This design comes from an exercise in tuning for small area, a short achievable clock period and few clock cycles per item on the open sky130 flow, not from production work. At most, simulation tests tie the RTL to the original design; equivalence was not proved. The series may have gaps, and a smaller design here may also do less where the tests do not look. For runs 6 to 10, only the layout was checked, not whether the RTL still works.

==> run_1/met2.png <==
Scale bar: 50 um.
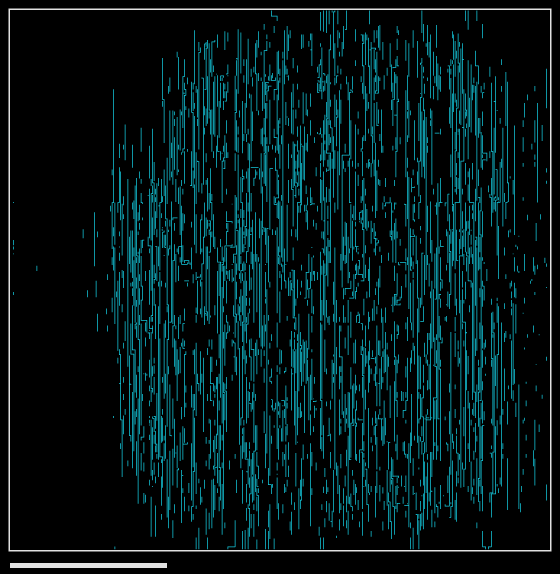
==> run_1/final_placement.png <==
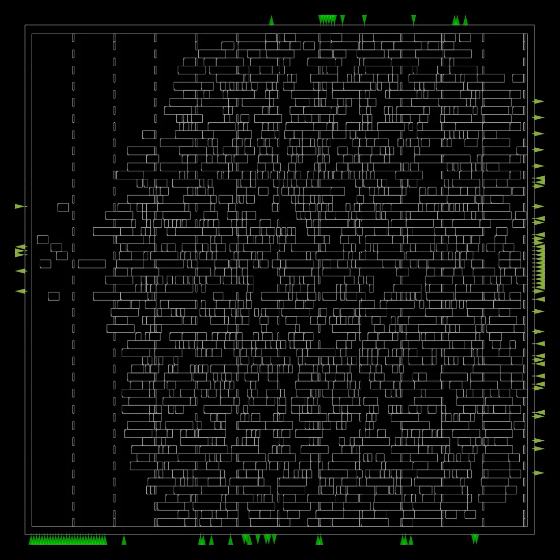
==> run_1/final_clocks.png <==
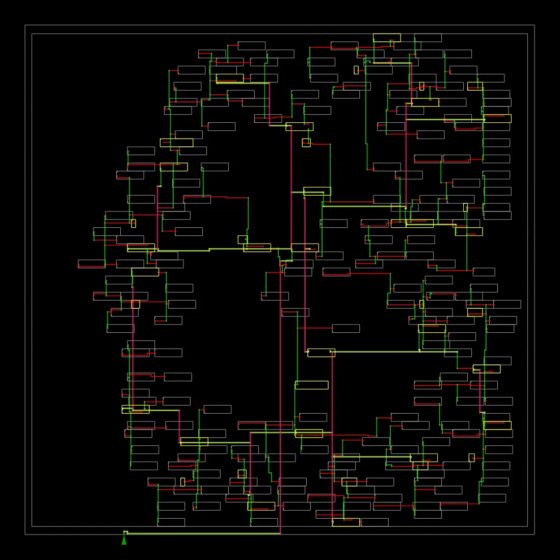
==> run_1/hierarchy.png <==
Scale bar: 50 um.
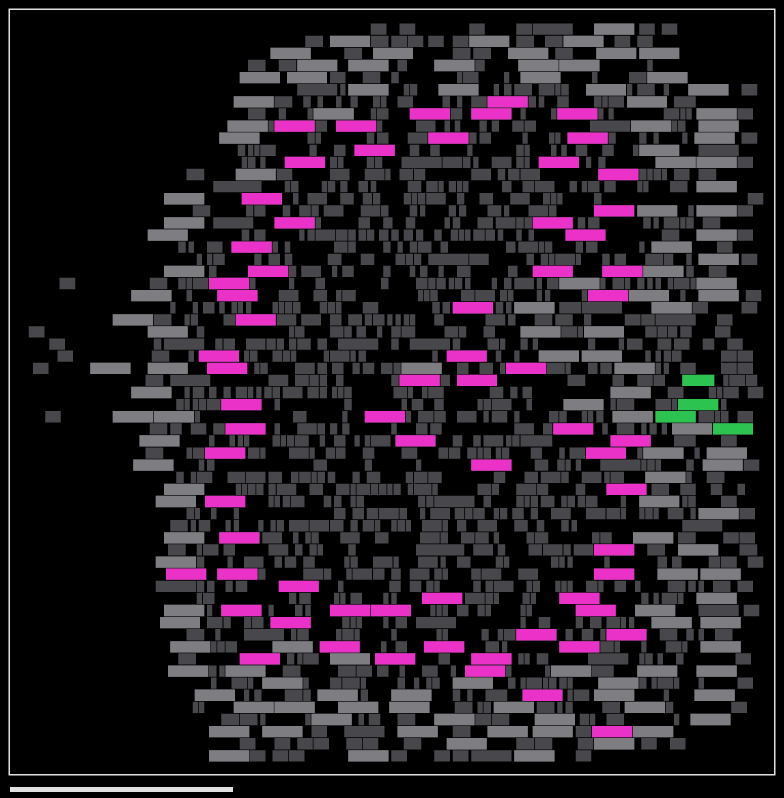
==> flow/design.v <==
`timescale 1ns/1ps
module SBGCDCtrl (
  input      [31:0]   io_sb_SBaddress,
  input               io_sb_SBvalid,
  input      [31:0]   io_sb_SBwdata,
  input               io_sb_SBwrite,
  input      [3:0]    io_sb_SBsize,
  output              io_sb_SBready,
  output     [31:0]   io_sb_SBrdata,
  input               io_sel,
  output              io_irq,
  input               clk,
  input               reset
);
  wire                gcdCtrl_1_io_ready;
  wire       [31:0]   gcdCtrl_1_io_res;
  wire                busCtrl_io_ready;
  wire       [0:0]    _zz_sbDataOutputReg;
  reg        [31:0]   regA;
  reg        [31:0]   regB;
  reg        [31:0]   regResBuf;
  reg                 regValid;
  reg                 regReadyBuf;
  reg        [31:0]   sbDataOutputReg;
  wire                mmioRegLogic_read;
  wire                mmioRegLogic_write;
  wire       [7:0]    mmioRegLogic_addr;
  wire                when_SBGCDCtrl_l31;
  wire                when_SBGCDCtrl_l34;
  wire                when_SBGCDCtrl_l37;
  wire                when_SBGCDCtrl_l39;
  wire                when_SBGCDCtrl_l41;
  wire                when_SBGCDCtrl_l46;
  wire                when_SBGCDCtrl_l48;
  wire                when_SBGCDCtrl_l50;
  wire                when_SBGCDCtrl_l54;
  assign _zz_sbDataOutputReg = regReadyBuf;
  GCDTop gcdCtrl_1 (
    .io_valid (regValid              ),  
    .io_ready (gcdCtrl_1_io_ready    ),  
    .io_a     (regA[31:0]            ),  
    .io_b     (regB[31:0]            ),  
    .io_res   (gcdCtrl_1_io_res[31:0]),  
    .clk      (clk                   ),  
    .reset    (reset                 )   
  );
  SimpleBusSlaveController busCtrl (
    .io_valid  (io_sb_SBvalid   ),  
    .io_ready  (busCtrl_io_ready),  
    .io_select (io_sel          ),  
    .clk       (clk             ),  
    .reset     (reset           )   
  );
  assign mmioRegLogic_read = ((io_sb_SBvalid && io_sel) && (! io_sb_SBwrite));
  assign mmioRegLogic_write = ((io_sb_SBvalid && io_sel) && io_sb_SBwrite);
  assign mmioRegLogic_addr = io_sb_SBaddress[7 : 0];
  assign when_SBGCDCtrl_l31 = (mmioRegLogic_addr == 8'h00);
  assign when_SBGCDCtrl_l34 = (mmioRegLogic_addr == 8'h04);
  assign when_SBGCDCtrl_l37 = (mmioRegLogic_addr == 8'h08);
  assign when_SBGCDCtrl_l39 = (mmioRegLogic_addr == 8'h0c);
  assign when_SBGCDCtrl_l41 = (mmioRegLogic_addr == 8'h10);
  assign when_SBGCDCtrl_l46 = (mmioRegLogic_addr == 8'h00);
  assign when_SBGCDCtrl_l48 = (mmioRegLogic_addr == 8'h04);
  assign when_SBGCDCtrl_l50 = (mmioRegLogic_addr == 8'h08);
  assign when_SBGCDCtrl_l54 = (mmioRegLogic_addr == 8'h0c);
  assign io_sb_SBready = busCtrl_io_ready;
  assign io_sb_SBrdata = sbDataOutputReg;
  assign io_irq = regReadyBuf;
  always @(posedge clk or posedge reset) begin
    if(reset) begin
      regA <= 32'h00000000;
      regB <= 32'h00000000;
      regResBuf <= 32'h00000000;
      regValid <= 1'b0;
      regReadyBuf <= 1'b0;
      sbDataOutputReg <= 32'h00000000;
    end else begin
      if(gcdCtrl_1_io_ready) begin
        regResBuf <= gcdCtrl_1_io_res;
      end
      regValid <= 1'b0;
      if(gcdCtrl_1_io_ready) begin
        regReadyBuf <= gcdCtrl_1_io_ready;
      end
      sbDataOutputReg <= 32'h00000000;
      if(mmioRegLogic_write) begin
        if(when_SBGCDCtrl_l31) begin
          regA <= io_sb_SBwdata;
          regResBuf <= 32'h00000000;
        end else begin
          if(when_SBGCDCtrl_l34) begin
            regB <= io_sb_SBwdata;
            regResBuf <= 32'h00000000;
          end else begin
            if(!when_SBGCDCtrl_l37) begin
              if(!when_SBGCDCtrl_l39) begin
                if(when_SBGCDCtrl_l41) begin
                  regValid <= (io_sb_SBwdata == 32'h00000001);
                  regResBuf <= 32'h00000000;
                end
              end
            end
          end
        end
      end else begin
        if(mmioRegLogic_read) begin
          if(when_SBGCDCtrl_l46) begin
            sbDataOutputReg <= regA;
          end else begin
            if(when_SBGCDCtrl_l48) begin
              sbDataOutputReg <= regB;
            end else begin
              if(when_SBGCDCtrl_l50) begin
                sbDataOutputReg <= regResBuf;
                regReadyBuf <= 1'b0;
              end else begin
                if(when_SBGCDCtrl_l54) begin
                  sbDataOutputReg <= {31'd0, _zz_sbDataOutputReg};
                end
              end
            end
          end
        end
      end
    end
  end
endmodule
module SimpleBusSlaveController (
  input               io_valid,
  output              io_ready,
  input               io_select,
  input               clk,
  input               reset
);
  localparam busStateMachine_enumDef_BOOT = 2'd0;
  localparam busStateMachine_enumDef_idle = 2'd1;
  localparam busStateMachine_enumDef_handleRequest = 2'd2;
  wire                busStateMachine_wantExit;
  reg                 busStateMachine_wantStart;
  wire                busStateMachine_wantKill;
  reg                 busStateMachine_readyFlag;
  reg        [1:0]    busStateMachine_stateReg;
  reg        [1:0]    busStateMachine_stateNext;
  reg                 io_valid_regNext;
  wire                when_SimpleBusSlaveController_l22;
  assign busStateMachine_wantExit = 1'b0;
  always @(*) begin
    busStateMachine_wantStart = 1'b0;
    case(busStateMachine_stateReg)
      busStateMachine_enumDef_idle : begin
      end
      busStateMachine_enumDef_handleRequest : begin
      end
      default : begin
        busStateMachine_wantStart = 1'b1;
      end
    endcase
  end
  assign busStateMachine_wantKill = 1'b0;
  assign io_ready = busStateMachine_readyFlag;
  always @(*) begin
    busStateMachine_stateNext = busStateMachine_stateReg;
    case(busStateMachine_stateReg)
      busStateMachine_enumDef_idle : begin
        if(when_SimpleBusSlaveController_l22) begin
          busStateMachine_stateNext = busStateMachine_enumDef_handleRequest;
        end
      end
      busStateMachine_enumDef_handleRequest : begin
        busStateMachine_stateNext = busStateMachine_enumDef_idle;
      end
      default : begin
      end
    endcase
    if(busStateMachine_wantStart) begin
      busStateMachine_stateNext = busStateMachine_enumDef_idle;
    end
    if(busStateMachine_wantKill) begin
      busStateMachine_stateNext = busStateMachine_enumDef_BOOT;
    end
  end
  assign when_SimpleBusSlaveController_l22 = (io_select && (io_valid && (! io_valid_regNext)));
  always @(posedge clk or posedge reset) begin
    if(reset) begin
      busStateMachine_readyFlag <= 1'b0;
      busStateMachine_stateReg <= busStateMachine_enumDef_BOOT;
    end else begin
      busStateMachine_stateReg <= busStateMachine_stateNext;
      case(busStateMachine_stateReg)
        busStateMachine_enumDef_idle : begin
          if(when_SimpleBusSlaveController_l22) begin
            busStateMachine_readyFlag <= 1'b1;
          end
        end
        busStateMachine_enumDef_handleRequest : begin
          busStateMachine_readyFlag <= 1'b0;
        end
        default : begin
        end
      endcase
    end
  end
  always @(posedge clk) begin
    io_valid_regNext <= io_valid;
  end
endmodule
module GCDTop (
  input               io_valid,
  output              io_ready,
  input      [31:0]   io_a,
  input      [31:0]   io_b,
  output     [31:0]   io_res,
  input               clk,
  input               reset
);
  wire                gcdCtr_io_ready;
  wire                gcdCtr_io_dataCtrl_loadA;
  wire                gcdCtr_io_dataCtrl_loadB;
  wire                gcdCtr_io_dataCtrl_selL;
  wire                gcdCtr_io_dataCtrl_selR;
  wire                gcdCtr_io_dataCtrl_init;
  wire       [31:0]   gcdDat_io_res;
  wire                gcdDat_io_dataCtrl_cmpAgtB;
  wire                gcdDat_io_dataCtrl_cmpAltB;
  GCDCtrl gcdCtr (
    .io_valid            (io_valid                  ),  
    .io_ready            (gcdCtr_io_ready           ),  
    .io_dataCtrl_cmpAgtB (gcdDat_io_dataCtrl_cmpAgtB),  
    .io_dataCtrl_cmpAltB (gcdDat_io_dataCtrl_cmpAltB),  
    .io_dataCtrl_loadA   (gcdCtr_io_dataCtrl_loadA  ),  
    .io_dataCtrl_loadB   (gcdCtr_io_dataCtrl_loadB  ),  
    .io_dataCtrl_init    (gcdCtr_io_dataCtrl_init   ),  
    .io_dataCtrl_selL    (gcdCtr_io_dataCtrl_selL   ),  
    .io_dataCtrl_selR    (gcdCtr_io_dataCtrl_selR   ),  
    .clk                 (clk                       ),  
    .reset               (reset                     )   
  );
  GCDData gcdDat (
    .io_a                (io_a[31:0]                ),  
    .io_b                (io_b[31:0]                ),  
    .io_res              (gcdDat_io_res[31:0]       ),  
    .io_dataCtrl_cmpAgtB (gcdDat_io_dataCtrl_cmpAgtB),  
    .io_dataCtrl_cmpAltB (gcdDat_io_dataCtrl_cmpAltB),  
    .io_dataCtrl_loadA   (gcdCtr_io_dataCtrl_loadA  ),  
    .io_dataCtrl_loadB   (gcdCtr_io_dataCtrl_loadB  ),  
    .io_dataCtrl_init    (gcdCtr_io_dataCtrl_init   ),  
    .io_dataCtrl_selL    (gcdCtr_io_dataCtrl_selL   ),  
    .io_dataCtrl_selR    (gcdCtr_io_dataCtrl_selR   ),  
    .clk                 (clk                       ),  
    .reset               (reset                     )   
  );
  assign io_ready = gcdCtr_io_ready;
  assign io_res = gcdDat_io_res;
endmodule
module GCDData (
  input      [31:0]   io_a,
  input      [31:0]   io_b,
  output     [31:0]   io_res,
  output              io_dataCtrl_cmpAgtB,
  output              io_dataCtrl_cmpAltB,
  input               io_dataCtrl_loadA,
  input               io_dataCtrl_loadB,
  input               io_dataCtrl_init,
  input               io_dataCtrl_selL,
  input               io_dataCtrl_selR,
  input               clk,
  input               reset
);
  reg        [31:0]   regA;
  reg        [31:0]   regB;
  wire                xGTy;
  wire                xLTy;
  wire       [31:0]   chX;
  wire       [31:0]   chY;
  wire       [31:0]   subXY;
  assign xGTy = (regB < regA);
  assign xLTy = (regA < regB);
  assign chX = (io_dataCtrl_selL ? regB : regA);
  assign chY = (io_dataCtrl_selR ? regB : regA);
  assign subXY = (chX - chY);
  assign io_dataCtrl_cmpAgtB = xGTy;
  assign io_dataCtrl_cmpAltB = xLTy;
  assign io_res = regA;
  always @(posedge clk or posedge reset) begin
    if(reset) begin
      regA <= 32'h00000000;
      regB <= 32'h00000000;
    end else begin
      if(io_dataCtrl_init) begin
        regA <= io_a;
        regB <= io_b;
      end
      if(io_dataCtrl_loadA) begin
        regA <= subXY;
      end
      if(io_dataCtrl_loadB) begin
        regB <= subXY;
      end
    end
  end
endmodule
module GCDCtrl (
  input               io_valid,
  output reg          io_ready,
  input               io_dataCtrl_cmpAgtB,
  input               io_dataCtrl_cmpAltB,
  output reg          io_dataCtrl_loadA,
  output reg          io_dataCtrl_loadB,
  output reg          io_dataCtrl_init,
  output reg          io_dataCtrl_selL,
  output reg          io_dataCtrl_selR,
  input               clk,
  input               reset
);
  localparam fsm_enumDef_BOOT = 3'd0;
  localparam fsm_enumDef_idle = 3'd1;
  localparam fsm_enumDef_calculate = 3'd2;
  localparam fsm_enumDef_calcA = 3'd3;
  localparam fsm_enumDef_calcB = 3'd4;
  localparam fsm_enumDef_calcDone = 3'd5;
  wire                fsm_wantExit;
  reg                 fsm_wantStart;
  wire                fsm_wantKill;
  reg        [2:0]    fsm_stateReg;
  reg        [2:0]    fsm_stateNext;
  wire                when_GCDCtrl_l37;
  assign fsm_wantExit = 1'b0;
  always @(*) begin
    fsm_wantStart = 1'b0;
    case(fsm_stateReg)
      fsm_enumDef_idle : begin
      end
      fsm_enumDef_calculate : begin
      end
      fsm_enumDef_calcA : begin
      end
      fsm_enumDef_calcB : begin
      end
      fsm_enumDef_calcDone : begin
      end
      default : begin
        fsm_wantStart = 1'b1;
      end
    endcase
  end
  assign fsm_wantKill = 1'b0;
  always @(*) begin
    io_dataCtrl_loadA = 1'b0;
    case(fsm_stateReg)
      fsm_enumDef_idle : begin
      end
      fsm_enumDef_calculate : begin
      end
      fsm_enumDef_calcA : begin
        io_dataCtrl_loadA = 1'b1;
      end
      fsm_enumDef_calcB : begin
      end
      fsm_enumDef_calcDone : begin
      end
      default : begin
      end
    endcase
  end
  always @(*) begin
    io_dataCtrl_loadB = 1'b0;
    case(fsm_stateReg)
      fsm_enumDef_idle : begin
      end
      fsm_enumDef_calculate : begin
      end
      fsm_enumDef_calcA : begin
      end
      fsm_enumDef_calcB : begin
        io_dataCtrl_loadB = 1'b1;
      end
      fsm_enumDef_calcDone : begin
      end
      default : begin
      end
    endcase
  end
  always @(*) begin
    io_dataCtrl_init = 1'b0;
    case(fsm_stateReg)
      fsm_enumDef_idle : begin
        if(io_valid) begin
          io_dataCtrl_init = 1'b1;
        end
      end
      fsm_enumDef_calculate : begin
      end
      fsm_enumDef_calcA : begin
      end
      fsm_enumDef_calcB : begin
      end
      fsm_enumDef_calcDone : begin
      end
      default : begin
      end
    endcase
  end
  always @(*) begin
    io_dataCtrl_selL = 1'b0;
    case(fsm_stateReg)
      fsm_enumDef_idle : begin
      end
      fsm_enumDef_calculate : begin
      end
      fsm_enumDef_calcA : begin
      end
      fsm_enumDef_calcB : begin
        io_dataCtrl_selL = 1'b1;
      end
      fsm_enumDef_calcDone : begin
      end
      default : begin
      end
    endcase
  end
  always @(*) begin
    io_dataCtrl_selR = 1'b0;
    case(fsm_stateReg)
      fsm_enumDef_idle : begin
      end
      fsm_enumDef_calculate : begin
      end
      fsm_enumDef_calcA : begin
        io_dataCtrl_selR = 1'b1;
      end
      fsm_enumDef_calcB : begin
      end
      fsm_enumDef_calcDone : begin
      end
      default : begin
      end
    endcase
  end
  always @(*) begin
    io_ready = 1'b0;
    case(fsm_stateReg)
      fsm_enumDef_idle : begin
      end
      fsm_enumDef_calculate : begin
      end
      fsm_enumDef_calcA : begin
      end
      fsm_enumDef_calcB : begin
      end
      fsm_enumDef_calcDone : begin
        io_ready = 1'b1;
      end
      default : begin
      end
    endcase
  end
  always @(*) begin
    fsm_stateNext = fsm_stateReg;
    case(fsm_stateReg)
      fsm_enumDef_idle : begin
        if(io_valid) begin
          fsm_stateNext = fsm_enumDef_calculate;
        end
      end
      fsm_enumDef_calculate : begin
        if(io_dataCtrl_cmpAgtB) begin
          fsm_stateNext = fsm_enumDef_calcA;
        end else begin
          if(io_dataCtrl_cmpAltB) begin
            fsm_stateNext = fsm_enumDef_calcB;
          end else begin
            if(when_GCDCtrl_l37) begin
              fsm_stateNext = fsm_enumDef_calcDone;
            end
          end
        end
      end
      fsm_enumDef_calcA : begin
        fsm_stateNext = fsm_enumDef_calculate;
      end
      fsm_enumDef_calcB : begin
        fsm_stateNext = fsm_enumDef_calculate;
      end
      fsm_enumDef_calcDone : begin
        fsm_stateNext = fsm_enumDef_idle;
      end
      default : begin
      end
    endcase
    if(fsm_wantStart) begin
      fsm_stateNext = fsm_enumDef_idle;
    end
    if(fsm_wantKill) begin
      fsm_stateNext = fsm_enumDef_BOOT;
    end
  end
  assign when_GCDCtrl_l37 = ((! io_dataCtrl_cmpAgtB) && (! io_dataCtrl_cmpAgtB));
  always @(posedge clk or posedge reset) begin
    if(reset) begin
      fsm_stateReg <= fsm_enumDef_BOOT;
    end else begin
      fsm_stateReg <= fsm_stateNext;
    end
  end
endmodule
==> flow/run.sh <==
#!/bin/bash
# synth_recipe.tcl (not shown) runs the flow's synth.tcl, then flattens the netlist and writes it again
# the make line also repeats each setting of config.mk as NAME=value (left out here)
make -C /OpenROAD-flow-scripts/flow DESIGN_CONFIG=/design/flow/config.mk WORK_HOME=/design/flow/orfs CLKGATE_MAP_FILE= SYNTH_SCRIPT=/design/flow/synth_recipe.tcl finish
==> flow/config.mk <==
export PLATFORM = sky130hd
export DESIGN_NAME = SBGCDCtrl
export DESIGN_NICKNAME = SBGCDCtrl
export VERILOG_FILES = /design/flow/design.v
export SDC_FILE = /design/flow/constraint.sdc
export NUM_CORES = 4
export LEC_CHECK = 0
export CAP_MARGIN = 20
export CORE_MARGIN = 2
export CORE_UTILIZATION = 40
export SLEW_MARGIN = 20
==> flow/constraint.sdc <==
create_clock -name core_clock -period 10.0 [get_ports {clk}]
set_input_delay 2.0000 -clock core_clock [delete_from_list [all_inputs] [get_ports {clk}]]
set_output_delay 2.0000 -clock core_clock [all_outputs]
set_load 0.01 [all_outputs]
==> notes.md, run 1 <==
status=finished clean; Post-synth top cells=200 x dfrtp_1, 173 x nand2_1, 134 x a21oi_1; top cell type's share of synthesized area=0.445; crit-path leading delay family=compound AO/OA/AOI/OAI gates; utilization after layout=0.473; Initial Utilization=0.406; Syn Area/Cell=9.22 um2; Synth cell types=56; Clock Latency Late Sink=510 ps; Die Width=172 um; Max clock buf depth=3; CP Class=register to register; unrepaired setup endpoints after global routing=no; final setup margin=5330 ps; Largest stage delay, worst path=690 ps; most common cell after layout, fill and taps aside=dfrtp_1; final non-filler cell area=0.0131 mm2; asr flop ratio synth=0.995; worst reg2reg startpoint=gcdCtrl_1.gcdCtr.fsm_stateReg[1]$_DFFE_PP0P_; Detailed Route Iter0 Violations=603; number of core rows=61; htree depth=1; Detailed Route WL=30.4 mm; critical path launch point=gcdCtrl_1.gcdCtr.fsm_stateReg[1]$_DFFE_PP0P_; CP arrival=5020 ps; Root Buffer=clkbuf_16; Critical path buffers and inverters=2; ys flop type=dfrtp_1; Hold WS=484 ps; XOR/XNOR Fraction of Synth Area=0.0226; Yosys top cell by area=dfrtp_1; vias in the first global route=8843; post-route antenna net violation count=0; Layout Nets=1403; Syn Inst Count=1219; Min Clock Period, post-route=4670 ps; worst hold endpoint=busCtrl.busStateMachine_stateReg[0]$_DFFE_PP0P_; post-cts gate resize count=0; die height=172 um; Worst setup EP type=register; CP max FO=22; most used cell, CP=o21ai_2; WHS Path Cells=1; Final Hold Violating Endpoints=0; crit-path cells=inv_1 -> nor2_1 -> nand2_1 -> o21ai_0 -> ha_1 -> inv_1 -> fa_1 -> a211oi_2 -> o21ai_2 -> o2111a_2 -> o21ai_2 -> o21ai_2 -> a211oi_2 -> o31a_1 -> xor2_1 -> o21ai_1; Max Cap Violations=0; grt total ovfl=0; HP Class=register to register; flop2flop setup slack=5330 ps; Ys Warns=4; commonest non-fill, non-tap cells in the layout=200 x dfrtp_1, 173 x nand2_1, 134 x a21oi_1, 113 x nor2_1, 77 x clkdlybuf4s50_1; sequential cell area fraction in the yosys report=0.447; # IOs=107
Testbench counts for the RTL of run 1, summed over its fixed seeds: cycles 212,358, items 2,400.
Notes on met2.png above:
- main direction: vertical
- share of all routed wire: 45%

Notes on final_placement.png above:
tap cells: 378
CORE AREA: 0.0277 mm2
Seq area share: 0.383
number of flip-flops and latches: 201

Notes on final_clocks.png above:
CTS buffer count: 23
Worst Clk Skew: 12.8 ps
CTS Sinks: 201

Notes on hierarchy.png above:
- busCtrl: green (flops 4; where middle right)
- gcdCtrl_1: magenta (flops 67)

run 1: flip-flops by register name, summed over array words and instances, names as in the netlist:
signal and cells:
gcdCtrl_1.gcdDat.regB 32, regB 32, busCtrl.busStateMachine_stateReg 2, regA 32
regResBuf 32, gcdCtrl_1.gcdDat.regA 32, sbDataOutputReg 32, busCtrl.busStateMachine_readyFlag 1
regValid 1, gcdCtrl_1.gcdCtr.fsm_stateReg 3, busCtrl.io_valid_regNext 1, regReadyBuf 1
run 1: cell families after synthesis:
family          after synthesis
buf+inv                     117
flops                       201
xor+xnor                     29
fa+ha+maj                    64
simple gates                369
mux                          97
compound gates              342
run 1: layout make-up:
class	count	area, um2
clock buffer	34	667
tap	378	473
inverter	47	184
fill	2648	14600
clock inverter	7	96.3
sequential	201	5020
multi-input combinational	901	5780
timing repair buffer	92	881
run 1: layer usage:
layer,vias to the layer above,GRT usage,part of all wire
met5,-,0,0
met4,0,0.0553,0.022
met3,45,0.0214,0.046
met2,201,0.341,0.45
met1,4421,0.298,0.48
li1,4414,-,-
==> run 2: changes to the inputs <==
==> flow/design.v (replaced) <==
`timescale 1ns/1ps
module SBGCDCtrl (
  input      [31:0]   io_sb_SBaddress,
  input               io_sb_SBvalid,
  input      [31:0]   io_sb_SBwdata,
  input               io_sb_SBwrite,
  input      [3:0]    io_sb_SBsize,
  output              io_sb_SBready,
  output     [31:0]   io_sb_SBrdata,
  input               io_sel,
  output              io_irq,
  input               clk,
  input               reset
);
  wire        acc   = io_sb_SBvalid && io_sel;
  wire [7:0]  addr  = io_sb_SBaddress[7:0];
  wire        wr    = acc && io_sb_SBwrite;
  wire        rd    = acc && !io_sb_SBwrite;
  wire        wrA   = wr && (addr == 8'h00);
  wire        wrB   = wr && (addr == 8'h04);
  wire        wrGo  = wr && (addr == 8'h10);
  wire        start = wrGo && (io_sb_SBwdata == 32'h00000001);
  wire        rdRes = rd && (addr == 8'h08);
  reg  [31:0] regA;
  reg  [31:0] regB;
  reg         readyReg;
  reg         irqReg;
  reg         busy;      
  reg         resValid;  
  reg         reload;    
  reg         irqPrev;   
  reg         selA, selB, selR, selS;
  wire [31:0] nextA = wrA ? io_sb_SBwdata : regA;
  wire [31:0] nextB = wrB ? io_sb_SBwdata : regB;
  wire        load  = wrA || wrB || reload;
  reg  [31:0] x;
  reg  [31:0] y;
  function [4:0] ctz;
    input [31:0] v;
    integer i;
    begin
      ctz = 5'd0;
      for (i = 31; i >= 0; i = i - 1)
        if (v[i]) ctz = i;
    end
  endfunction
  wire        done  = (x == y);
  wire [31:0] xd    = x ^ y;
  wire [31:0] xy    = x | y;
  wire [31:0] low   = xy & (~xy + 32'd1);            
  wire        evenX = !(|(x & low));
  wire        evenY = !(|(y & low));
  wire [32:0] diff  = {1'b0, x} - {1'b0, y};
  wire        neg   = diff[32];
  wire [31:0] t     = evenX ? x : (evenY ? y : xd);
  wire [4:0]  kz    = ctz(t) - ctz(xy);
  wire [2:0]  k     = (kz > 5'd7) ? 3'd7 : kz[2:0];
  wire [31:0] above = ~(xd ^ (xd - 32'd1));
  wire [31:0] w     = evenX ? x : (evenY ? y : (diff[31:0] ^ ({32{neg}} & above)));
  wire [31:0] r     = w >> k;
  wire        updX  = !done && (evenX || (!evenY && !neg));
  wire        updY  = !done && !evenX && (evenY || neg);
  always @(posedge clk) begin
    if (load) begin
      x <= nextA;
      y <= nextB;
    end else begin
      if (updX) x <= r;
      if (updY) y <= r;
    end
  end
  always @(posedge clk or posedge reset) begin
    if (reset) begin
      regA     <= 32'h00000000;
      regB     <= 32'h00000000;
      readyReg <= 1'b0;
      irqReg   <= 1'b0;
      busy     <= 1'b0;
      resValid <= 1'b0;
      reload   <= 1'b1;
      irqPrev  <= 1'b0;
      selA     <= 1'b0;
      selB     <= 1'b0;
      selR     <= 1'b0;
      selS     <= 1'b0;
    end else begin
      regA     <= nextA;
      regB     <= nextB;
      reload   <= 1'b0;
      readyReg <= acc;
      irqPrev  <= irqReg;
      selA     <= rd && (addr == 8'h00);
      selB     <= rd && (addr == 8'h04);
      selR     <= rdRes && resValid;
      selS     <= rd && (addr == 8'h0c);
      if (start)
        busy <= 1'b1;
      else if (done)
        busy <= 1'b0;
      if (rdRes)
        irqReg <= 1'b0;
      else if (busy && done)
        irqReg <= 1'b1;
      if (wrA || wrB || wrGo)
        resValid <= 1'b0;
      else if (busy && done)
        resValid <= 1'b1;
    end
  end
  assign io_sb_SBready = readyReg;
  assign io_irq        = irqReg;
  assign io_sb_SBrdata = ({32{selA}} & regA) | ({32{selB}} & regB) |
                         ({32{selR}} & x) | {31'd0, selS & irqPrev};
endmodule
==> run_2/final_clocks.png <==
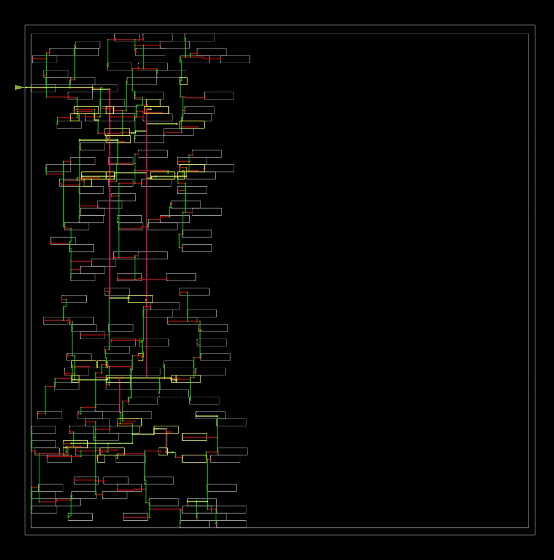
CTS Sinks: 138
Worst Clk Skew: 13.9 ps
CTS buffer count: 17

==> run_2/metal_stack.png <==
Only two layers are drawn.
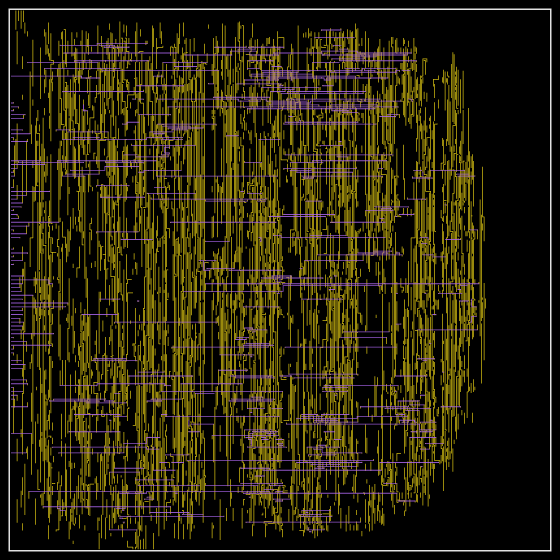
- met2: yellow (wire length 25.8 mm)
- met3: purple (wire length 4810 um)

==> run 2 against run 1 <==
Synthesized area rose by 25%. Core utilization is 1.5 points lower. Critical path type unchanged. Non-clock buffer count increased by 29. Maximum frequency shrank 47%. Still clean. Critical endpoint is now y[23]$_DFFE_PP_.
==> notes.md, run 2 <==
CP max FO=25; PortBufs=78; htree depth=4; Area Growth Syn to Fin=13.0%; layout cells sized above 1=0.113; FMAX=113 MHz; CP arrival=8950 ps; Initial Utilization=0.406; GRT Overall Usage=0.306; largest net degree at the start of global routing=75; Syn Inst Count=1712; Hold WS=479 ps; worst hold endpoint=irqPrev$_DFF_PP0_; grt total ovfl=0; total placed cells including tap cells=2183; Syn Area/Cell=8.17 um2; Post-synth EDFFs=64; Area contributors post-synth=edfxtp_1 14%, dfrtp_1 13%, ha_1 6.1%, mux2_2 6.0%, nand2_1 4.2%; Detail Route met3 WL=4.81 mm; HP Class=register to register; sequential cell area fraction in the yosys report=0.270; final non-filler cell area=0.0158 mm2; Worst setup EP type=register; status=finished clean; most common cell after layout, fill and taps aside=nand2_1; setup TNS=0 ps; drt drc=0; Post-CTS Hold Buffers=0; clk slew on worst S/H paths=70 ps; asr flop ratio synth=0.536; register bit total from synthesis=138; commonest non-fill, non-tap cells in the layout=158 x nand2_1, 138 x inv_1, 115 x nor2_1, 92 x a21oi_1, 78 x clkdlybuf4s50_1; most instantiated library cell after synthesis=nand2_1; routed length on met1=24.7 mm; final setup margin=1190 ps; routability congestion estimate=0.979; Final Max Tran Viols=0; nature of the critical path startpoint=register; Final Setup Violations=0; Worst EP required=10140 ps; Root Buffer=clkbuf_16; Detailed Route WL=56.2 mm; Final Hold Violating Endpoints=0; final non-filler cell total=2215; Detailed Route Iter0 Violations=1828; DIE AREA=0.0365 mm2; worst reg2reg startpoint=x[20]$_DFFE_PP_; mapped cell area=0.0140 mm2; Critical path buffers and inverters=3; post-route clock period utilization=0.881; Via Count=14800; post-cts gate resize count=0; Layout Nets=1890; flop2flop setup slack=1190 ps; hold_sp=irqReg$_DFFE_PP0P_; normalized max-slew margin=0.324; Top Layer Used=met4; Max Cap Violations=0; CP Class=register to register; critical path launch point=x[20]$_DFFE_PP_; crit-path leading delay family=simple AND/OR/NAND/NOR gates; Mapped Nets=1855; Largest stage delay, worst path=670 ps; Critical Path End=y[23]$_DFFE_PP_; initial antenna violation count=0; met1 usage=0.432; Die Width=191 um; Post-synth top cells=158 x nand2_1, 139 x inv_1, 116 x nor2_1; Synth cell types=97; Placement Setup Slack=1470 ps; die height=191 um; first-pass GRT wire length=84.9 mm; Clock Latency Late Sink=430 ps; post-route antenna net violation count=0; top cell type's share of synthesized area=0.137; vias per inst=6.66; met2 routed WL=25.8 mm; most used routing layer=met2; utilization after layout=0.459; Ys Warns=1; ys flop type=dfrtp_1; number of iterations in the first detailed-routing pass=6; Max clock buf depth=2; Routed WL per cell=25.4 um; dpl cell area=0.0152 mm2; vias in the first global route=13700; CORE AREA=0.0345 mm2; fillers=3409; # IOs=107; number of core rows=68; unrepaired setup endpoints after global routing=no; CTS tree=built; dpl hpwl=44.1 mm; Levels on crit path=28; met3 Track Usage GR=0.0430; setup bufs post-CTS=0; FF-to-FF path depth=28; Crit-path slowest cell=or4_1; Least-Margin Pin Slew=1010 ps; # diodes=0; WHS Path Cells=0; critical register-to-register path endpoint=y[23]$_DFFE_PP_; met2 usage=0.496; Yosys top cell by area=edfxtp_1; Min Clock Period, post-route=8810 ps
Testbench counts for the RTL of run 2, summed over its fixed seeds: cycles 34,242, items 2,400.
## run 2: cell count changes in the layout (fill, tap and decap cells not counted), sizes merged, moves of 30 or more
cell / previous run / this run
a21oi: 136 / 92
a222oi: 0 / 33
a22oi: 53 / 23
a31oi: 5 / 38
dfrtp: 200 / 73
edfxtp: 0 / 64
inv: 48 / 140
nand3: 16 / 70
nor3: 12 / 43
nor4: 7 / 37
## run 2: cell type report
cell class / count / area (um2) / share of cell area
Multi-Input combinational cell: 1330 / 9280 / 0.587
Sequential cell: 138 / 3770 / 0.239
Timing Repair Buffer: 121 / 1100 / 0.0698
Tap cell: 455 / 569 / 0.0360
Inverter: 139 / 522 / 0.0330
Clock buffer: 19 / 464 / 0.0294
Clock inverter: 13 / 95.1 / 0.00602
## run 2: cell families after synthesis
logic type,synth area share
simple gates,0.223
compound gates,0.262
buf+inv,0.0710
flops,0.270
mux,0.0912
fa+ha+maj,0.0637
xor+xnor,0.0188
other cells,0.000268
==> run 3: changes to the inputs <==
--- a/flow/design.v
+++ b/flow/design.v
@@ -36,36 +36,72 @@
   reg  [31:0] x;
   reg  [31:0] y;
-  function [4:0] ctz;
-    input [31:0] v;
-    integer i;
-    begin
-      ctz = 5'd0;
-      for (i = 31; i >= 0; i = i - 1)
-        if (v[i]) ctz = i;
+  reg  [4:0]  c;         
+  reg         fin;       
+  wire [31:0] xd = x ^ y;
+  wire        eq = ~|xd;
+  wire        ce = eq || fin;
+  wire        done = ce && (c == 5'd0);
+  wire        ex = ~x[0];
+  wire        ey = ~y[0];
+  wire        fresh  = busy && done;
+  wire        irqNow = irqReg || fresh;
+  wire [31:0] p = ~xd;
+  wire [31:0] g = x & ~y;
+  reg  [32:0] gc;
+  reg  [32:0] pc;
+  reg  [32:0] gt, pt;
+  integer i, s;
+  always @(*) begin
+    gt = {g, 1'b0};
+    pt = {p, 1'b1};
+    for (s = 1; s < 33; s = s * 2) begin
+      for (i = 2 * s - 1; i < 33; i = i + 2 * s) begin
+        gt[i] = gt[i] | (pt[i] & gt[i - s]);
+        pt[i] = pt[i] & pt[i - s];
+      end
     end
-  endfunction
-  wire        done  = (x == y);
-  wire [31:0] xd    = x ^ y;
-  wire [31:0] xy    = x | y;
-  wire [31:0] low   = xy & (~xy + 32'd1);            
-  wire        evenX = !(|(x & low));
-  wire        evenY = !(|(y & low));
-  wire [32:0] diff  = {1'b0, x} - {1'b0, y};
-  wire        neg   = diff[32];
-  wire [31:0] t     = evenX ? x : (evenY ? y : xd);
-  wire [4:0]  kz    = ctz(t) - ctz(xy);
-  wire [2:0]  k     = (kz > 5'd7) ? 3'd7 : kz[2:0];
-  wire [31:0] above = ~(xd ^ (xd - 32'd1));
-  wire [31:0] w     = evenX ? x : (evenY ? y : (diff[31:0] ^ ({32{neg}} & above)));
-  wire [31:0] r     = w >> k;
-  wire        updX  = !done && (evenX || (!evenY && !neg));
-  wire        updY  = !done && !evenX && (evenY || neg);
+    for (s = 16; s >= 1; s = s / 2) begin
+      for (i = 3 * s - 1; i < 33; i = i + 2 * s) begin
+        gt[i] = gt[i] | (pt[i] & gt[i - s]);
+        pt[i] = pt[i] & pt[i - s];
+      end
+    end
+    gc = gt;
+    pc = pt;
+  end
+  wire [32:0] c1  = gc | pc;
+  wire        neg = ~c1[32];
+  wire [31:0] ad  = neg ? ~(p ^ gc[31:0]) : (p ^ c1[31:0]);
+  wire [31:0] t = ex ? x : (ey ? y : xd);
+  wire [2:0]  kz = t[1] ? 3'd1 : t[2] ? 3'd2 : t[3] ? 3'd3 : t[4] ? 3'd4 :
+                   t[5] ? 3'd5 : t[6] ? 3'd6 : 3'd7;
+  wire        both = ex && ey;
+  wire [2:0]  k = both ? 3'd1 : kz;
+  wire [31:0] w = ex ? x : (ey ? y : ad);
+  wire [31:0] r = w >> k;
+  wire        updX = !ce && (ex || (!ey && !neg));
+  wire        updY = !ce && !ex && (ey || neg);
+  wire        halfY = !ce && both;
+  wire        dblX = ce && (c != 5'd0);
   always @(posedge clk) begin
     if (load) begin
-      x <= nextA;
-      y <= nextB;
+      x   <= nextA;
+      y   <= nextB;
+      c   <= 5'd0;
+      fin <= 1'b0;
     end else begin
-      if (updX) x <= r;
-      if (updY) y <= r;
+      if (dblX) begin
+        x   <= {x[30:0], 1'b0};
+        c   <= c - 5'd1;
+        fin <= 1'b1;
+      end else if (updX) begin
+        x <= r;
+      end
+      if (halfY) begin
+        y <= {1'b0, y[31:1]};
+        c <= c + 5'd1;
+      end else if (updY) begin
+        y <= r;
+      end
     end
   end
@@ -89,8 +125,8 @@
       reload   <= 1'b0;
       readyReg <= acc;
-      irqPrev  <= irqReg;
+      irqPrev  <= irqNow;
       selA     <= rd && (addr == 8'h00);
       selB     <= rd && (addr == 8'h04);
-      selR     <= rdRes && resValid;
+      selR     <= rdRes && (resValid || fresh);
       selS     <= rd && (addr == 8'h0c);
       if (start)
@@ -100,14 +136,14 @@
       if (rdRes)
         irqReg <= 1'b0;
-      else if (busy && done)
+      else if (fresh)
         irqReg <= 1'b1;
       if (wrA || wrB || wrGo)
         resValid <= 1'b0;
-      else if (busy && done)
+      else if (fresh)
         resValid <= 1'b1;
     end
   end
   assign io_sb_SBready = readyReg;
-  assign io_irq        = irqReg;
+  assign io_irq        = irqNow;
   assign io_sb_SBrdata = ({32{selA}} & regA) | ({32{selB}} & regB) |
                          ({32{selR}} & x) | {31'd0, selS & irqPrev};
--- a/flow/config.mk
+++ b/flow/config.mk
@@ -8,4 +8,5 @@
 export CAP_MARGIN = 20
 export CORE_MARGIN = 2
-export CORE_UTILIZATION = 40
+export CORE_UTILIZATION = 60
+export SETUP_SLACK_MARGIN = 5
 export SLEW_MARGIN = 20
==> run_3/registers.png <==
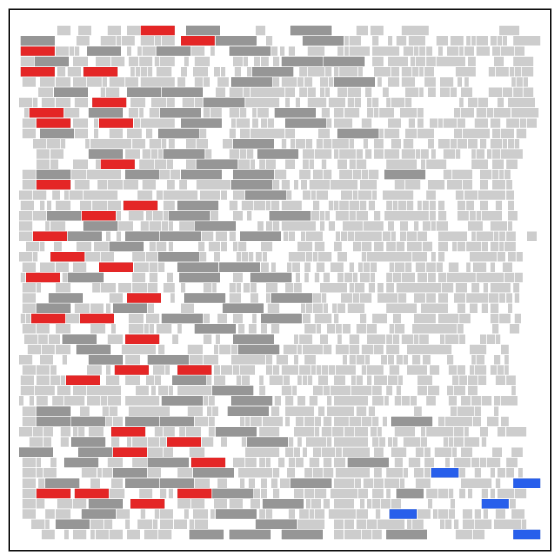
- regA: red (flops 32)
- c: blue (flops 5; where lower right)
- not colored: 107

==> run_3/final_placement.png <==
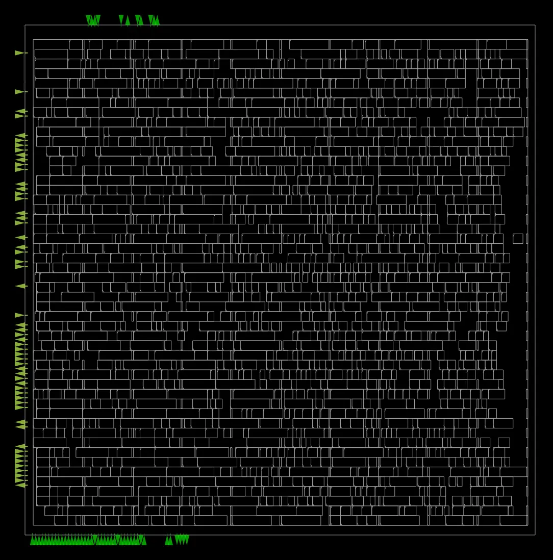
Seq area share: 0.275
number of core rows: 50
CORE AREA: 0.0188 mm2

==> run 3 against run 2 <==
Still clean. Register-to-register slack better by 3800 ps. Final cell count is 25% lower. Die area is 44% lower. Maximum frequency is 75% higher. Synthesized cell count is 24% lower. Critical endpoint is now y[19]$_DFFE_PP_.
==> notes.md, run 3 <==
Max clock buf depth=2; Compound-Gate Fraction of Synth Area=0.252; drt drc=0; unrepaired setup endpoints after global routing=yes; top cell type's share of synthesized area=0.166; critical path launch point=y[13]$_DFFE_PP_; total placed cells including tap cells=1580; most instantiated library cell after synthesis=nand2_1; CTS Sinks=144; normalized max-slew margin=0.287; Post-CTS Hold Buffers=0; Levels on crit path=18; hold_sp=irqReg$_DFFE_PP0P_; flop2flop setup slack=4960 ps; dpl hpwl=29.0 mm; Critical Path End=y[19]$_DFFE_PP_; # IOs=107; initial antenna violation count=0; PortBufs=78; Area Growth Syn to Fin=22.7%; Final Setup Violations=0; final setup margin=4960 ps; crit-path leading delay family=compound AO/OA/AOI/OAI gates; WHS Path Cells=1; CP Class=register to register; Worst EP required=10150 ps; routability congestion estimate=0.984; Detailed Route WL=43.9 mm; area share of fa/ha/maj cells after synthesis=0.0695; Max Cap Violations=0; Post-synth top cells=105 x nand2_1, 91 x a21oi_1, 84 x inv_1; Ys Warns=1; crit-path cells=inv_1 -> ha_1 -> and4_1 -> a211o_2 -> nor2_4 -> inv_1 -> a21oi_1 -> o21ai_0 -> fa_1 -> nand2b_1 -> nor4_2 -> a31oi_1 -> a31oi_1 -> o21ai_0 -> a21boi_2 -> mux2_2 -> a221oi_1 -> o31ai_1; vias per inst=7.27; Crit-path slowest cell=fa_1; Critical path buffers and inverters=2; Worst Clk Skew=19.7 ps; XOR/XNOR Fraction of Synth Area=0.0106; Clock Latency Late Sink=440 ps; Least-Margin Pin Slew=1060 ps; DIE AREA=0.0204 mm2; Final Hold Violating Endpoints=0; Root Buffer=clkbuf_16; Min Clock Period, post-route=5040 ps; die height=143 um; post-route clock period utilization=0.504; clk slew on worst S/H paths=70 ps; ys flop type=dfrtp_1; most common cell after layout, fill and taps aside=nand2_1; Mapped Nets=1431; Post-synth EDFFs=64; Via Count=12100; worst reg2reg startpoint=y[13]$_DFFE_PP_; Largest stage delay, worst path=460 ps; # diodes=0; Routed WL per cell=26.3 um; nature of the critical path startpoint=register; fillers=1388; mapped cell area=0.0116 mm2; vias in the first global route=11400; Reg area=0.00389 mm2; Layout Nets=1524; HP Class=register to register; Placement Setup Slack=3200 ps; CP max FO=7; layout cells sized above 1=0.210; Simple-Gate Fraction of Synth Area=0.167; worst hold endpoint=irqPrev$_DFF_PP0_; register bit total from synthesis=144; Yosys top cell by area=edfxtp_1; FMAX=198 MHz; multiplexer share of the synthesized area=0.105; Final Max Tran Viols=0; setup TNS=0 ps; Synth cell types=88; post-route antenna net violation count=0; Syn Inst Count=1304; area occupied by multi-input gates=0.00738 mm2; largest family of logic cells by synthesized area=compound AO/OA/AOI/OAI gates; commonest non-fill, non-tap cells in the layout=104 x nand2_1, 88 x a21oi_1, 82 x inv_1, 77 x clkdlybuf4s50_1, 76 x nor2_1; status=finished clean; asr flop ratio synth=0.514; Worst setup EP type=register; grt total ovfl=0; critical register-to-register path endpoint=y[19]$_DFFE_PP_; FF-to-FF path depth=18; largest net degree at the start of global routing=75; Syn Area/Cell=8.86 um2; htree depth=4; CP arrival=5190 ps; Detailed Route Iter0 Violations=2008; first-pass GRT wire length=66.3 mm; Area contributors post-synth=edfxtp_1 17%, dfrtp_1 16%, mux2_2 6.9%, ha_1 4.0%, a21oi_1 3.9%; Hold WS=492 ps; Initial Utilization=0.614; Die Width=143 um; GRT Overall Usage=0.431; sequential cell area fraction in the yosys report=0.337; CTS tree=built; CTS buffer count=17; number of iterations in the first detailed-routing pass=7; final non-filler cell total=1670
Testbench counts for the RTL of run 3, summed over its fixed seeds: cycles 35,714, items 2,400.
==> run 3: cell types whose count changed after synthesis, sizes merged, moves of 14 or more <==
cell    before  now
a211oi      14   31
a22oi       23    9
a31oi       38   23
fa           2   17
ha          68   37
inv        139   85
nand2      158  106
nand3       70   31
nand4       38   17
nor2       116   83
nor4        37   10
o22a        21    1
xnor2       29    9
==> run 3: stage by stage <==
step | instance area, um2 | util
after floorplan | 11600 | -
after global placement | 12600 | 0.667
after detailed placement | 12600 | 0.667
after CTS | 13800 | 0.734
after global routing | 14200 | 0.753
final | 14200 | 0.753
==> run 3: area by class of cell <==
class	count	share of cell area
repair buffers	162	0.115
flip-flops and latches	144	0.275
well taps	260	0.0229
inverters	86	0.0232
clock inverters	12	0.0102
clock buffers	20	0.0338
multi-input cells	986	0.521
==> run 3: what timing repair did <==
item                       in CTS  in global routing
gates cloned                    6                  1
gates resized for setup        67                 44
setup buffers                  28                 22
pin swaps                      11                 10
setup endpoints to repair     135                 95
==> run 3: metal layers <==
layer | global-route usage | routed length, um
met4 | 0.200 | 2170
met5 | 0 | 0
met2 | 0.624 | 18500
met3 | 0.137 | 6690
met1 | 0.590 | 16600
==> run 4: changes to the inputs <==
--- a/flow/config.mk
+++ b/flow/config.mk
@@ -8,5 +8,5 @@
 export CAP_MARGIN = 20
 export CORE_MARGIN = 2
-export CORE_UTILIZATION = 60
+export CORE_UTILIZATION = 40
 export SETUP_SLACK_MARGIN = 5
 export SLEW_MARGIN = 20
==> run_4/met2.png <==
Scale bar: 50 um.
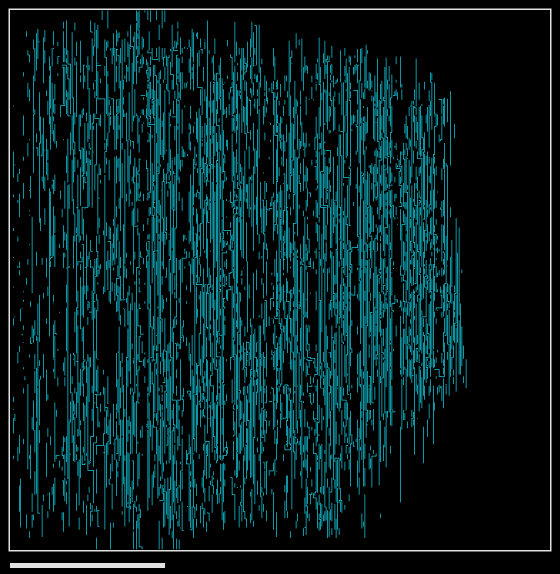
- main direction: vertical
- wire length on this layer: 19500 um

==> run_4/met1.png <==
Supply wires on this layer in gray.
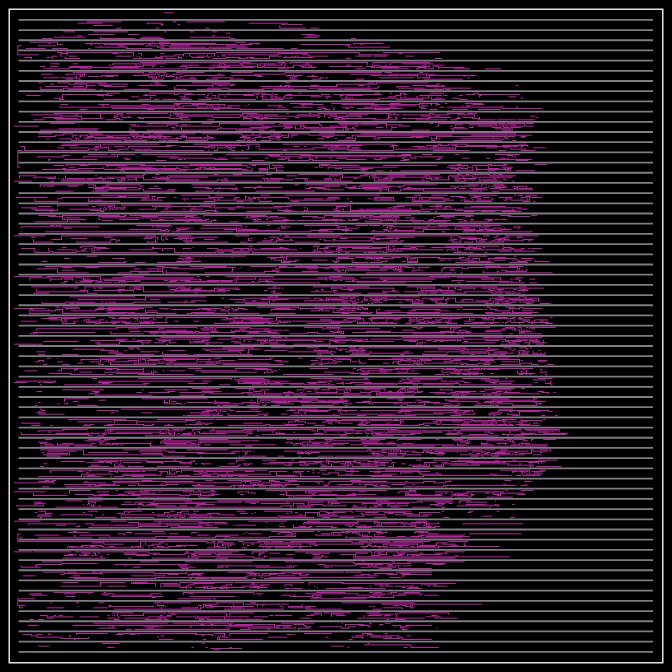
- share of all routed wire: 43%
- main direction: horizontal
- longest straight run: 47.8 um
- wire length on this layer: 19000 um
- nets with wire on the layer: 1427

==> run 4 against run 3 <==
Still clean. Via count is 3.8% lower. Maximum frequency is 1.4% higher. Highest routed layer unchanged. Largest cell class unchanged. Critical endpoint is now io_irq.
==> notes.md, run 4 <==
status=finished clean; ys flop type=dfrtp_1; # IOs=107; Critical path buffers and inverters=4; drt drc=0; Post-CTS Hold Buffers=0; crit-path cells=buf_6 -> clkinvlp_4 -> buf_12 -> ha_4 -> nand3b_1 -> or3_4 -> nor3_4 -> nor2_4 -> nor2_4 -> a21o_1 -> buf_6; Worst setup EP type=output pin; number of iterations in the first detailed-routing pass=9; Max Cap Violations=0; worst reg2reg startpoint=y[0]$_DFFE_PP_; initial antenna violation count=0; CP max FO=5; setup TNS=0 ps; CTS Sinks=144; Data buffer area share=0.112; tap cells=384; Routed WL per cell=24.8 um; sequential cell area fraction in the yosys report=0.337; Hold WS=488 ps; most instantiated library cell after synthesis=nand2_1; vias in the first global route=11000; DIE AREA=0.0303 mm2; CP Class=register to output pin; worst hold endpoint=irqPrev$_DFF_PP0_; number of core rows=62; Syn Area/Cell=8.86 um2; CTS buffer count=17; Root Buffer=clkbuf_16; CTS tree=built; htree depth=4; CP arrival=2970 ps; Area contributors post-synth=edfxtp_1 17%, dfrtp_1 16%, mux2_2 6.9%, ha_1 4.0%, a21oi_1 3.9%; die height=174 um; Final Max Tran Viols=0; asr flop ratio synth=0.514; mapped cell area=0.0116 mm2; Die Width=174 um; Largest stage delay, worst path=430 ps; largest class=multi-input combinational cells; hold_sp=irqReg$_DFFE_PP0P_; Synth cell types=88; FF-to-FF path depth=21; top cell type's share of synthesized area=0.166; WHS Path Cells=1; layout cells sized above 1=0.225; Syn Inst Count=1304; Reg area=0.00389 mm2; post-route antenna net violation count=0; multi-input logic portion of the cell area=0.520; Max clock buf depth=2; number of flip-flops and latches=144; Critical Path End=io_irq; normalized max-slew margin=0.292; Via Count=11700; HP Class=register to register; Initial Utilization=0.405; vias per inst=6.49; flop2flop setup slack=5040 ps; grt total ovfl=0; PortBufs=78; first-pass GRT wire length=66.7 mm; critical register-to-register path endpoint=y[5]$_DFFE_PP_; CORE AREA=0.0285 mm2; fillers=2676; unrepaired setup endpoints after global routing=yes; largest net degree at the start of global routing=75; Least-Margin Pin Slew=1040 ps; Yosys top cell by area=edfxtp_1; count of multi-input gates=985; Layout Nets=1530; Min Clock Period, post-route=4970 ps; dpl cell area=0.0127 mm2; most common cell after layout, fill and taps aside=nand2_1; Detailed Route Iter0 Violations=1415; nonclk inv count=86; commonest non-fill, non-tap cells in the layout=102 x nand2_1, 83 x a21oi_1, 80 x inv_1, 79 x buf_4, 77 x clkdlybuf4s50_1; clock buffers=19; dpl hpwl=30.9 mm; clk slew on worst S/H paths=60 ps; Levels on crit path=11; register bit total from synthesis=144; Post-synth EDFFs=64; Mapped Nets=1431; Clock buf/inv share=0.0432; # diodes=0; routability congestion estimate=0.954; GRT Overall Usage=0.284; Worst Clk Skew=7.76 ps; crit-path leading delay family=simple AND/OR/NAND/NOR gates; final non-filler cell area=0.0145 mm2; Worst EP required=8000 ps; Detailed Route WL=44.6 mm; Area Growth Syn to Fin=25.2%; Final Setup Violations=0; Post-synth top cells=105 x nand2_1, 91 x a21oi_1, 84 x inv_1; Seq area share=0.269; Crit-path slowest cell=or3_4; post-route clock period utilization=0.497; critical path launch point=y[0]$_DFFE_PP_; FMAX=201 MHz; Clock Latency Late Sink=430 ps; Final Hold Violating Endpoints=0; nature of the critical path startpoint=register; Ys Warns=1; Buffers excl. clock=169; area occupied by multi-input gates=0.00752 mm2
run 4: timing repair:
action	CTS	global route
pin swaps	10	15
setup endpoints to repair	135	93
buffers inserted	29	28
cloned	5	1
gates resized for setup	69	72
run 4: layer usage:
| metal | vias to the layer above | routed length (um) | part of all wire | GRT usage |
|---|---|---|---|---|
| met5 | - | 0 | 0 | 0 |
| met2 | 744 | 19500 | 0.44 | 0.428 |
| met4 | 0 | 1640 | 0.037 | 0.111 |
| li1 | 5144 | - | - | - |
| met3 | 97 | 4430 | 0.099 | 0.0525 |
| met1 | 5696 | 19000 | 0.43 | 0.403 |
run 4: through the flow:
stage	setup slack (ps)	std cells	utilization
floorplan	5070	1304	-
CTS	4970	1771	0.488
detailed placement	3230	1705	0.446
global placement	3230	1705	0.446
finish	5030	1800	0.507
global route	4940	1800	0.507
run 4: cell families after synthesis:
family | after synthesis | share of synthesized area
AO/OA/AOI/OAI | 417 | 0.252
XOR/XNOR | 14 | 0.0106
adder cells (fa/ha/maj) | 54 | 0.0695
buffers and inverters | 176 | 0.0591
flip-flops | 144 | 0.337
multiplexers | 112 | 0.105
other | 1 | 0.000324
AND/OR/NAND/NOR | 386 | 0.167
==> run 5: changes to the inputs <==
--- a/flow/design.v
+++ b/flow/design.v
@@ -56,11 +56,5 @@
     pt = {p, 1'b1};
     for (s = 1; s < 33; s = s * 2) begin
-      for (i = 2 * s - 1; i < 33; i = i + 2 * s) begin
-        gt[i] = gt[i] | (pt[i] & gt[i - s]);
-        pt[i] = pt[i] & pt[i - s];
-      end
-    end
-    for (s = 16; s >= 1; s = s / 2) begin
-      for (i = 3 * s - 1; i < 33; i = i + 2 * s) begin
+      for (i = 32; i >= s; i = i - 1) begin
         gt[i] = gt[i] | (pt[i] & gt[i - s]);
         pt[i] = pt[i] & pt[i - s];
==> run_5/metal_stack.png <==
Only two layers are drawn.
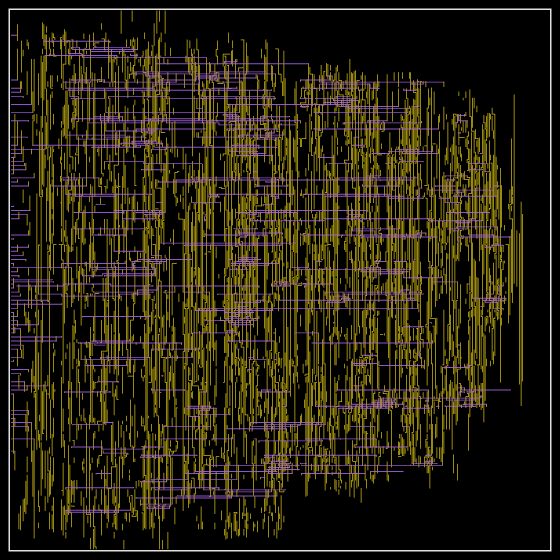
- met2: yellow (wire length 22.0 mm)
- met3: purple (wire length 5120 um)

==> run_5/final_clocks.png <==
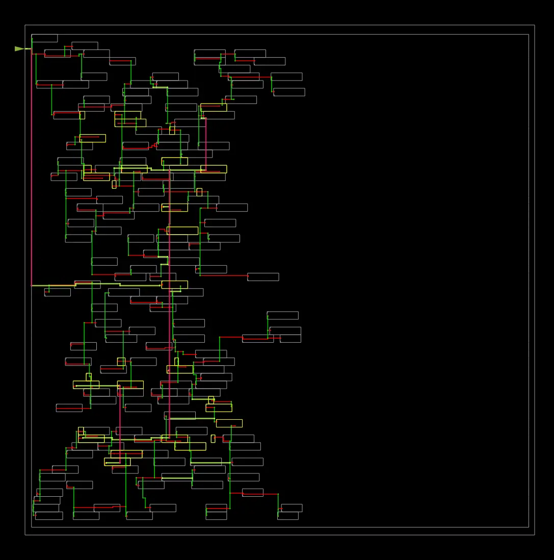
clock buffers: 19
Worst Clk Skew: 9.07 ps
number of flip-flops and latches: 144
Clock Latency Late Sink: 420 ps
CTS Sinks: 144

==> run 5 against run 4 <==
Synthesized cell count is 24% higher. Die area increased by 7.1%. Clock skew grew 1.3 ps. Critical endpoint unchanged. Critical path depth down 2. Final cell count rose by 14%. Maximum frequency shrank 2.0%. Register-to-register slack lost 50 ps. Wire length grew 14%. Still clean. First-iteration DRC count grew 37%. Hold slack worse by 3.0 ps.
==> notes.md, run 5 <==
status=finished clean; Clock buf/inv share=0.0414; Final Setup Violations=0; Crit-path slowest cell=edfxtp_1; Placement Setup Slack=3620 ps; ys flop type=dfrtp_1; mapped cell area=0.0124 mm2; most used routing layer=met2; HP Class=register to register; Ys Warns=1; Max clock buf depth=2; CP arrival=3070 ps; Hold WS=485 ps; met3 Track Usage GR=0.0424; fillers=3070; post-route antenna net violation count=0; met1 usage=0.437; tap cells=396; post-route clock period utilization=0.507; register bit total from synthesis=144; Layout Nets=1750; Routed WL per cell=24.9 um; Seq area share=0.268; utilization after layout=0.475; GRT Overall Usage=0.305; Worst EP required=8000 ps; number of iterations in the first detailed-routing pass=9; unrepaired setup endpoints after global routing=yes; CTS buffer count=17; normalized max-slew margin=0.290; commonest non-fill, non-tap cells in the layout=307 x nand2_1, 128 x nor2_1, 107 x a21oi_1, 94 x o21ai_0; Final Hold Violating Endpoints=0; Syn Inst Count=1611; # IOs=107; top cell type's share of synthesized area=0.155; Synth cell types=92; clk slew on worst S/H paths=60 ps; Post-synth top cells=311 x nand2_1, 129 x nor2_1, 108 x a21oi_1; post-cts gate resize count=38; setup bufs post-CTS=10; crit-path cells=ha_2 -> nand4_1 -> nor4_4 -> buf_4 -> a21oi_4 -> nor3_2 -> buf_4 -> a21o_1 -> clkdlybuf4s15_2; area occupied by multi-input gates=0.00795 mm2; Root Buffer=clkbuf_16; FMAX=197 MHz; Area contributors post-synth=edfxtp_1 15%, dfrtp_1 15%, nand2_1 9.4%, a21oi_1 4.4%, nor2_1 3.9%; Max Cap Violations=0; setup TNS=0 ps; Syn Area/Cell=7.70 um2; layout cells sized above 1=0.108; DIE AREA=0.0324 mm2; grt total ovfl=0; routability congestion estimate=0.957; most instantiated library cell after synthesis=nand2_1; Post-synth EDFFs=64; final setup margin=4930 ps; nonclk inv count=79; drt drc=0; sequential cell area fraction in the yosys report=0.314; Min Clock Period, post-route=5070 ps; die height=180 um; vias per inst=6.64; most common cell after layout, fill and taps aside=nand2_1; nature of the critical path startpoint=register; Post-CTS Hold Buffers=0; multi-input logic portion of the cell area=0.547; largest class=multi-input combinational cells; CTS tree=built; final non-filler cell area=0.0145 mm2; CP max FO=9; dpl cell area=0.0134 mm2; dpl hpwl=36.8 mm; Worst setup EP type=output pin; count of multi-input gates=1267; Detailed Route Iter0 Violations=1939; CORE AREA=0.0306 mm2; CP Class=register to output pin; met2 usage=0.463; Via Count=13600; met2 routed WL=22.0 mm; Buffers excl. clock=129; total placed cells including tap cells=1991; first-pass GRT wire length=77.3 mm; routed length on met1=21.8 mm; Detail Route met3 WL=5.12 mm; vias in the first global route=12600; number of core rows=64
Testbench counts for the RTL of run 5, summed over its fixed seeds: cycles 35,714, items 2,400.
[run 5: worst paths after layout]
kind | start | to | cells past startpoint
setup / recovery | x[17]$_DFFE_PP_ | io_irq | 9
hold / removal | irqReg$_DFFE_PP0P_ | irqPrev$_DFF_PP0_ | 1
setup reg to reg | y[0]$_DFFE_PP_ | x[23]$_DFFE_PP_ | 18
hold reg to reg | irqReg$_DFFE_PP0P_ | irqPrev$_DFF_PP0_ | 1
max in group asynchronous | reset | selR$_DFF_PP0_ | 3
min in group asynchronous | reset | regB[19]$_DFF_PP0_ | 3
[run 5: logic make-up (layout without fill, tap and decap cells)]
logic type / Yosys count / count (layout) / synth area share
multiplexers: 25 / 25 / 0.0222
XOR/XNOR: 9 / 9 / 0.00636
AO/OA/AOI/OAI: 544 / 544 / 0.312
buffers and inverters: 200 / 240 / 0.0666
AND/OR/NAND/NOR: 649 / 649 / 0.238
adder cells (fa/ha/maj): 39 / 39 / 0.0405
other: 1 / 1 / 0.000302
flip-flops: 144 / 144 / 0.314
==> run 6: changes to the inputs <==
--- a/flow/design.v
+++ b/flow/design.v
@@ -44,6 +44,4 @@
   wire        ex = ~x[0];
   wire        ey = ~y[0];
-  wire        fresh  = busy && done;
-  wire        irqNow = irqReg || fresh;
   wire [31:0] p = ~xd;
   wire [31:0] g = x & ~y;
@@ -119,8 +117,8 @@
       reload   <= 1'b0;
       readyReg <= acc;
-      irqPrev  <= irqNow;
+      irqPrev  <= irqReg;
       selA     <= rd && (addr == 8'h00);
       selB     <= rd && (addr == 8'h04);
-      selR     <= rdRes && (resValid || fresh);
+      selR     <= rdRes && resValid;
       selS     <= rd && (addr == 8'h0c);
       if (start)
@@ -130,14 +128,14 @@
       if (rdRes)
         irqReg <= 1'b0;
-      else if (fresh)
+      else if (busy && done)
         irqReg <= 1'b1;
       if (wrA || wrB || wrGo)
         resValid <= 1'b0;
-      else if (fresh)
+      else if (busy && done)
         resValid <= 1'b1;
     end
   end
   assign io_sb_SBready = readyReg;
-  assign io_irq        = irqNow;
+  assign io_irq        = irqReg;
   assign io_sb_SBrdata = ({32{selA}} & regA) | ({32{selB}} & regB) |
                          ({32{selR}} & x) | {31'd0, selS & irqPrev};
==> run_6/final_placement.png <==
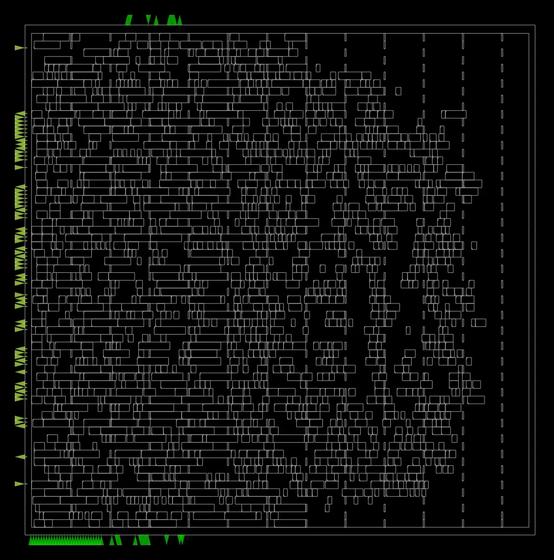
fillers: 2967
utilization after layout: 0.457
number of core rows: 64

==> run_6/registers.png <==
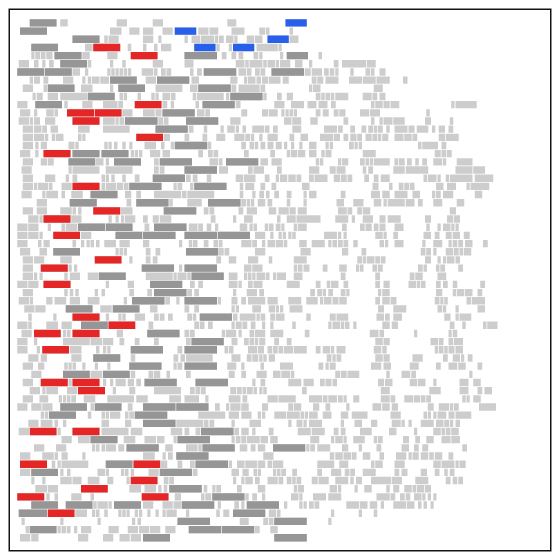
- c: blue (flops 5; where top center)
- regA: red (flops 32; where a column on the left)
- not colored: 107

==> run 6 against run 5 <==
Still clean. Register-to-register slack better by 230 ps. Wire length down 11%. Global-route usage down 3.3 points. Final cell count down 3.8%. First-iteration DRC count down 23%. Synthesized cell count down 3.7%. Core utilization down 1.9 points. Hold slack worse by 56 ps. Maximum frequency up 3.7%.
==> notes.md, run 6 <==
Max Cap Violations=0; commonest non-fill, non-tap cells in the layout=238 x nand2_1, 129 x a21oi_1, 121 x nor2_1, 107 x o21ai_0, 81 x inv_1; Final Hold Violating Endpoints=0; Die Width=180 um; routed length on met1=21.1 mm; FMAX=205 MHz; number of flip-flops and latches=144; ys flop type=dfrtp_1; asr flop ratio synth=0.514; Detailed Route Iter0 Violations=1501; Clock Latency Late Sink=430 ps; setup TNS=0 ps; CP arrival=5060 ps; sequential cell area fraction in the yosys report=0.315; Detail Route met3 WL=3.52 mm; GRT Overall Usage=0.272; crit-path leading delay family=buffers and inverters; htree depth=4; number of iterations in the first detailed-routing pass=6; most used cell, CP=nand2_1; nature of the critical path startpoint=input pin; CORE AREA=0.0305 mm2; nonclk inv count=82; dpl cell area=0.0133 mm2; CTS buffer count=17; largest net degree at the start of global routing=75; Final Setup Violations=0; vias per inst=6.42; Via Count=12700; mapped cell area=0.0124 mm2; most common cell after layout, fill and taps aside=nand2_1; Clock buf/inv share=0.0375; CP max FO=55; Max clock buf depth=2; Placement Setup Slack=4350 ps; register bit total from synthesis=144; Initial Utilization=0.405; met1 usage=0.412; Worst Clk Skew=9.88 ps; Post-synth top cells=239 x nand2_1, 129 x a21oi_1, 124 x nor2_1; Area Growth Syn to Fin=12.8%; tap cells=396; die height=180 um; dpl hpwl=33.9 mm; Crit-path slowest cell=clkdlybuf4s50_1; DIE AREA=0.0323 mm2; PortBufs=78; clk slew on worst S/H paths=50 ps; Least-Margin Pin Slew=1110 ps; Min Clock Period, post-route=4890 ps; CTS Sinks=144; Mapped Nets=1663; Final Max Tran Viols=0; status=finished clean; Top Layer Used=met4; post-cts gate resize count=9; Layout Nets=1673; area occupied by multi-input gates=0.00768 mm2; Reg area=0.00389 mm2; Largest stage delay, worst path=590 ps; post-route antenna net violation count=0; CTS tree=built; # IOs=107; grt total ovfl=0; met3 Track Usage GR=0.0286; Post-CTS Hold Buffers=0; Yosys top cell by area=edfxtp_1; Post-synth EDFFs=64; Area contributors post-synth=edfxtp_1 16%, dfrtp_1 15%, nand2_1 7.3%, a21oi_1 5.2%, o21ai_0 4.4%; largest class=multi-input combinational cells; normalized max-slew margin=0.259; routability congestion estimate=0.951; Ys Warns=1
==> run 6: worst paths after layout <==
path	from	endpoint	slack (ps)	cells past startpoint
max	io_sb_SBaddress[3]	x[23]$_DFFE_PP_	5110	9
min	irqReg$_DFFE_PP0P_	irqPrev$_DFF_PP0_	430	0
max reg2reg	y[0]$_DFFE_PP_	x[21]$_DFFE_PP_	5220	18
min reg2reg	irqReg$_DFFE_PP0P_	irqPrev$_DFF_PP0_	430	0
max in group asynchronous	reset	selB$_DFF_PP0_	7190	3
min in group asynchronous	reset	regB[31]$_DFF_PP0_	2170	3
==> run 6: kinds of logic (layout without fill, tap and decap cells) <==
| kind of cell | count (synthesis) | after routing | synth area share |
|---|---|---|---|
| AOI/OAI and AO/OA | 527 | 527 | 0.294 |
| xor gates and xnor gates | 14 | 14 | 0.00993 |
| adders and majority gates | 39 | 39 | 0.0407 |
| buffers and inverters | 198 | 221 | 0.0689 |
| DFF | 144 | 144 | 0.315 |
| muxes | 64 | 64 | 0.0569 |
| other | 1 | 1 | 0.000304 |
| and+or+nand+nor | 564 | 564 | 0.214 |
==> run 7: changes to the inputs <==
--- a/flow/config.mk
+++ b/flow/config.mk
@@ -9,4 +9,3 @@
 export CORE_MARGIN = 2
 export CORE_UTILIZATION = 40
-export SETUP_SLACK_MARGIN = 5
 export SLEW_MARGIN = 20
==> run_7/met2.png <==
Scale bar: 50 um.
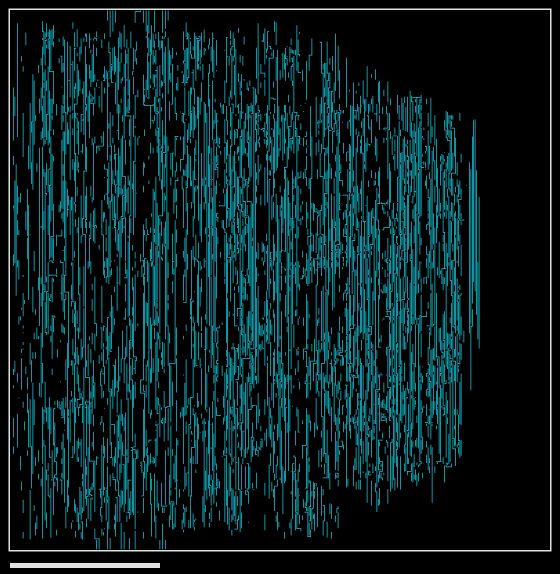
- nets with wire on the layer: 1357
- longest straight run: 86.9 um
- wire length on this layer: 20.7 mm
- main direction: vertical

==> run_7/registers.png <==
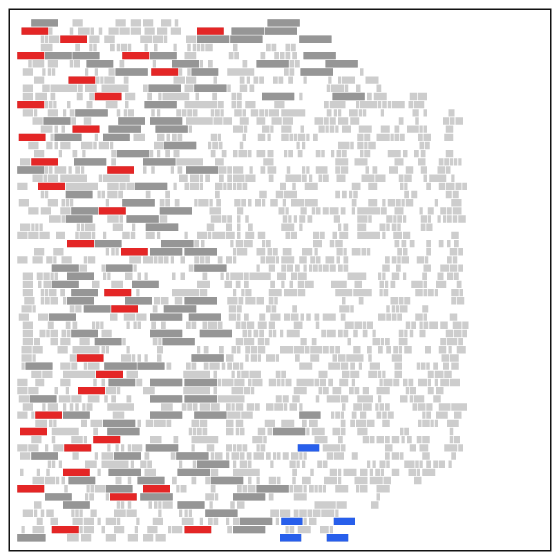
- regA: red (flops 32; where a column on the left)
- c: blue (flops 5; where bottom center)
- not colored: 107

==> run 7 against run 6 <==
Largest cell class unchanged. Synthesized area did not move. Global-route usage up 1.6 points. Still clean on timing, DRC and antenna. Final cell count down 0.25%. Maximum frequency is 10% lower. Via count grew 1.4%. Sequential share of layout area grew 0.091 points. Clock skew is 1.9 ps higher. Highest routed layer unchanged. Critical path depth rose by 7.
==> notes.md, run 7 <==
Largest stage delay, worst path=680 ps; DIE AREA=0.0323 mm2; setup TNS=0 ps; crit-path cells=inv_1 -> buf_4 -> ha_1 -> inv_1 -> fa_1 -> nand3b_1 -> a21oi_2 -> o211a_4 -> o21ai_4 -> nand2_1 -> o41a_1 -> a32o_1 -> o21ai_1 -> o22ai_1 -> nor3_1 -> a21oi_1; number of core rows=64; Area contributors post-synth=edfxtp_1 16%, dfrtp_1 15%, nand2_1 7.3%, a21oi_1 5.2%, o21ai_0 4.4%; ys flop type=dfrtp_1; # IOs=107; PortBufs=78; Post-synth EDFFs=64; CP max FO=34; utilization after layout=0.455; FF-to-FF path depth=16; CTS buffer count=17; largest family of logic cells by synthesized area=compound AO/OA/AOI/OAI gates; Syn Inst Count=1551; Ys Warns=1; die height=180 um; dpl hpwl=35.0 mm; Worst Clk Skew=11.8 ps; FMAX=183 MHz; Routed WL per cell=24.3 um; total placed cells including tap cells=1933; multiplexer share of the synthesized area=0.0569; Simple-Gate Fraction of Synth Area=0.214; most used cell, CP=inv_1; Syn Area/Cell=7.97 um2; post-cts gate resize count=0; Mapped Nets=1663; largest net degree at the start of global routing=79; asr flop ratio synth=0.514; Final Setup Violations=0; Least-Margin Pin Slew=1100 ps; sequential cell area fraction in the yosys report=0.315; CTS tree=built; Post-synth top cells=239 x nand2_1, 129 x a21oi_1, 124 x nor2_1; Root Buffer=clkbuf_16; # diodes=0; grt total ovfl=0; CP arrival=5640 ps; Levels on crit path=16; Initial Utilization=0.405; Detailed Route WL=47.7 mm; fillers=3017; most common cell after layout, fill and taps aside=nand2_1; number of iterations in the first detailed-routing pass=8; Yosys top cell by area=edfxtp_1; WHS Path Cells=0; Final Max Tran Viols=0; first-pass GRT wire length=72.8 mm; Max clock buf depth=2; Worst EP required=10180 ps; drt drc=0; Crit-path slowest cell=o21ai_4; clk slew on worst S/H paths=70 ps; Clock Latency Late Sink=440 ps; register bit total from synthesis=144; HP Class=register to register; met3 Track Usage GR=0.0432; XOR/XNOR Fraction of Synth Area=0.00993; Synth cell types=106; Compound-Gate Fraction of Synth Area=0.294; Post-CTS Hold Buffers=0; vias in the first global route=12000; final setup margin=4540 ps; most instantiated library cell after synthesis=nand2_1; nature of the critical path startpoint=register; met1 usage=0.418; setup bufs post-CTS=0; Layout Nets=1668; Critical path buffers and inverters=3; routability congestion estimate=0.994; most used routing layer=met2; met2 usage=0.434; Worst setup EP type=register; commonest non-fill, non-tap cells in the layout=239 x nand2_1, 129 x a21oi_1, 123 x nor2_1, 107 x o21ai_0, 81 x inv_1; dpl cell area=0.0133 mm2; layout cells sized above 1=0.101; final non-filler cell total=1965; Via Count=12800; crit-path leading delay family=compound AO/OA/AOI/OAI gates; Area Growth Syn to Fin=12.4%; normalized max-slew margin=0.265; htree depth=4; unrepaired setup endpoints after global routing=no; initial antenna violation count=0; vias per inst=6.53; Die Width=180 um; GRT Overall Usage=0.288; CP Class=register to register; flop2flop setup slack=4540 ps; Placement Setup Slack=4560 ps; top cell type's share of synthesized area=0.156; Min Clock Period, post-route=5460 ps; Final Hold Violating Endpoints=0; Max Cap Violations=0; status=finished clean; post-route antenna net violation count=0; post-route clock period utilization=0.546; mapped cell area=0.0124 mm2; Detailed Route Iter0 Violations=1726; Hold WS=427 ps; CTS Sinks=144; area share of fa/ha/maj cells after synthesis=0.0407; CORE AREA=0.0305 mm2; final non-filler cell area=0.0139 mm2
-- run 7: layer usage --
layer  up-vias  part of all wire
met4         0             0.035
met5         -                 0
met3        89             0.098
li1       5779                 -
met2       761              0.43
met1      6199              0.43
-- run 7: worst paths after layout --
| check | from | endpoint |
|---|---|---|
| max in group asynchronous | reset | regB[15]$_DFF_PP0_ |
| hold / removal | irqReg$_DFFE_PP0P_ | irqPrev$_DFF_PP0_ |
| setup reg to reg | y[0]$_DFFE_PP_ | y[17]$_DFFE_PP_ |
| hold reg to reg | irqReg$_DFFE_PP0P_ | irqPrev$_DFF_PP0_ |
| min in group asynchronous | reset | regA[30]$_DFF_PP0_ |
| setup / recovery | y[0]$_DFFE_PP_ | y[17]$_DFFE_PP_ |
-- run 7: final cells by class --
class,count,area [um2],share of cell area
tap,396,495,0.0357
timing repair buffer,102,961,0.0692
inverter,82,308,0.0222
clock buffer,22,465,0.0335
sequential,144,3890,0.280
clock inverter,10,135,0.00973
multi-input combinational,1209,7630,0.549
==> run 8: changes to the inputs <==
==> flow/flow/run.sh (new file) <==
#!/bin/bash
set -euo pipefail
export SETUP_SLACK_MARGIN=6
bash standard.sh > standard.log 2>&1
==> flow/standard.sh (new file) <==
#!/bin/bash
# synth_recipe.tcl (not shown) runs the flow's synth.tcl, then flattens the netlist and writes it again
# the make line also repeats each setting of config.mk as NAME=value (left out here)
make -C /OpenROAD-flow-scripts/flow DESIGN_CONFIG=/design/flow/config.mk WORK_HOME=/design/flow/orfs CLKGATE_MAP_FILE= SYNTH_SCRIPT=/design/flow/synth_recipe.tcl "${@:-finish}"
removed: flow/run.sh
==> run_8/final_clocks.png <==
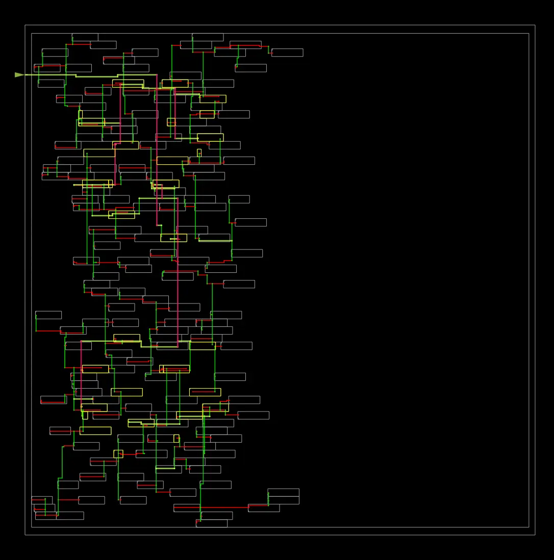
clock buffers: 21
Clock Latency Late Sink: 430 ps
Worst Clk Skew: 9.70 ps

==> run_8/met1.png <==
Supply wires on this layer in gray.
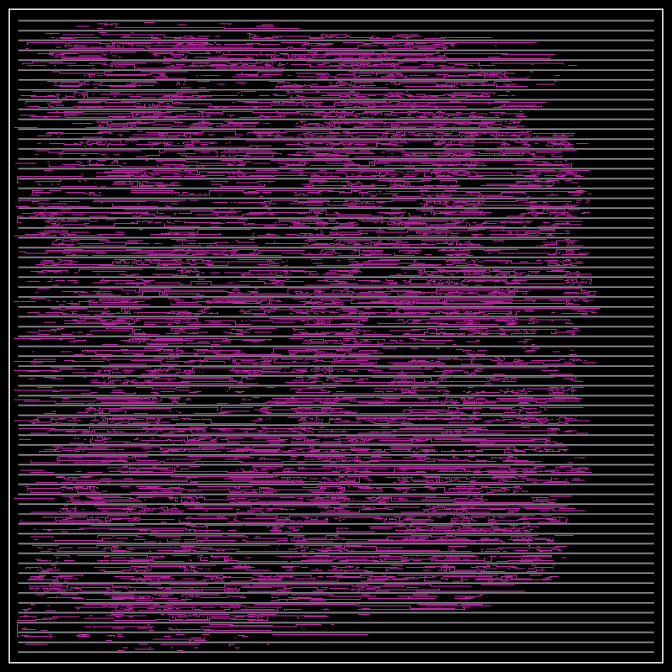
- wire length on this layer: 21.9 mm
- share of all routed wire: 41%
- main direction: horizontal

==> run 8 against run 7 <==
Design area rose by 20%. Flip-flop and latch count unchanged. Die area stayed put. Hold slack improved by 4.0 ps. Clock-buffer cell count down 1. Setup slack gained 1400 ps. Maximum frequency up 35%. Core utilization increased by 8.9 points. Sequential share of layout area down 4.6 points. First-iteration DRC count grew 0.81%.
==> notes.md, run 8 <==
Largest stage delay, worst path=430 ps; Area contributors post-synth=edfxtp_1 16%, dfrtp_1 15%, nand2_1 7.3%, a21oi_1 5.2%, o21ai_0 4.4%; Synth cell types=106; Placement Setup Slack=4450 ps; CP max FO=5; PortBufs=78; final non-filler cell area=0.0166 mm2; CTS Sinks=144; Syn Inst Count=1551; number of iterations in the first detailed-routing pass=10; Worst setup EP type=register; Detailed Route Iter0 Violations=1740; Die Width=180 um; post-route antenna net violation count=0; Final Max Tran Viols=0; status=finished clean; crit-path cells=buf_12 -> inv_16 -> ha_4 -> inv_2 -> fa_2 -> nand3b_1 -> a21oi_2 -> o211a_4 -> o21a_4 -> nor2_4 -> buf_6 -> buf_12 -> o311a_4 -> nor3_4 -> nand2_2 -> a32o_2 -> o211ai_2 -> o21ai_2 -> o221a_1; mapped cell area=0.0124 mm2; initial antenna violation count=0; FMAX=247 MHz; ys flop type=dfrtp_1; vias per inst=6.58; first-pass GRT wire length=77.7 mm; htree depth=4; Detail Route met3 WL=5.14 mm; die height=180 um; met2 routed WL=24.2 mm; crit-path leading delay family=compound AO/OA/AOI/OAI gates; Max clock buf depth=2; Least-Margin Pin Slew=1110 ps; setup TNS=0 ps; post-route clock period utilization=0.406; number of core rows=64; Post-synth top cells=239 x nand2_1, 129 x a21oi_1, 124 x nor2_1; Hold WS=431 ps; Final Setup Violations=0; most common cell after layout, fill and taps aside=nand2_1; setup bufs post-CTS=56; Syn Area/Cell=7.97 um2; normalized max-slew margin=0.253; CTS buffer count=17; unrepaired setup endpoints after global routing=yes; Post-CTS Hold Buffers=0; # diodes=0; Max Cap Violations=0; met2 usage=0.494; CTS tree=built; most instantiated library cell after synthesis=nand2_1; post-cts gate resize count=144; final non-filler cell total=2088; Top Layer Used=met4; CORE AREA=0.0305 mm2; GRT Overall Usage=0.310; most used cell, CP=buf_12; dpl cell area=0.0133 mm2; utilization after layout=0.544; Worst EP required=10180 ps; Area Growth Syn to Fin=34.4%; Ys Warns=1; DIE AREA=0.0323 mm2; Via Count=13700; asr flop ratio synth=0.514; Initial Utilization=0.405; Root Buffer=clkbuf_16; routed length on met1=21.9 mm; drt drc=0; most used routing layer=met2; Mapped Nets=1663; routability congestion estimate=0.984; Final Hold Violating Endpoints=0; Layout Nets=1791
## run 8: final timing paths
kind                               startpoint  cells past startpoint                  to  slack (ps)
max in group asynchronous               reset                      3      selB$_DFF_PP0_        7100
min                        irqReg$_DFFE_PP0P_                      0   irqPrev$_DFF_PP0_         430
min in group asynchronous               reset                      3  regA[23]$_DFF_PP0_        2190
max                            y[0]$_DFFE_PP_                     19     y[24]$_DFFE_PP_        5940
min reg2reg                irqReg$_DFFE_PP0P_                      0   irqPrev$_DFF_PP0_         430
max reg2reg                    y[0]$_DFFE_PP_                     19     y[24]$_DFFE_PP_        5940
## run 8: logic make-up after synthesis
family	share of synthesized area
other cells	0.000304
xor+xnor	0.00993
compound gates	0.294
mux	0.0569
flops	0.315
buf+inv	0.0689
fa+ha+maj	0.0407
simple gates	0.214
## run 8: area by class of cell
cell class	instances	area, um2
flip-flops and latches	144	3900
clock inverters	11	210
inverters	82	328
well taps	396	495
repair inverters	1	8.76
multi-input cells	1213	8790
fillers	2735	13900
repair buffers	220	2420
clock buffers	21	450
==> run 9: changes to the inputs <==
==> flow/flow/run.sh (replaced) <==
#!/bin/bash
set -euo pipefail
export SETUP_SLACK_MARGIN=7
bash standard.sh > standard.log 2>&1
==> run_9/final_placement.png <==
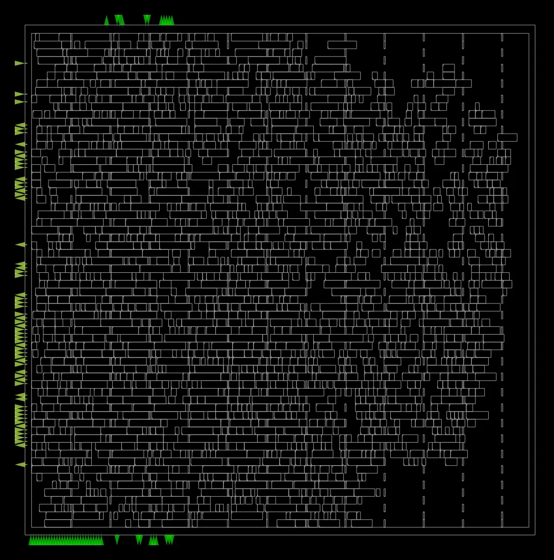
utilization after layout: 0.617
final non-filler cell total: 2216
fillers: 2491
tap cells: 396
CORE AREA: 0.0305 mm2

==> run_9/final_clocks.png <==
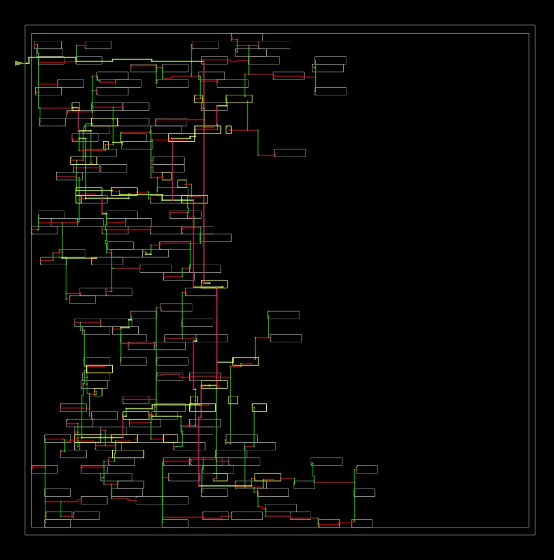
clock buffers: 20
Worst Clk Skew: 13.6 ps
Clock Latency Late Sink: 440 ps

==> run 9 against run 8 <==
Flip-flop and latch count unchanged. Via count up 9.2%. Non-clock buffer count up 117. Core utilization up 7.3 points. Final cell count up 6.1%. Wire length up 21%. Clock skew up 3.9 ps. Maximum frequency down 6.6%. Clock-buffer cell count down 1. Synthesized area unchanged. Largest cell class unchanged. Highest routed layer unchanged.
==> notes.md, run 9 <==
normalized max-slew margin=0.487; most used routing layer=met2; Buffers excl. clock=337; CP Class=register to register; DIE AREA=0.0323 mm2; final setup margin=5660 ps; routability congestion estimate=0.950; met2 routed WL=27.8 mm; Placement Setup Slack=4390 ps; area occupied by multi-input gates=0.00993 mm2; die height=180 um; Routed WL per cell=29.1 um; Least-Margin Pin Slew=751 ps; Syn Area/Cell=7.97 um2; Area contributors post-synth=edfxtp_1 16%, dfrtp_1 15%, nand2_1 7.3%, a21oi_1 5.2%, o21ai_0 4.4%; number of core rows=64; final non-filler cell area=0.0188 mm2; largest family of logic cells by synthesized area=compound AO/OA/AOI/OAI gates; CTS tree=built; Detailed Route Iter0 Violations=2297; Detail Route met3 WL=7.34 mm; Area Growth Syn to Fin=52.3%; Largest stage delay, worst path=440 ps; Compound-Gate Fraction of Synth Area=0.294; met1 usage=0.507; nonclk inv count=83; Data buffer area share=0.189; mapped cell area=0.0124 mm2; largest class=multi-input combinational cells; commonest non-fill, non-tap cells in the layout=164 x nand2_1, 140 x buf_4, 111 x nor2_1, 86 x a21oi_1; CTS Sinks=144; Crit-path slowest cell=edfxtp_1; Worst setup EP type=register; drt drc=0; vias in the first global route=14100; Clock buf/inv share=0.0304; Final Hold Violating Endpoints=0; Via Count=15000; XOR/XNOR Fraction of Synth Area=0.00993; multiplexer share of the synthesized area=0.0569; top cell type's share of synthesized area=0.156; ys flop type=dfrtp_1; Reg area=0.00390 mm2; Final Max Tran Viols=0; Top Layer Used=met4; vias per inst=6.77; HP Class=register to register; PortBufs=78; Synth cell types=106; Root Buffer=clkbuf_16; asr flop ratio synth=0.514; dpl cell area=0.0136 mm2; total placed cells including tap cells=1930; status=finished clean; Initial Utilization=0.405; GRT Overall Usage=0.378; number of flip-flops and latches=144; first-pass GRT wire length=92.3 mm; most common cell after layout, fill and taps aside=nand2_1; setup bufs post-CTS=163; grt total ovfl=0; Mapped Nets=1663; initial antenna violation count=0; htree depth=4; met2 usage=0.573; Simple-Gate Fraction of Synth Area=0.214; FMAX=230 MHz
==> run 9: cell count changes in the layout (fill, tap and decap cells not counted), moves of 12 or more <==
cell / change
a21oi_1: -18
a21oi_4: +13
buf_12: +19
buf_2: +37
buf_4: +45
buf_6: +50
clkdlybuf4s50_1: -42
dlymetal6s2s_1: -13
ha_4: +12
nand2_1: -59
nand2_2: +47
o21ai_0: -18
o21ai_1: +14
==> run 9: path summary, 6_finish.rpt <==
| check | startpoint | endpoint | slack, ps | depth (start not counted) |
|---|---|---|---|---|
| max | y[0]$_DFFE_PP_ | x[27]$_DFFE_PP_ | 5660 | 16 |
| min | regB[30]$_DFF_PP0_ | regB[30]$_DFF_PP0_ | 510 | 2 |
| max reg2reg | y[0]$_DFFE_PP_ | x[27]$_DFFE_PP_ | 5660 | 16 |
| min reg2reg | regB[30]$_DFF_PP0_ | regB[30]$_DFF_PP0_ | 510 | 2 |
| max in group asynchronous | reset | selB$_DFF_PP0_ | 7310 | 3 |
| min in group asynchronous | reset | regA[13]$_DFF_PP0_ | 2130 | 3 |
==> run 10: changes to the inputs <==
==> flow/flow/run.sh (replaced) <==
#!/bin/bash
# The standard layout (standard.sh, standard synthesis included), with
# the port buffers made from sky130_fd_sc_hd__buf_1 instead of the buffer that
# buffer_ports picks by default (a slow, large delay buffer). Every port still
# gets its own buffer.
set -euo pipefail
export BUFFER_PORTS_ARGS="-buffer_cell sky130_fd_sc_hd__buf_1"
bash standard.sh > standard.log 2>&1
--- a/flow/config.mk
+++ b/flow/config.mk
@@ -9,3 +9,4 @@
 export CORE_MARGIN = 2
 export CORE_UTILIZATION = 40
+export SETUP_SLACK_MARGIN = 5
 export SLEW_MARGIN = 20
==> run_10/metal_stack.png <==
Only two layers are drawn.
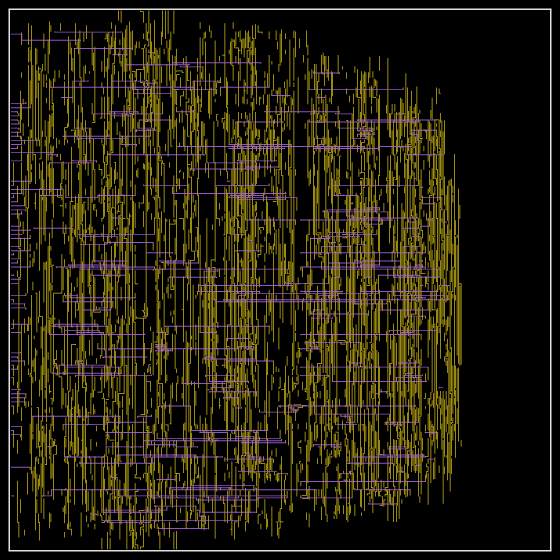
- met3: purple (wire length 4060 um)
- met2: yellow (wire length 20.3 mm)

==> run_10/final_placement.png <==
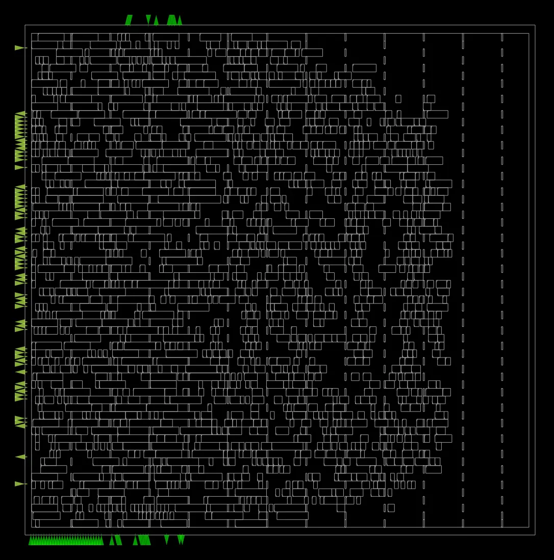
Seq area share: 0.286
final non-filler cell total: 1977

==> run 10 against run 9 <==
Final cell count fell by 11%. Synthesized area did not move. Maximum frequency fell by 10%. Sequential share of layout area rose by 7.9 points. Critical path depth rose by 2. Global-route usage fell by 10 points. Highest routed layer unchanged.
==> notes.md, run 10 <==
fillers=3083; first-pass GRT wire length=70.3 mm; WHS Path Cells=0; Clock Latency Late Sink=430 ps; register bit total from synthesis=144; sequential cell area fraction in the yosys report=0.315; # diodes=0; largest family of logic cells by synthesized area=compound AO/OA/AOI/OAI gates; setup TNS=0 ps; Worst setup EP type=register; total placed cells including tap cells=1932; most used cell, CP=a21oi_1; unrepaired setup endpoints after global routing=no; final non-filler cell area=0.0136 mm2; Detailed Route WL=46.1 mm; dpl hpwl=33.5 mm; Syn Inst Count=1551; Ys Warns=1; GRT Overall Usage=0.275; CTS tree=built; Least-Margin Pin Slew=1120 ps; Critical path buffers and inverters=5; Area Growth Syn to Fin=10.2%; asr flop ratio synth=0.514; status=finished clean; Compound-Gate Fraction of Synth Area=0.294; met2 usage=0.419; Synth cell types=106; CP arrival=4960 ps; CP Class=register to register; Top Layer Used=met4; utilization after layout=0.446; area share of fa/ha/maj cells after synthesis=0.0407; nature of the critical path startpoint=register; clk slew on worst S/H paths=60 ps; Post-synth EDFFs=64; routability congestion estimate=0.947; Final Hold Violating Endpoints=0; Worst Clk Skew=13.2 ps; Final Max Tran Viols=0; top cell type's share of synthesized area=0.156; Detail Route met3 WL=4.06 mm; met3 Track Usage GR=0.0361; Initial Utilization=0.405; Layout Nets=1680; CORE AREA=0.0305 mm2; Via Count=12700; Simple-Gate Fraction of Synth Area=0.214; most common cell after layout, fill and taps aside=nand2_1; CTS buffer count=17; die height=180 um; Post-synth top cells=239 x nand2_1, 129 x a21oi_1, 124 x nor2_1; Syn Area/Cell=7.97 um2; mapped cell area=0.0124 mm2; met1 usage=0.406; critical register-to-register path endpoint=y[8]$_DFFE_PP_; layout cells sized above 1=0.114; hold_sp=irqReg$_DFFE_PP0P_; worst reg2reg startpoint=y[0]$_DFFE_PP_; grt total ovfl=0; number of core rows=64; # IOs=107; Post-CTS Hold Buffers=0; met2 routed WL=20.3 mm; post-route clock period utilization=0.484; HP Class=register to register; Routed WL per cell=23.3 um; CTS Sinks=144; number of iterations in the first detailed-routing pass=8; crit-path leading delay family=compound AO/OA/AOI/OAI gates; Crit-path slowest cell=or4b_1; Worst EP required=10120 ps; vias in the first global route=11900
==> run 10: cell counts after synthesis <==
Identical to the previous run, type by type.
==> run 10: worst max path at each step <==
| stage | to | from | slack [ps] | cells after the start |
|---|---|---|---|---|
| floorplan | y[0]$_DFFE_PP_ | io_sb_SBaddress[5] | 5400 | 9 |
| global placement | y[24]$_DFFE_PP_ | y[0]$_DFFE_PP_ | 4110 | 18 |
| detailed placement | y[24]$_DFFE_PP_ | y[0]$_DFFE_PP_ | 4070 | 18 |
| CTS | x[21]$_DFFE_PP_ | y[0]$_DFFE_PP_ | 5020 | 18 |
| global route | y[8]$_DFFE_PP_ | y[0]$_DFFE_PP_ | 5000 | 18 |
| finish | y[8]$_DFFE_PP_ | y[0]$_DFFE_PP_ | 5160 | 18 |
==> run 10: final cells by class <==
cell class                 instances  area [um2]  share of cell area
clock inverter                    13         111             0.00818
inverter                          82         317              0.0232
sequential                       144        3890               0.286
clock buffer                      19         443              0.0325
multi-input combinational       1210        7720               0.567
tap                              396         495              0.0364
timing repair buffer             113         638              0.0469
==> run 10: timing repair <==
item,CTS,global route
pin swaps,2,4
setup endpoints to repair,124,56
gates cloned,1,1
buffers inserted,1,10
resized for setup,8,21
==> run 11: changes to the inputs <==
--- a/flow/design.v
+++ b/flow/design.v
@@ -44,4 +44,6 @@
   wire        ex = ~x[0];
   wire        ey = ~y[0];
+  wire        fresh  = busy && done;
+  wire        irqNow = irqReg || fresh;
   wire [31:0] p = ~xd;
   wire [31:0] g = x & ~y;
@@ -117,8 +119,8 @@
       reload   <= 1'b0;
       readyReg <= acc;
-      irqPrev  <= irqReg;
+      irqPrev  <= irqNow;
       selA     <= rd && (addr == 8'h00);
       selB     <= rd && (addr == 8'h04);
-      selR     <= rdRes && resValid;
+      selR     <= rdRes && (resValid || fresh);
       selS     <= rd && (addr == 8'h0c);
       if (start)
@@ -128,14 +130,14 @@
       if (rdRes)
         irqReg <= 1'b0;
-      else if (busy && done)
+      else if (fresh)
         irqReg <= 1'b1;
       if (wrA || wrB || wrGo)
         resValid <= 1'b0;
-      else if (busy && done)
+      else if (fresh)
         resValid <= 1'b1;
     end
   end
   assign io_sb_SBready = readyReg;
-  assign io_irq        = irqReg;
+  assign io_irq        = irqNow;
   assign io_sb_SBrdata = ({32{selA}} & regA) | ({32{selB}} & regB) |
                          ({32{selR}} & x) | {31'd0, selS & irqPrev};
==> run_11/metal_stack.png <==
Only two layers are drawn.
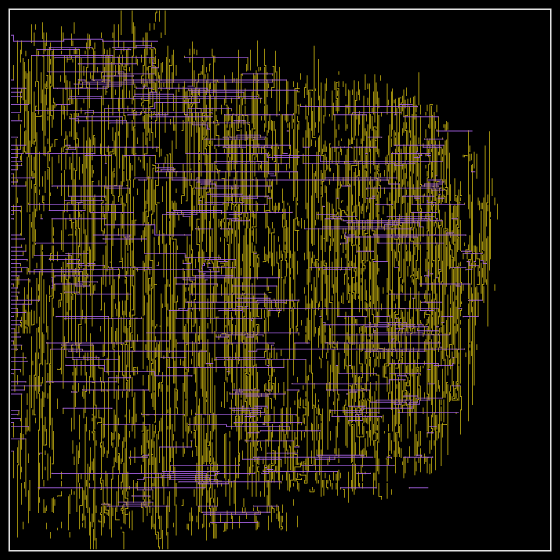
- met3: purple (wire length 5140 um)
- met2: yellow (wire length 21.1 mm)

==> run_11/final_placement.png <==
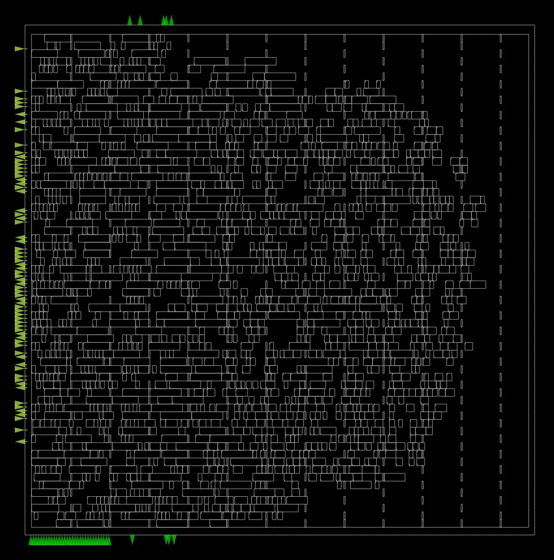
final non-filler cell total: 2047
fillers: 3123
Seq area share: 0.279
utilization after layout: 0.456

==> run 11 against run 10 <==
Still clean on timing, DRC and antenna. Non-clock buffer count up 16. Register-to-register slack worse by 30 ps. Via count up 5.9%. First-iteration DRC count up 23%. Final cell count up 3.5%.
==> notes.md, run 11 <==
most used routing layer=met2; number of flip-flops and latches=144; clk slew on worst S/H paths=60 ps; vias in the first global route=12500; worst hold endpoint=irqPrev$_DFF_PP0_; die height=180 um; # diodes=0; Simple-Gate Fraction of Synth Area=0.238; number of core rows=64; Hold WS=475 ps; final non-filler cell area=0.0140 mm2; routed length on met1=20.8 mm; Largest stage delay, worst path=530 ps; Detail Route met3 WL=5.14 mm; flop2flop setup slack=5130 ps; multiplexer share of the synthesized area=0.0222; Via Count=13400; Max Cap Violations=0; Min Clock Period, post-route=5000 ps; Max clock buf depth=2; DIE AREA=0.0324 mm2; dpl cell area=0.0129 mm2; Compound-Gate Fraction of Synth Area=0.312; Clock buf/inv share=0.0441; Reg area=0.00389 mm2; setup TNS=0 ps; area share of fa/ha/maj cells after synthesis=0.0405; Synth cell types=92; FMAX=200 MHz; # IOs=107; grt total ovfl=0; FF-to-FF path depth=18; Buffers excl. clock=129; CORE AREA=0.0306 mm2; Least-Margin Pin Slew=969 ps; Area contributors post-synth=edfxtp_1 15%, dfrtp_1 15%, nand2_1 9.4%, a21oi_1 4.4%, nor2_1 3.9%; CP arrival=3000 ps; Post-synth EDFFs=64; met2 usage=0.441; count of multi-input gates=1267; Worst EP required=8000 ps; dpl hpwl=35.9 mm; initial antenna violation count=0; Worst Clk Skew=4.93 ps; largest class=multi-input combinational cells; hold_sp=irqReg$_DFFE_PP0P_; top cell type's share of synthesized area=0.155; CP max FO=10; largest net degree at the start of global routing=75; Mapped Nets=1723; tap cells=396; Detailed Route WL=49.3 mm; Critical path buffers and inverters=1; largest family of logic cells by synthesized area=compound AO/OA/AOI/OAI gates; Final Setup Violations=0; ys flop type=dfrtp_1; worst reg2reg startpoint=y[0]$_DFFE_PP_; Post-synth top cells=311 x nand2_1, 129 x nor2_1, 108 x a21oi_1; Clock Latency Late Sink=420 ps; crit-path cells=ha_2 -> nand4_1 -> nor4_4 -> a21oi_4 -> nor3_4 -> a21o_1 -> buf_1; Initial Utilization=0.406; nature of the critical path startpoint=register; multi-input logic portion of the cell area=0.566; Worst setup EP type=output pin; unrepaired setup endpoints after global routing=yes; layout cells sized above 1=0.0999; clock buffers=25; CTS buffer count=17; Die Width=180 um; Detailed Route Iter0 Violations=1681; number of iterations in the first detailed-routing pass=6; XOR/XNOR Fraction of Synth Area=0.00635; asr flop ratio synth=0.514; Placement Setup Slack=4060 ps; met1 usage=0.424; Final Max Tran Viols=0; GRT Overall Usage=0.293; commonest non-fill, non-tap cells in the layout=311 x nand2_1, 129 x nor2_1, 107 x a21oi_1, 94 x o21ai_0, 78 x buf_1; Crit-path slowest cell=ha_2; Syn Inst Count=1611; CTS Sinks=144; Routed WL per cell=24.1 um; PortBufs=78; htree depth=4; register bit total from synthesis=144; mapped cell area=0.0124 mm2; Final Hold Violating Endpoints=0; Area Growth Syn to Fin=12.5%; total placed cells including tap cells=1994; met3 Track Usage GR=0.0451; CP Class=register to output pin; Syn Area/Cell=7.70 um2; status=finished clean; CTS tree=built; HP Class=register to register; first-pass GRT wire length=74.8 mm; most common cell after layout, fill and taps aside=nand2_1; nonclk inv count=79; Root Buffer=clkbuf_16; Data buffer area share=0.0542; post-route antenna net violation count=0; normalized max-slew margin=0.354; post-route clock period utilization=0.500; final setup margin=5000 ps; met2 routed WL=21.1 mm; critical register-to-register path endpoint=x[7]$_DFFE_PP_; WHS Path Cells=1; routability congestion estimate=0.974; Yosys top cell by area=edfxtp_1; drt drc=0; Top Layer Used=met4; vias per inst=6.56; most instantiated library cell after synthesis=nand2_1; Ys Warns=1; area occupied by multi-input gates=0.00790 mm2; Layout Nets=1750; sequential cell area fraction in the yosys report=0.314; crit-path leading delay family=simple AND/OR/NAND/NOR gates
Testbench counts for the RTL of run 11, summed over its fixed seeds: cycles 35,714, items 2,400.
==> run 11: cell count changes in the layout (fill, tap and decap cells not counted), moves of 16 or more <==
cell / change
buf_4: +16
a31oi_1: +16
ha_1: -22
mux2_2: -30
a21oi_1: -22
nand2_1: +73
==> run 11: what timing repair did <==
item,CTS,global route
gates cloned,1,1
hold buffers,0,0
endpoints found under the setup margin,79,51
buffers inserted,10,9
gates resized for setup,15,38
pin swaps,4,7
==> run 11: worst max path at each step <==
stage / end / cells past startpoint / from / slack [ps]
2_1_floorplan: io_irq / 11 / x[0]$_DFFE_PP_ / 4940
3_3_place_gp: y[12]$_DFFE_PP_ / 11 / io_sb_SBaddress[1] / 4040
3_5_place_dp: y[12]$_DFFE_PP_ / 11 / io_sb_SBaddress[1] / 4060
4_1_cts: io_irq / 9 / x[0]$_DFFE_PP_ / 4950
5_1_grt: io_irq / 9 / y[0]$_DFFE_PP_ / 4910
6_report: io_irq / 7 / x[12]$_DFFE_PP_ / 5000
==> run 12: changes to the inputs <==
--- a/flow/design.v
+++ b/flow/design.v
@@ -56,5 +56,11 @@
     pt = {p, 1'b1};
     for (s = 1; s < 33; s = s * 2) begin
-      for (i = 32; i >= s; i = i - 1) begin
+      for (i = 2 * s - 1; i < 33; i = i + 2 * s) begin
+        gt[i] = gt[i] | (pt[i] & gt[i - s]);
+        pt[i] = pt[i] & pt[i - s];
+      end
+    end
+    for (s = 16; s >= 1; s = s / 2) begin
+      for (i = 3 * s - 1; i < 33; i = i + 2 * s) begin
         gt[i] = gt[i] | (pt[i] & gt[i - s]);
         pt[i] = pt[i] & pt[i - s];
==> run_12/final_clocks.png <==
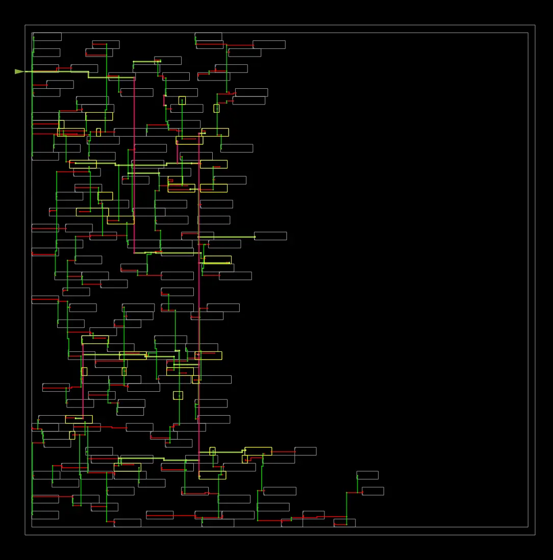
clock buffers: 22
Clock Latency Late Sink: 430 ps

==> run_12/met1.png <==
Supply wires on this layer in gray.
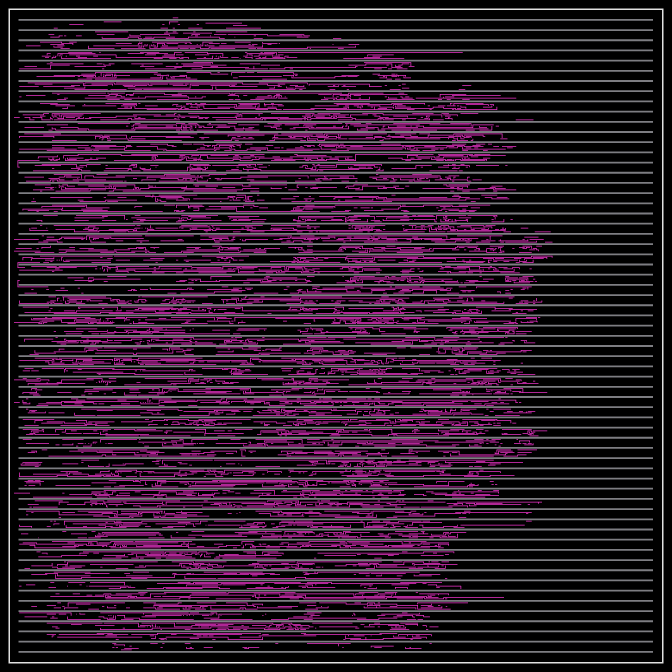
- nets with wire on the layer: 1401
- longest straight run: 72.5 um
- share of all routed wire: 44%
- wire length on this layer: 18900 um

==> run 12 against run 11 <==
Register-to-register slack worse by 30 ps. Sequential share of layout area grew 0.20 points. Highest routed layer unchanged. Final cell count decreased by 12%. Clock skew grew 2.0 ps. Critical path depth up 1. Design area is 0.73% lower. Flip-flop and latch count unchanged. Critical endpoint unchanged. Still clean.
==> notes.md, run 12 <==
dpl hpwl=30.2 mm; nature of the critical path startpoint=register; Final Setup Violations=0; HP Class=register to register; dpl cell area=0.0122 mm2; Critical path buffers and inverters=1; Detailed Route Iter0 Violations=1436; Final Max Tran Viols=0; final non-filler cell total=1800; most common cell after layout, fill and taps aside=nand2_1; largest family of logic cells by synthesized area=compound AO/OA/AOI/OAI gates; Post-synth top cells=105 x nand2_1, 91 x a21oi_1, 84 x inv_1; total placed cells including tap cells=1706; area occupied by multi-input gates=0.00747 mm2; GRT Overall Usage=0.280; Via Count=11500; Seq area share=0.281; number of iterations in the first detailed-routing pass=8; met2 routed WL=18.8 mm; drt drc=0; tap cells=384; post-route antenna net violation count=0; Buffers excl. clock=170; Area contributors post-synth=edfxtp_1 17%, dfrtp_1 16%, mux2_2 6.9%, ha_1 4.0%, a21oi_1 3.9%; Hold WS=473 ps; # diodes=0; vias in the first global route=10800; clk slew on worst S/H paths=60 ps; CTS Sinks=144; Max clock buf depth=2; Simple-Gate Fraction of Synth Area=0.167; Post-synth EDFFs=64; Root Buffer=clkbuf_16; setup bufs post-CTS=27; CP max FO=6; sequential cell area fraction in the yosys report=0.337; layout cells sized above 1=0.218; top cell type's share of synthesized area=0.166; area share of fa/ha/maj cells after synthesis=0.0695; Detail Route met3 WL=3.98 mm; Synth cell types=88; FMAX=200 MHz; grt total ovfl=0; Ys Warns=1; most instantiated library cell after synthesis=nand2_1; Clock buf/inv share=0.0409; multiplexer share of the synthesized area=0.105; fillers=2818; largest class=multi-input combinational cells; Reg area=0.00389 mm2; PortBufs=78; setup TNS=0 ps; CORE AREA=0.0285 mm2; unrepaired setup endpoints after global routing=yes; Placement Setup Slack=3290 ps; XOR/XNOR Fraction of Synth Area=0.0106; crit-path cells=ha_2 -> nand4_1 -> or3_4 -> nor3_4 -> nor2_4 -> nor2_4 -> a21o_1 -> buf_2; Detailed Route WL=43.2 mm; CTS tree=built; Min Clock Period, post-route=4990 ps; multi-input logic portion of the cell area=0.539; DIE AREA=0.0303 mm2; Area Growth Syn to Fin=19.9%; largest net degree at the start of global routing=75; Syn Inst Count=1304; routability congestion estimate=0.931; Compound-Gate Fraction of Synth Area=0.252; Die Width=174 um; Max Cap Violations=0; register bit total from synthesis=144; Mapped Nets=1431; Largest stage delay, worst path=510 ps; CTS buffer count=17; initial antenna violation count=0; final non-filler cell area=0.0139 mm2; first-pass GRT wire length=65.8 mm; commonest non-fill, non-tap cells in the layout=104 x nand2_1, 84 x a21oi_1, 82 x buf_4, 81 x inv_1, 78 x nor2_1; Final Hold Violating Endpoints=0; Worst setup EP type=output pin; ys flop type=dfrtp_1; normalized max-slew margin=0.398; post-cts gate resize count=61; Initial Utilization=0.405; Worst Clk Skew=6.90 ps; Top Layer Used=met4; CP arrival=2990 ps; vias per inst=6.39; status=finished clean; number of flip-flops and latches=144; Syn Area/Cell=8.86 um2; Routed WL per cell=24.0 um; count of multi-input gates=984; asr flop ratio synth=0.514; final setup margin=5010 ps; die height=174 um; CP Class=register to output pin; Crit-path slowest cell=edfxtp_1; routed length on met1=18.9 mm; post-route clock period utilization=0.499; nonclk inv count=86; Post-CTS Hold Buffers=0; Layout Nets=1530; Worst EP required=8000 ps; # IOs=107; Data buffer area share=0.0803; crit-path leading delay family=simple AND/OR/NAND/NOR gates; Yosys top cell by area=edfxtp_1; number of core rows=62; utilization after layout=0.485; mapped cell area=0.0116 mm2; most used cell, CP=nor2_4; Least-Margin Pin Slew=902 ps; htree depth=4
Testbench counts for the RTL of run 12, summed over its fixed seeds: cycles 35,714, items 2,400.
## run 12: cell types whose count changed after synthesis, moves of 15 or more
cell	change
nand2_1	-206
nand4_1	-16
nor2_1	-46
mux2_2	+61
buf_2	-24
mux2i_1	+27
o21ai_0	-28
a21oi_1	-17
fa_1	+15
## run 12: path summary, 6_finish.rpt
kind | start | endpoint | slack (ps) | cells past startpoint
worst max register to register | x[14]$_DFFE_PP_ | x[7]$_DFFE_PP_ | 5100 | 16
worst min register to register | irqReg$_DFFE_PP0P_ | irqPrev$_DFF_PP0_ | 470 | 1
max in group asynchronous | reset | regB[11]$_DFF_PP0_ | 7790 | 3
worst min-delay path | irqReg$_DFFE_PP0P_ | irqPrev$_DFF_PP0_ | 470 | 1
worst max-delay path | x[4]$_DFFE_PP_ | io_irq | 5010 | 8
min in group asynchronous | reset | regB[0]$_DFF_PP0_ | 1720 | 3
## run 12: per-layer routing
layer | track usage | up-vias
met5 | 0 | -
met4 | 0.101 | 0
met3 | 0.0468 | 96
met2 | 0.417 | 658
met1 | 0.408 | 5620
li1 | - | 5134
==> run 13: changes to the inputs <==
--- a/flow/config.mk
+++ b/flow/config.mk
@@ -9,4 +9,5 @@
 export CORE_MARGIN = 2
 export CORE_UTILIZATION = 40
+export CTS_BUF_LIST = sky130_fd_sc_hd__clkbuf_8
 export SETUP_SLACK_MARGIN = 5
 export SLEW_MARGIN = 20
==> run_13/final_clocks.png <==
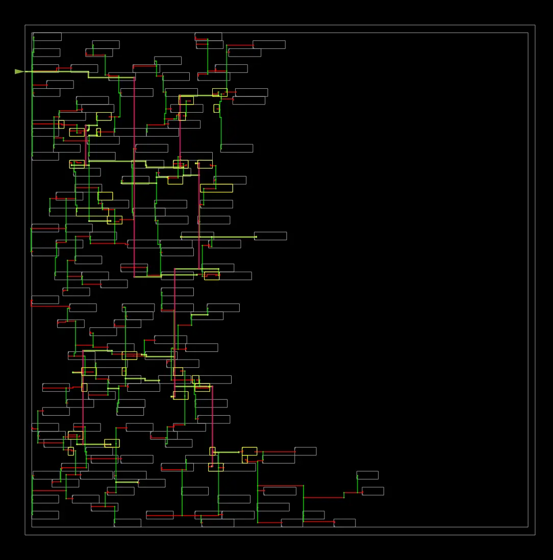
Worst Clk Skew: 12.4 ps
clock buffers: 19

==> run_13/met2.png <==
Scale bar: 50 um.
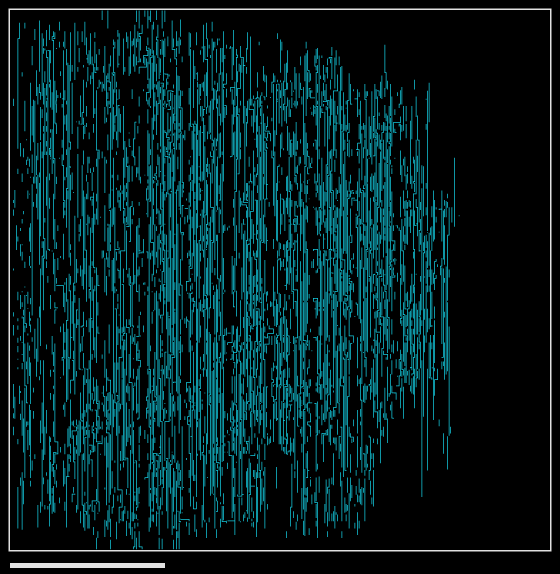
- share of all routed wire: 44%
- wire length on this layer: 18900 um
- main direction: vertical

==> run 13 against run 12 <==
Hold slack better by 57 ps. Sequential share of layout area up 0.34 points. Maximum frequency down 0.99%. Critical endpoint unchanged. Critical path type unchanged.
==> notes.md, run 13 <==
status=finished clean; Hold WS=530 ps; CTS Sinks=144; Yosys top cell by area=edfxtp_1; met1 usage=0.406; # IOs=107; CP arrival=3050 ps; first-pass GRT wire length=65.9 mm; Syn Inst Count=1304; Initial Utilization=0.405; Synth cell types=88; critical path launch point=x[5]$_DFFE_PP_; Crit-path slowest cell=edfxtp_1; ys flop type=dfrtp_1; post-route clock period utilization=0.505; Top Layer Used=met4; Post-synth top cells=105 x nand2_1, 91 x a21oi_1, 84 x inv_1; asr flop ratio synth=0.514; drt drc=0; Post-synth EDFFs=64; largest family of logic cells by synthesized area=compound AO/OA/AOI/OAI gates; most used cell, CP=nor2_4; vias per inst=6.45; DIE AREA=0.0303 mm2; Area contributors post-synth=edfxtp_1 17%, dfrtp_1 16%, mux2_2 6.9%, ha_1 4.0%, a21oi_1 3.9%; hold_sp=regA[23]$_DFF_PP0_; fillers=2823; initial antenna violation count=0; CP Class=register to output pin; die height=174 um; worst reg2reg startpoint=x[2]$_DFFE_PP_; XOR/XNOR Fraction of Synth Area=0.0106; CTS buffer count=17; largest net degree at the start of global routing=75; setup bufs post-CTS=35; Compound-Gate Fraction of Synth Area=0.252; Area Growth Syn to Fin=18.5%; Detailed Route Iter0 Violations=1766; Reg area=0.00389 mm2; commonest non-fill, non-tap cells in the layout=104 x nand2_1, 86 x buf_4, 84 x inv_1, 83 x a21oi_1; Least-Margin Pin Slew=909 ps; area share of fa/ha/maj cells after synthesis=0.0695; Root Buffer=clkbuf_8; Via Count=11600; Die Width=174 um; met2 routed WL=18.9 mm; HP Class=register to register; routed length on met1=18.8 mm; layout cells sized above 1=0.223; CTS tree=built; final non-filler cell total=1804; met3 Track Usage GR=0.0451; met2 usage=0.420; sequential cell area fraction in the yosys report=0.337; nature of the critical path startpoint=register; unrepaired setup endpoints after global routing=yes; total placed cells including tap cells=1706; Detailed Route WL=43.2 mm; mapped cell area=0.0116 mm2; Ys Warns=1; Worst setup EP type=output pin; Placement Setup Slack=3290 ps; routability congestion estimate=0.931; vias in the first global route=10900; PortBufs=78; dpl cell area=0.0122 mm2; final non-filler cell area=0.0137 mm2; Routed WL per cell=24.0 um; Max Cap Violations=0; area occupied by multi-input gates=0.00745 mm2; # diodes=0; final setup margin=4950 ps; post-cts gate resize count=64; number of core rows=62; Detail Route met3 WL=4.05 mm; Min Clock Period, post-route=5050 ps; setup TNS=0 ps; Post-CTS Hold Buffers=0; most used routing layer=met2; Max clock buf depth=2; crit-path cells=ha_2 -> nand4_1 -> or3_4 -> nor3_4 -> nor2_4 -> nor2_4 -> a21o_1 -> buf_2; Final Setup Violations=0; register bit total from synthesis=144
[run 13: cell counts after synthesis]
No cell type changed its count.
[run 13: worst paths after layout]
path / endpoint / slack [ps] / cells after the start
hold reg to reg: regA[23]$_DFF_PP0_ / 530 / 1
setup reg to reg: x[30]$_DFFE_PP_ / 5160 / 17
setup / recovery: io_irq / 4950 / 8
hold / removal: regA[23]$_DFF_PP0_ / 530 / 1
min in group asynchronous: regA[0]$_DFF_PP0_ / 1520 / 3
max in group asynchronous: reload$_DFF_PP1_ / 7850 / 4
[run 13: critical path, delay by kind of cell, from the launching register on]
| family | cells | cell delay [ps] |
|---|---|---|
| DFF | 1 | 530 |
| buffers and inverters | 1 | 140 |
| and+or+nand+nor | 5 | 1260 |
| adders and majority gates | 1 | 450 |
| AOI/OAI and AO/OA | 1 | 180 |
[run 13: layout make-up]
type,count,share of cell area
clock buffer,19,0.0191
sequential,144,0.284
timing repair buffer,174,0.0846
multi-input combinational,984,0.544
tap,384,0.0351
clock inverter,13,0.00868
inverter,86,0.0241

==> layout pictures side by side <==
Metal 1.
Supply wires on this layer in gray.
shot_01.png
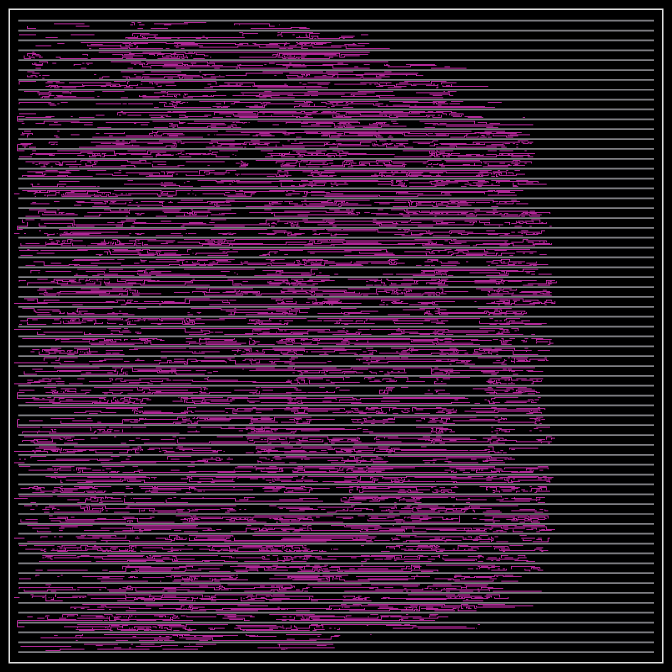
shot_02.png
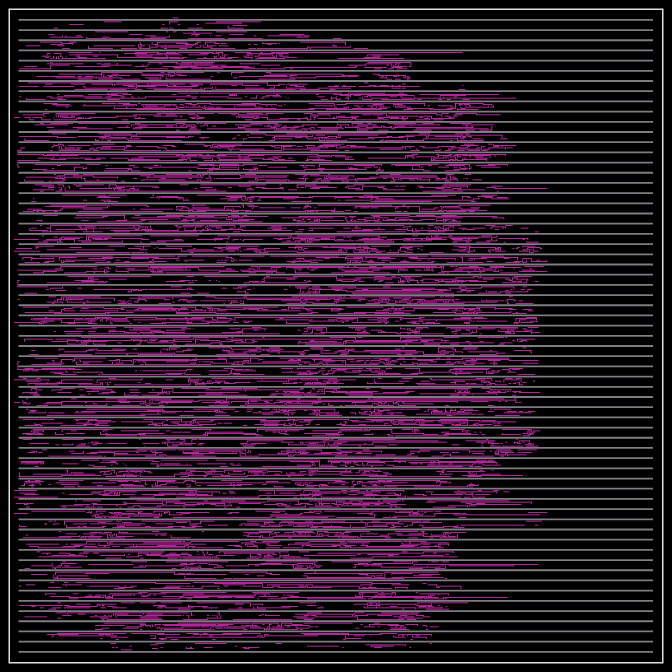
shot_03.png
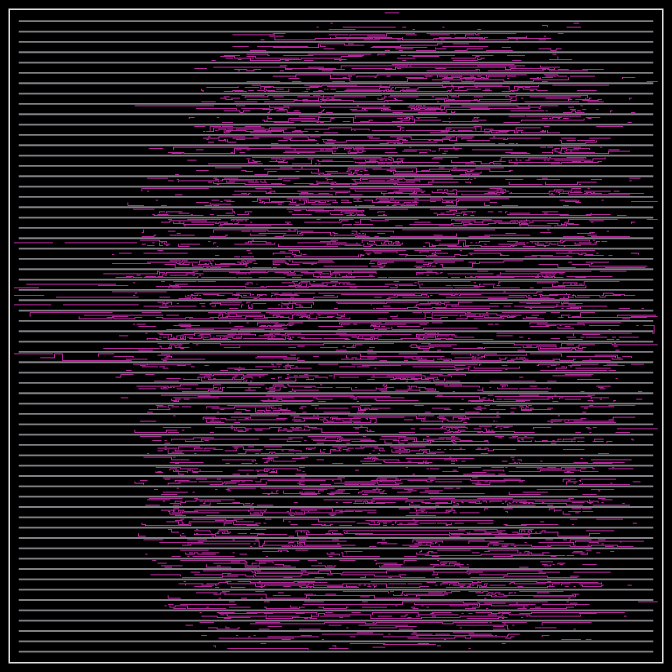
shot_04.png
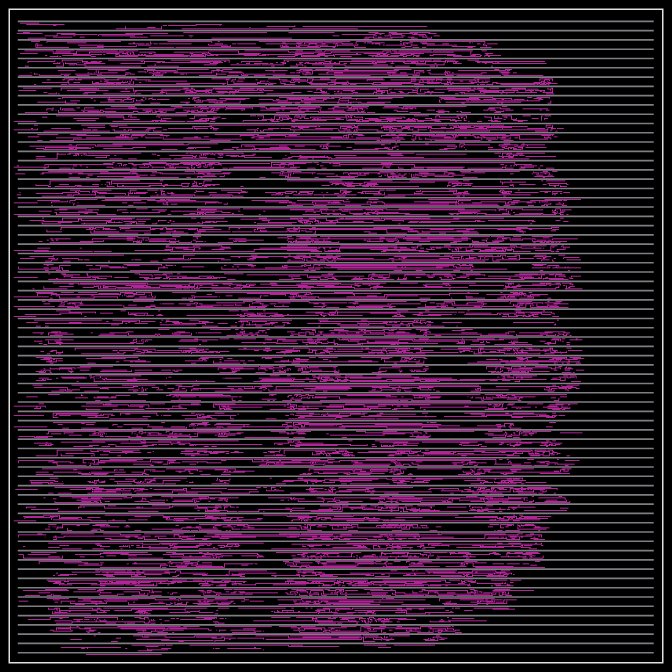
shot_05.png
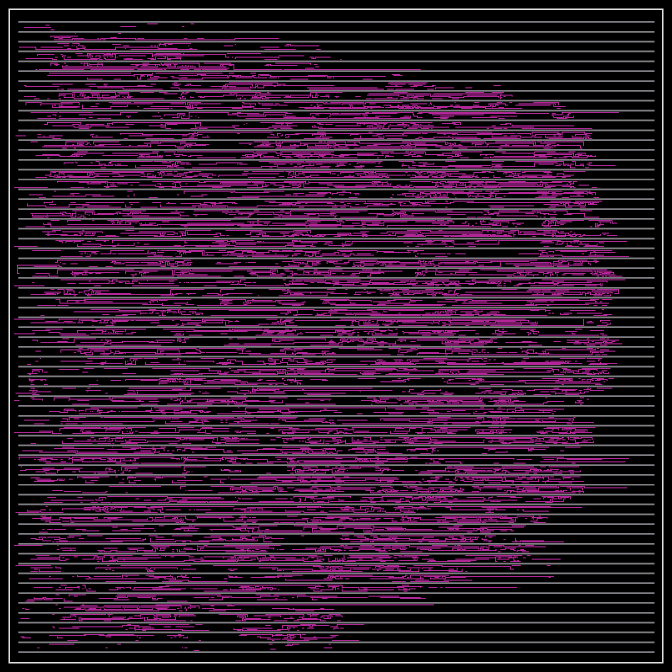
shot_06.png
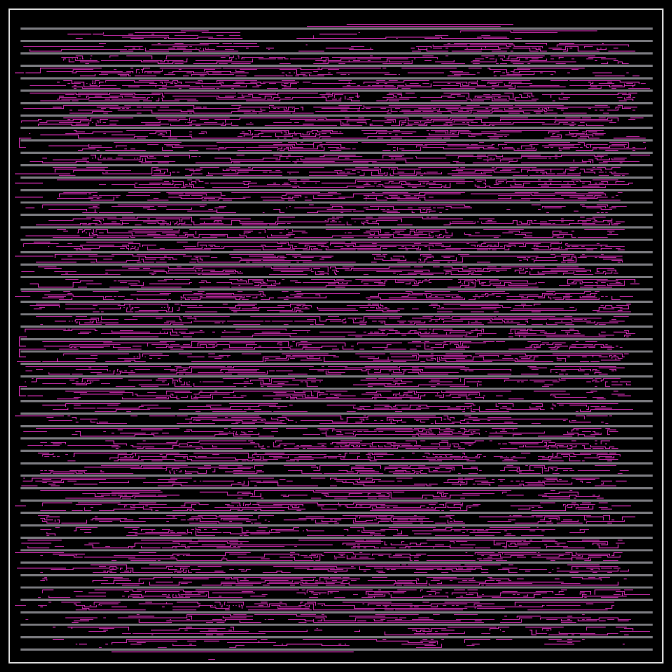
shot_02.png is run 13.
shot_06.png is run 3.
shot_05.png is run 5.
shot_01.png is run 10.
shot_03.png is run 1.
shot_04.png is run 2.

Key to shot_05.png:
- wire length on this layer: 21.8 mm
- main direction: horizontal


==> layout pictures side by side <==
Metal 2.
Scale bar: 50 um.
panel A
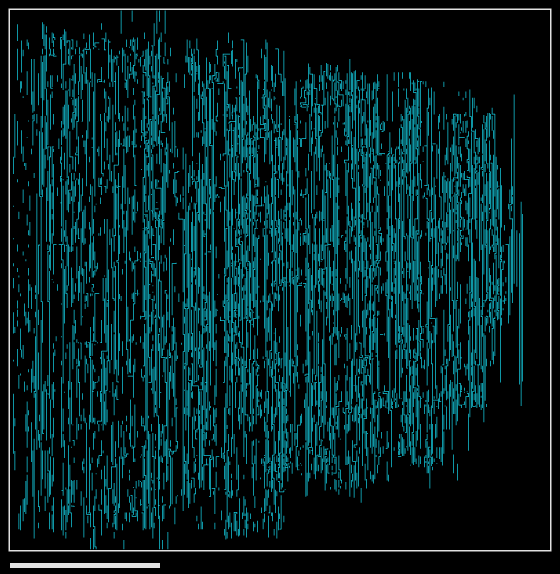
panel B
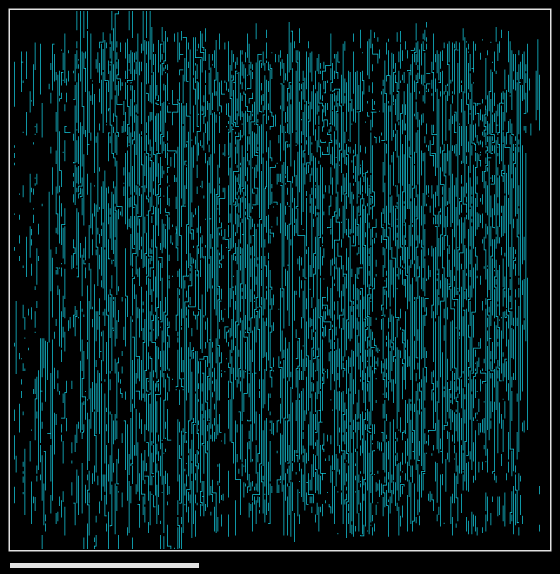
panel C
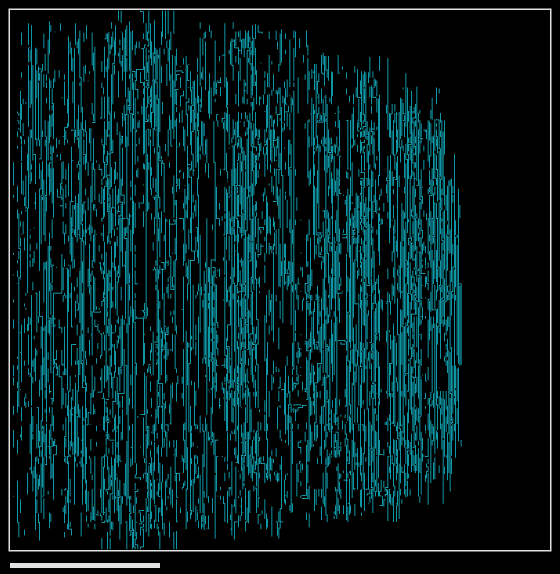
panel A -> run 5
panel B -> run 3
panel C -> run 10
Of these, smallest die: panel B

-- re-timing with driven ports --
How much do the figures lean on ideal ports? The routed layouts below were timed once more, with nothing changed but the port constraints.
Step 1, drivers: a clkbuf_16 drives clk and a buf_2 each remaining input, both assumed.
Step 2 moves the port delays by t, midway between the first and last clock arrival at a register: inputs arrive t later, outputs are due t later. That takes back most of the time a late clock gives input paths.
Slacks: no drivers / after step 1 / after step 2; pairs: no drivers / after step 1.
run	shift t [ns]	setup WS [ns]	pins driven straight from the clock port
run 1	0.551	5.335 / 5.335 / 5.333	1
run 2	0.471	1.188 / 1.188 / 1.188	1
run 3	0.476	4.961 / 4.959 / 4.648	1
run 4	0.472	5.031 / 4.984 / 4.764	1
run 5	0.462	4.931 / 4.885 / 4.700	1
run 6	0.467	5.110 / 5.133 / 4.666	1
run 7	0.477	4.541 / 4.541 / 4.541	1
run 8	0.472	5.944 / 5.914 / 5.597	1
run 9	0.481	5.657 / 5.657 / 5.657	1
run 10	0.465	5.163 / 5.163 / 4.980	1
run 11	0.465	4.996 / 4.949 / 4.768	1
run 12	0.475	5.005 / 4.959 / 4.831	1
run 13	0.520	4.955 / 4.912 / 4.832	1
After both steps every run listed still meets setup and hold. The setup slack of run 6, which loses most, moves by +0.023 ns with the drivers and by -0.444 ns with both steps.
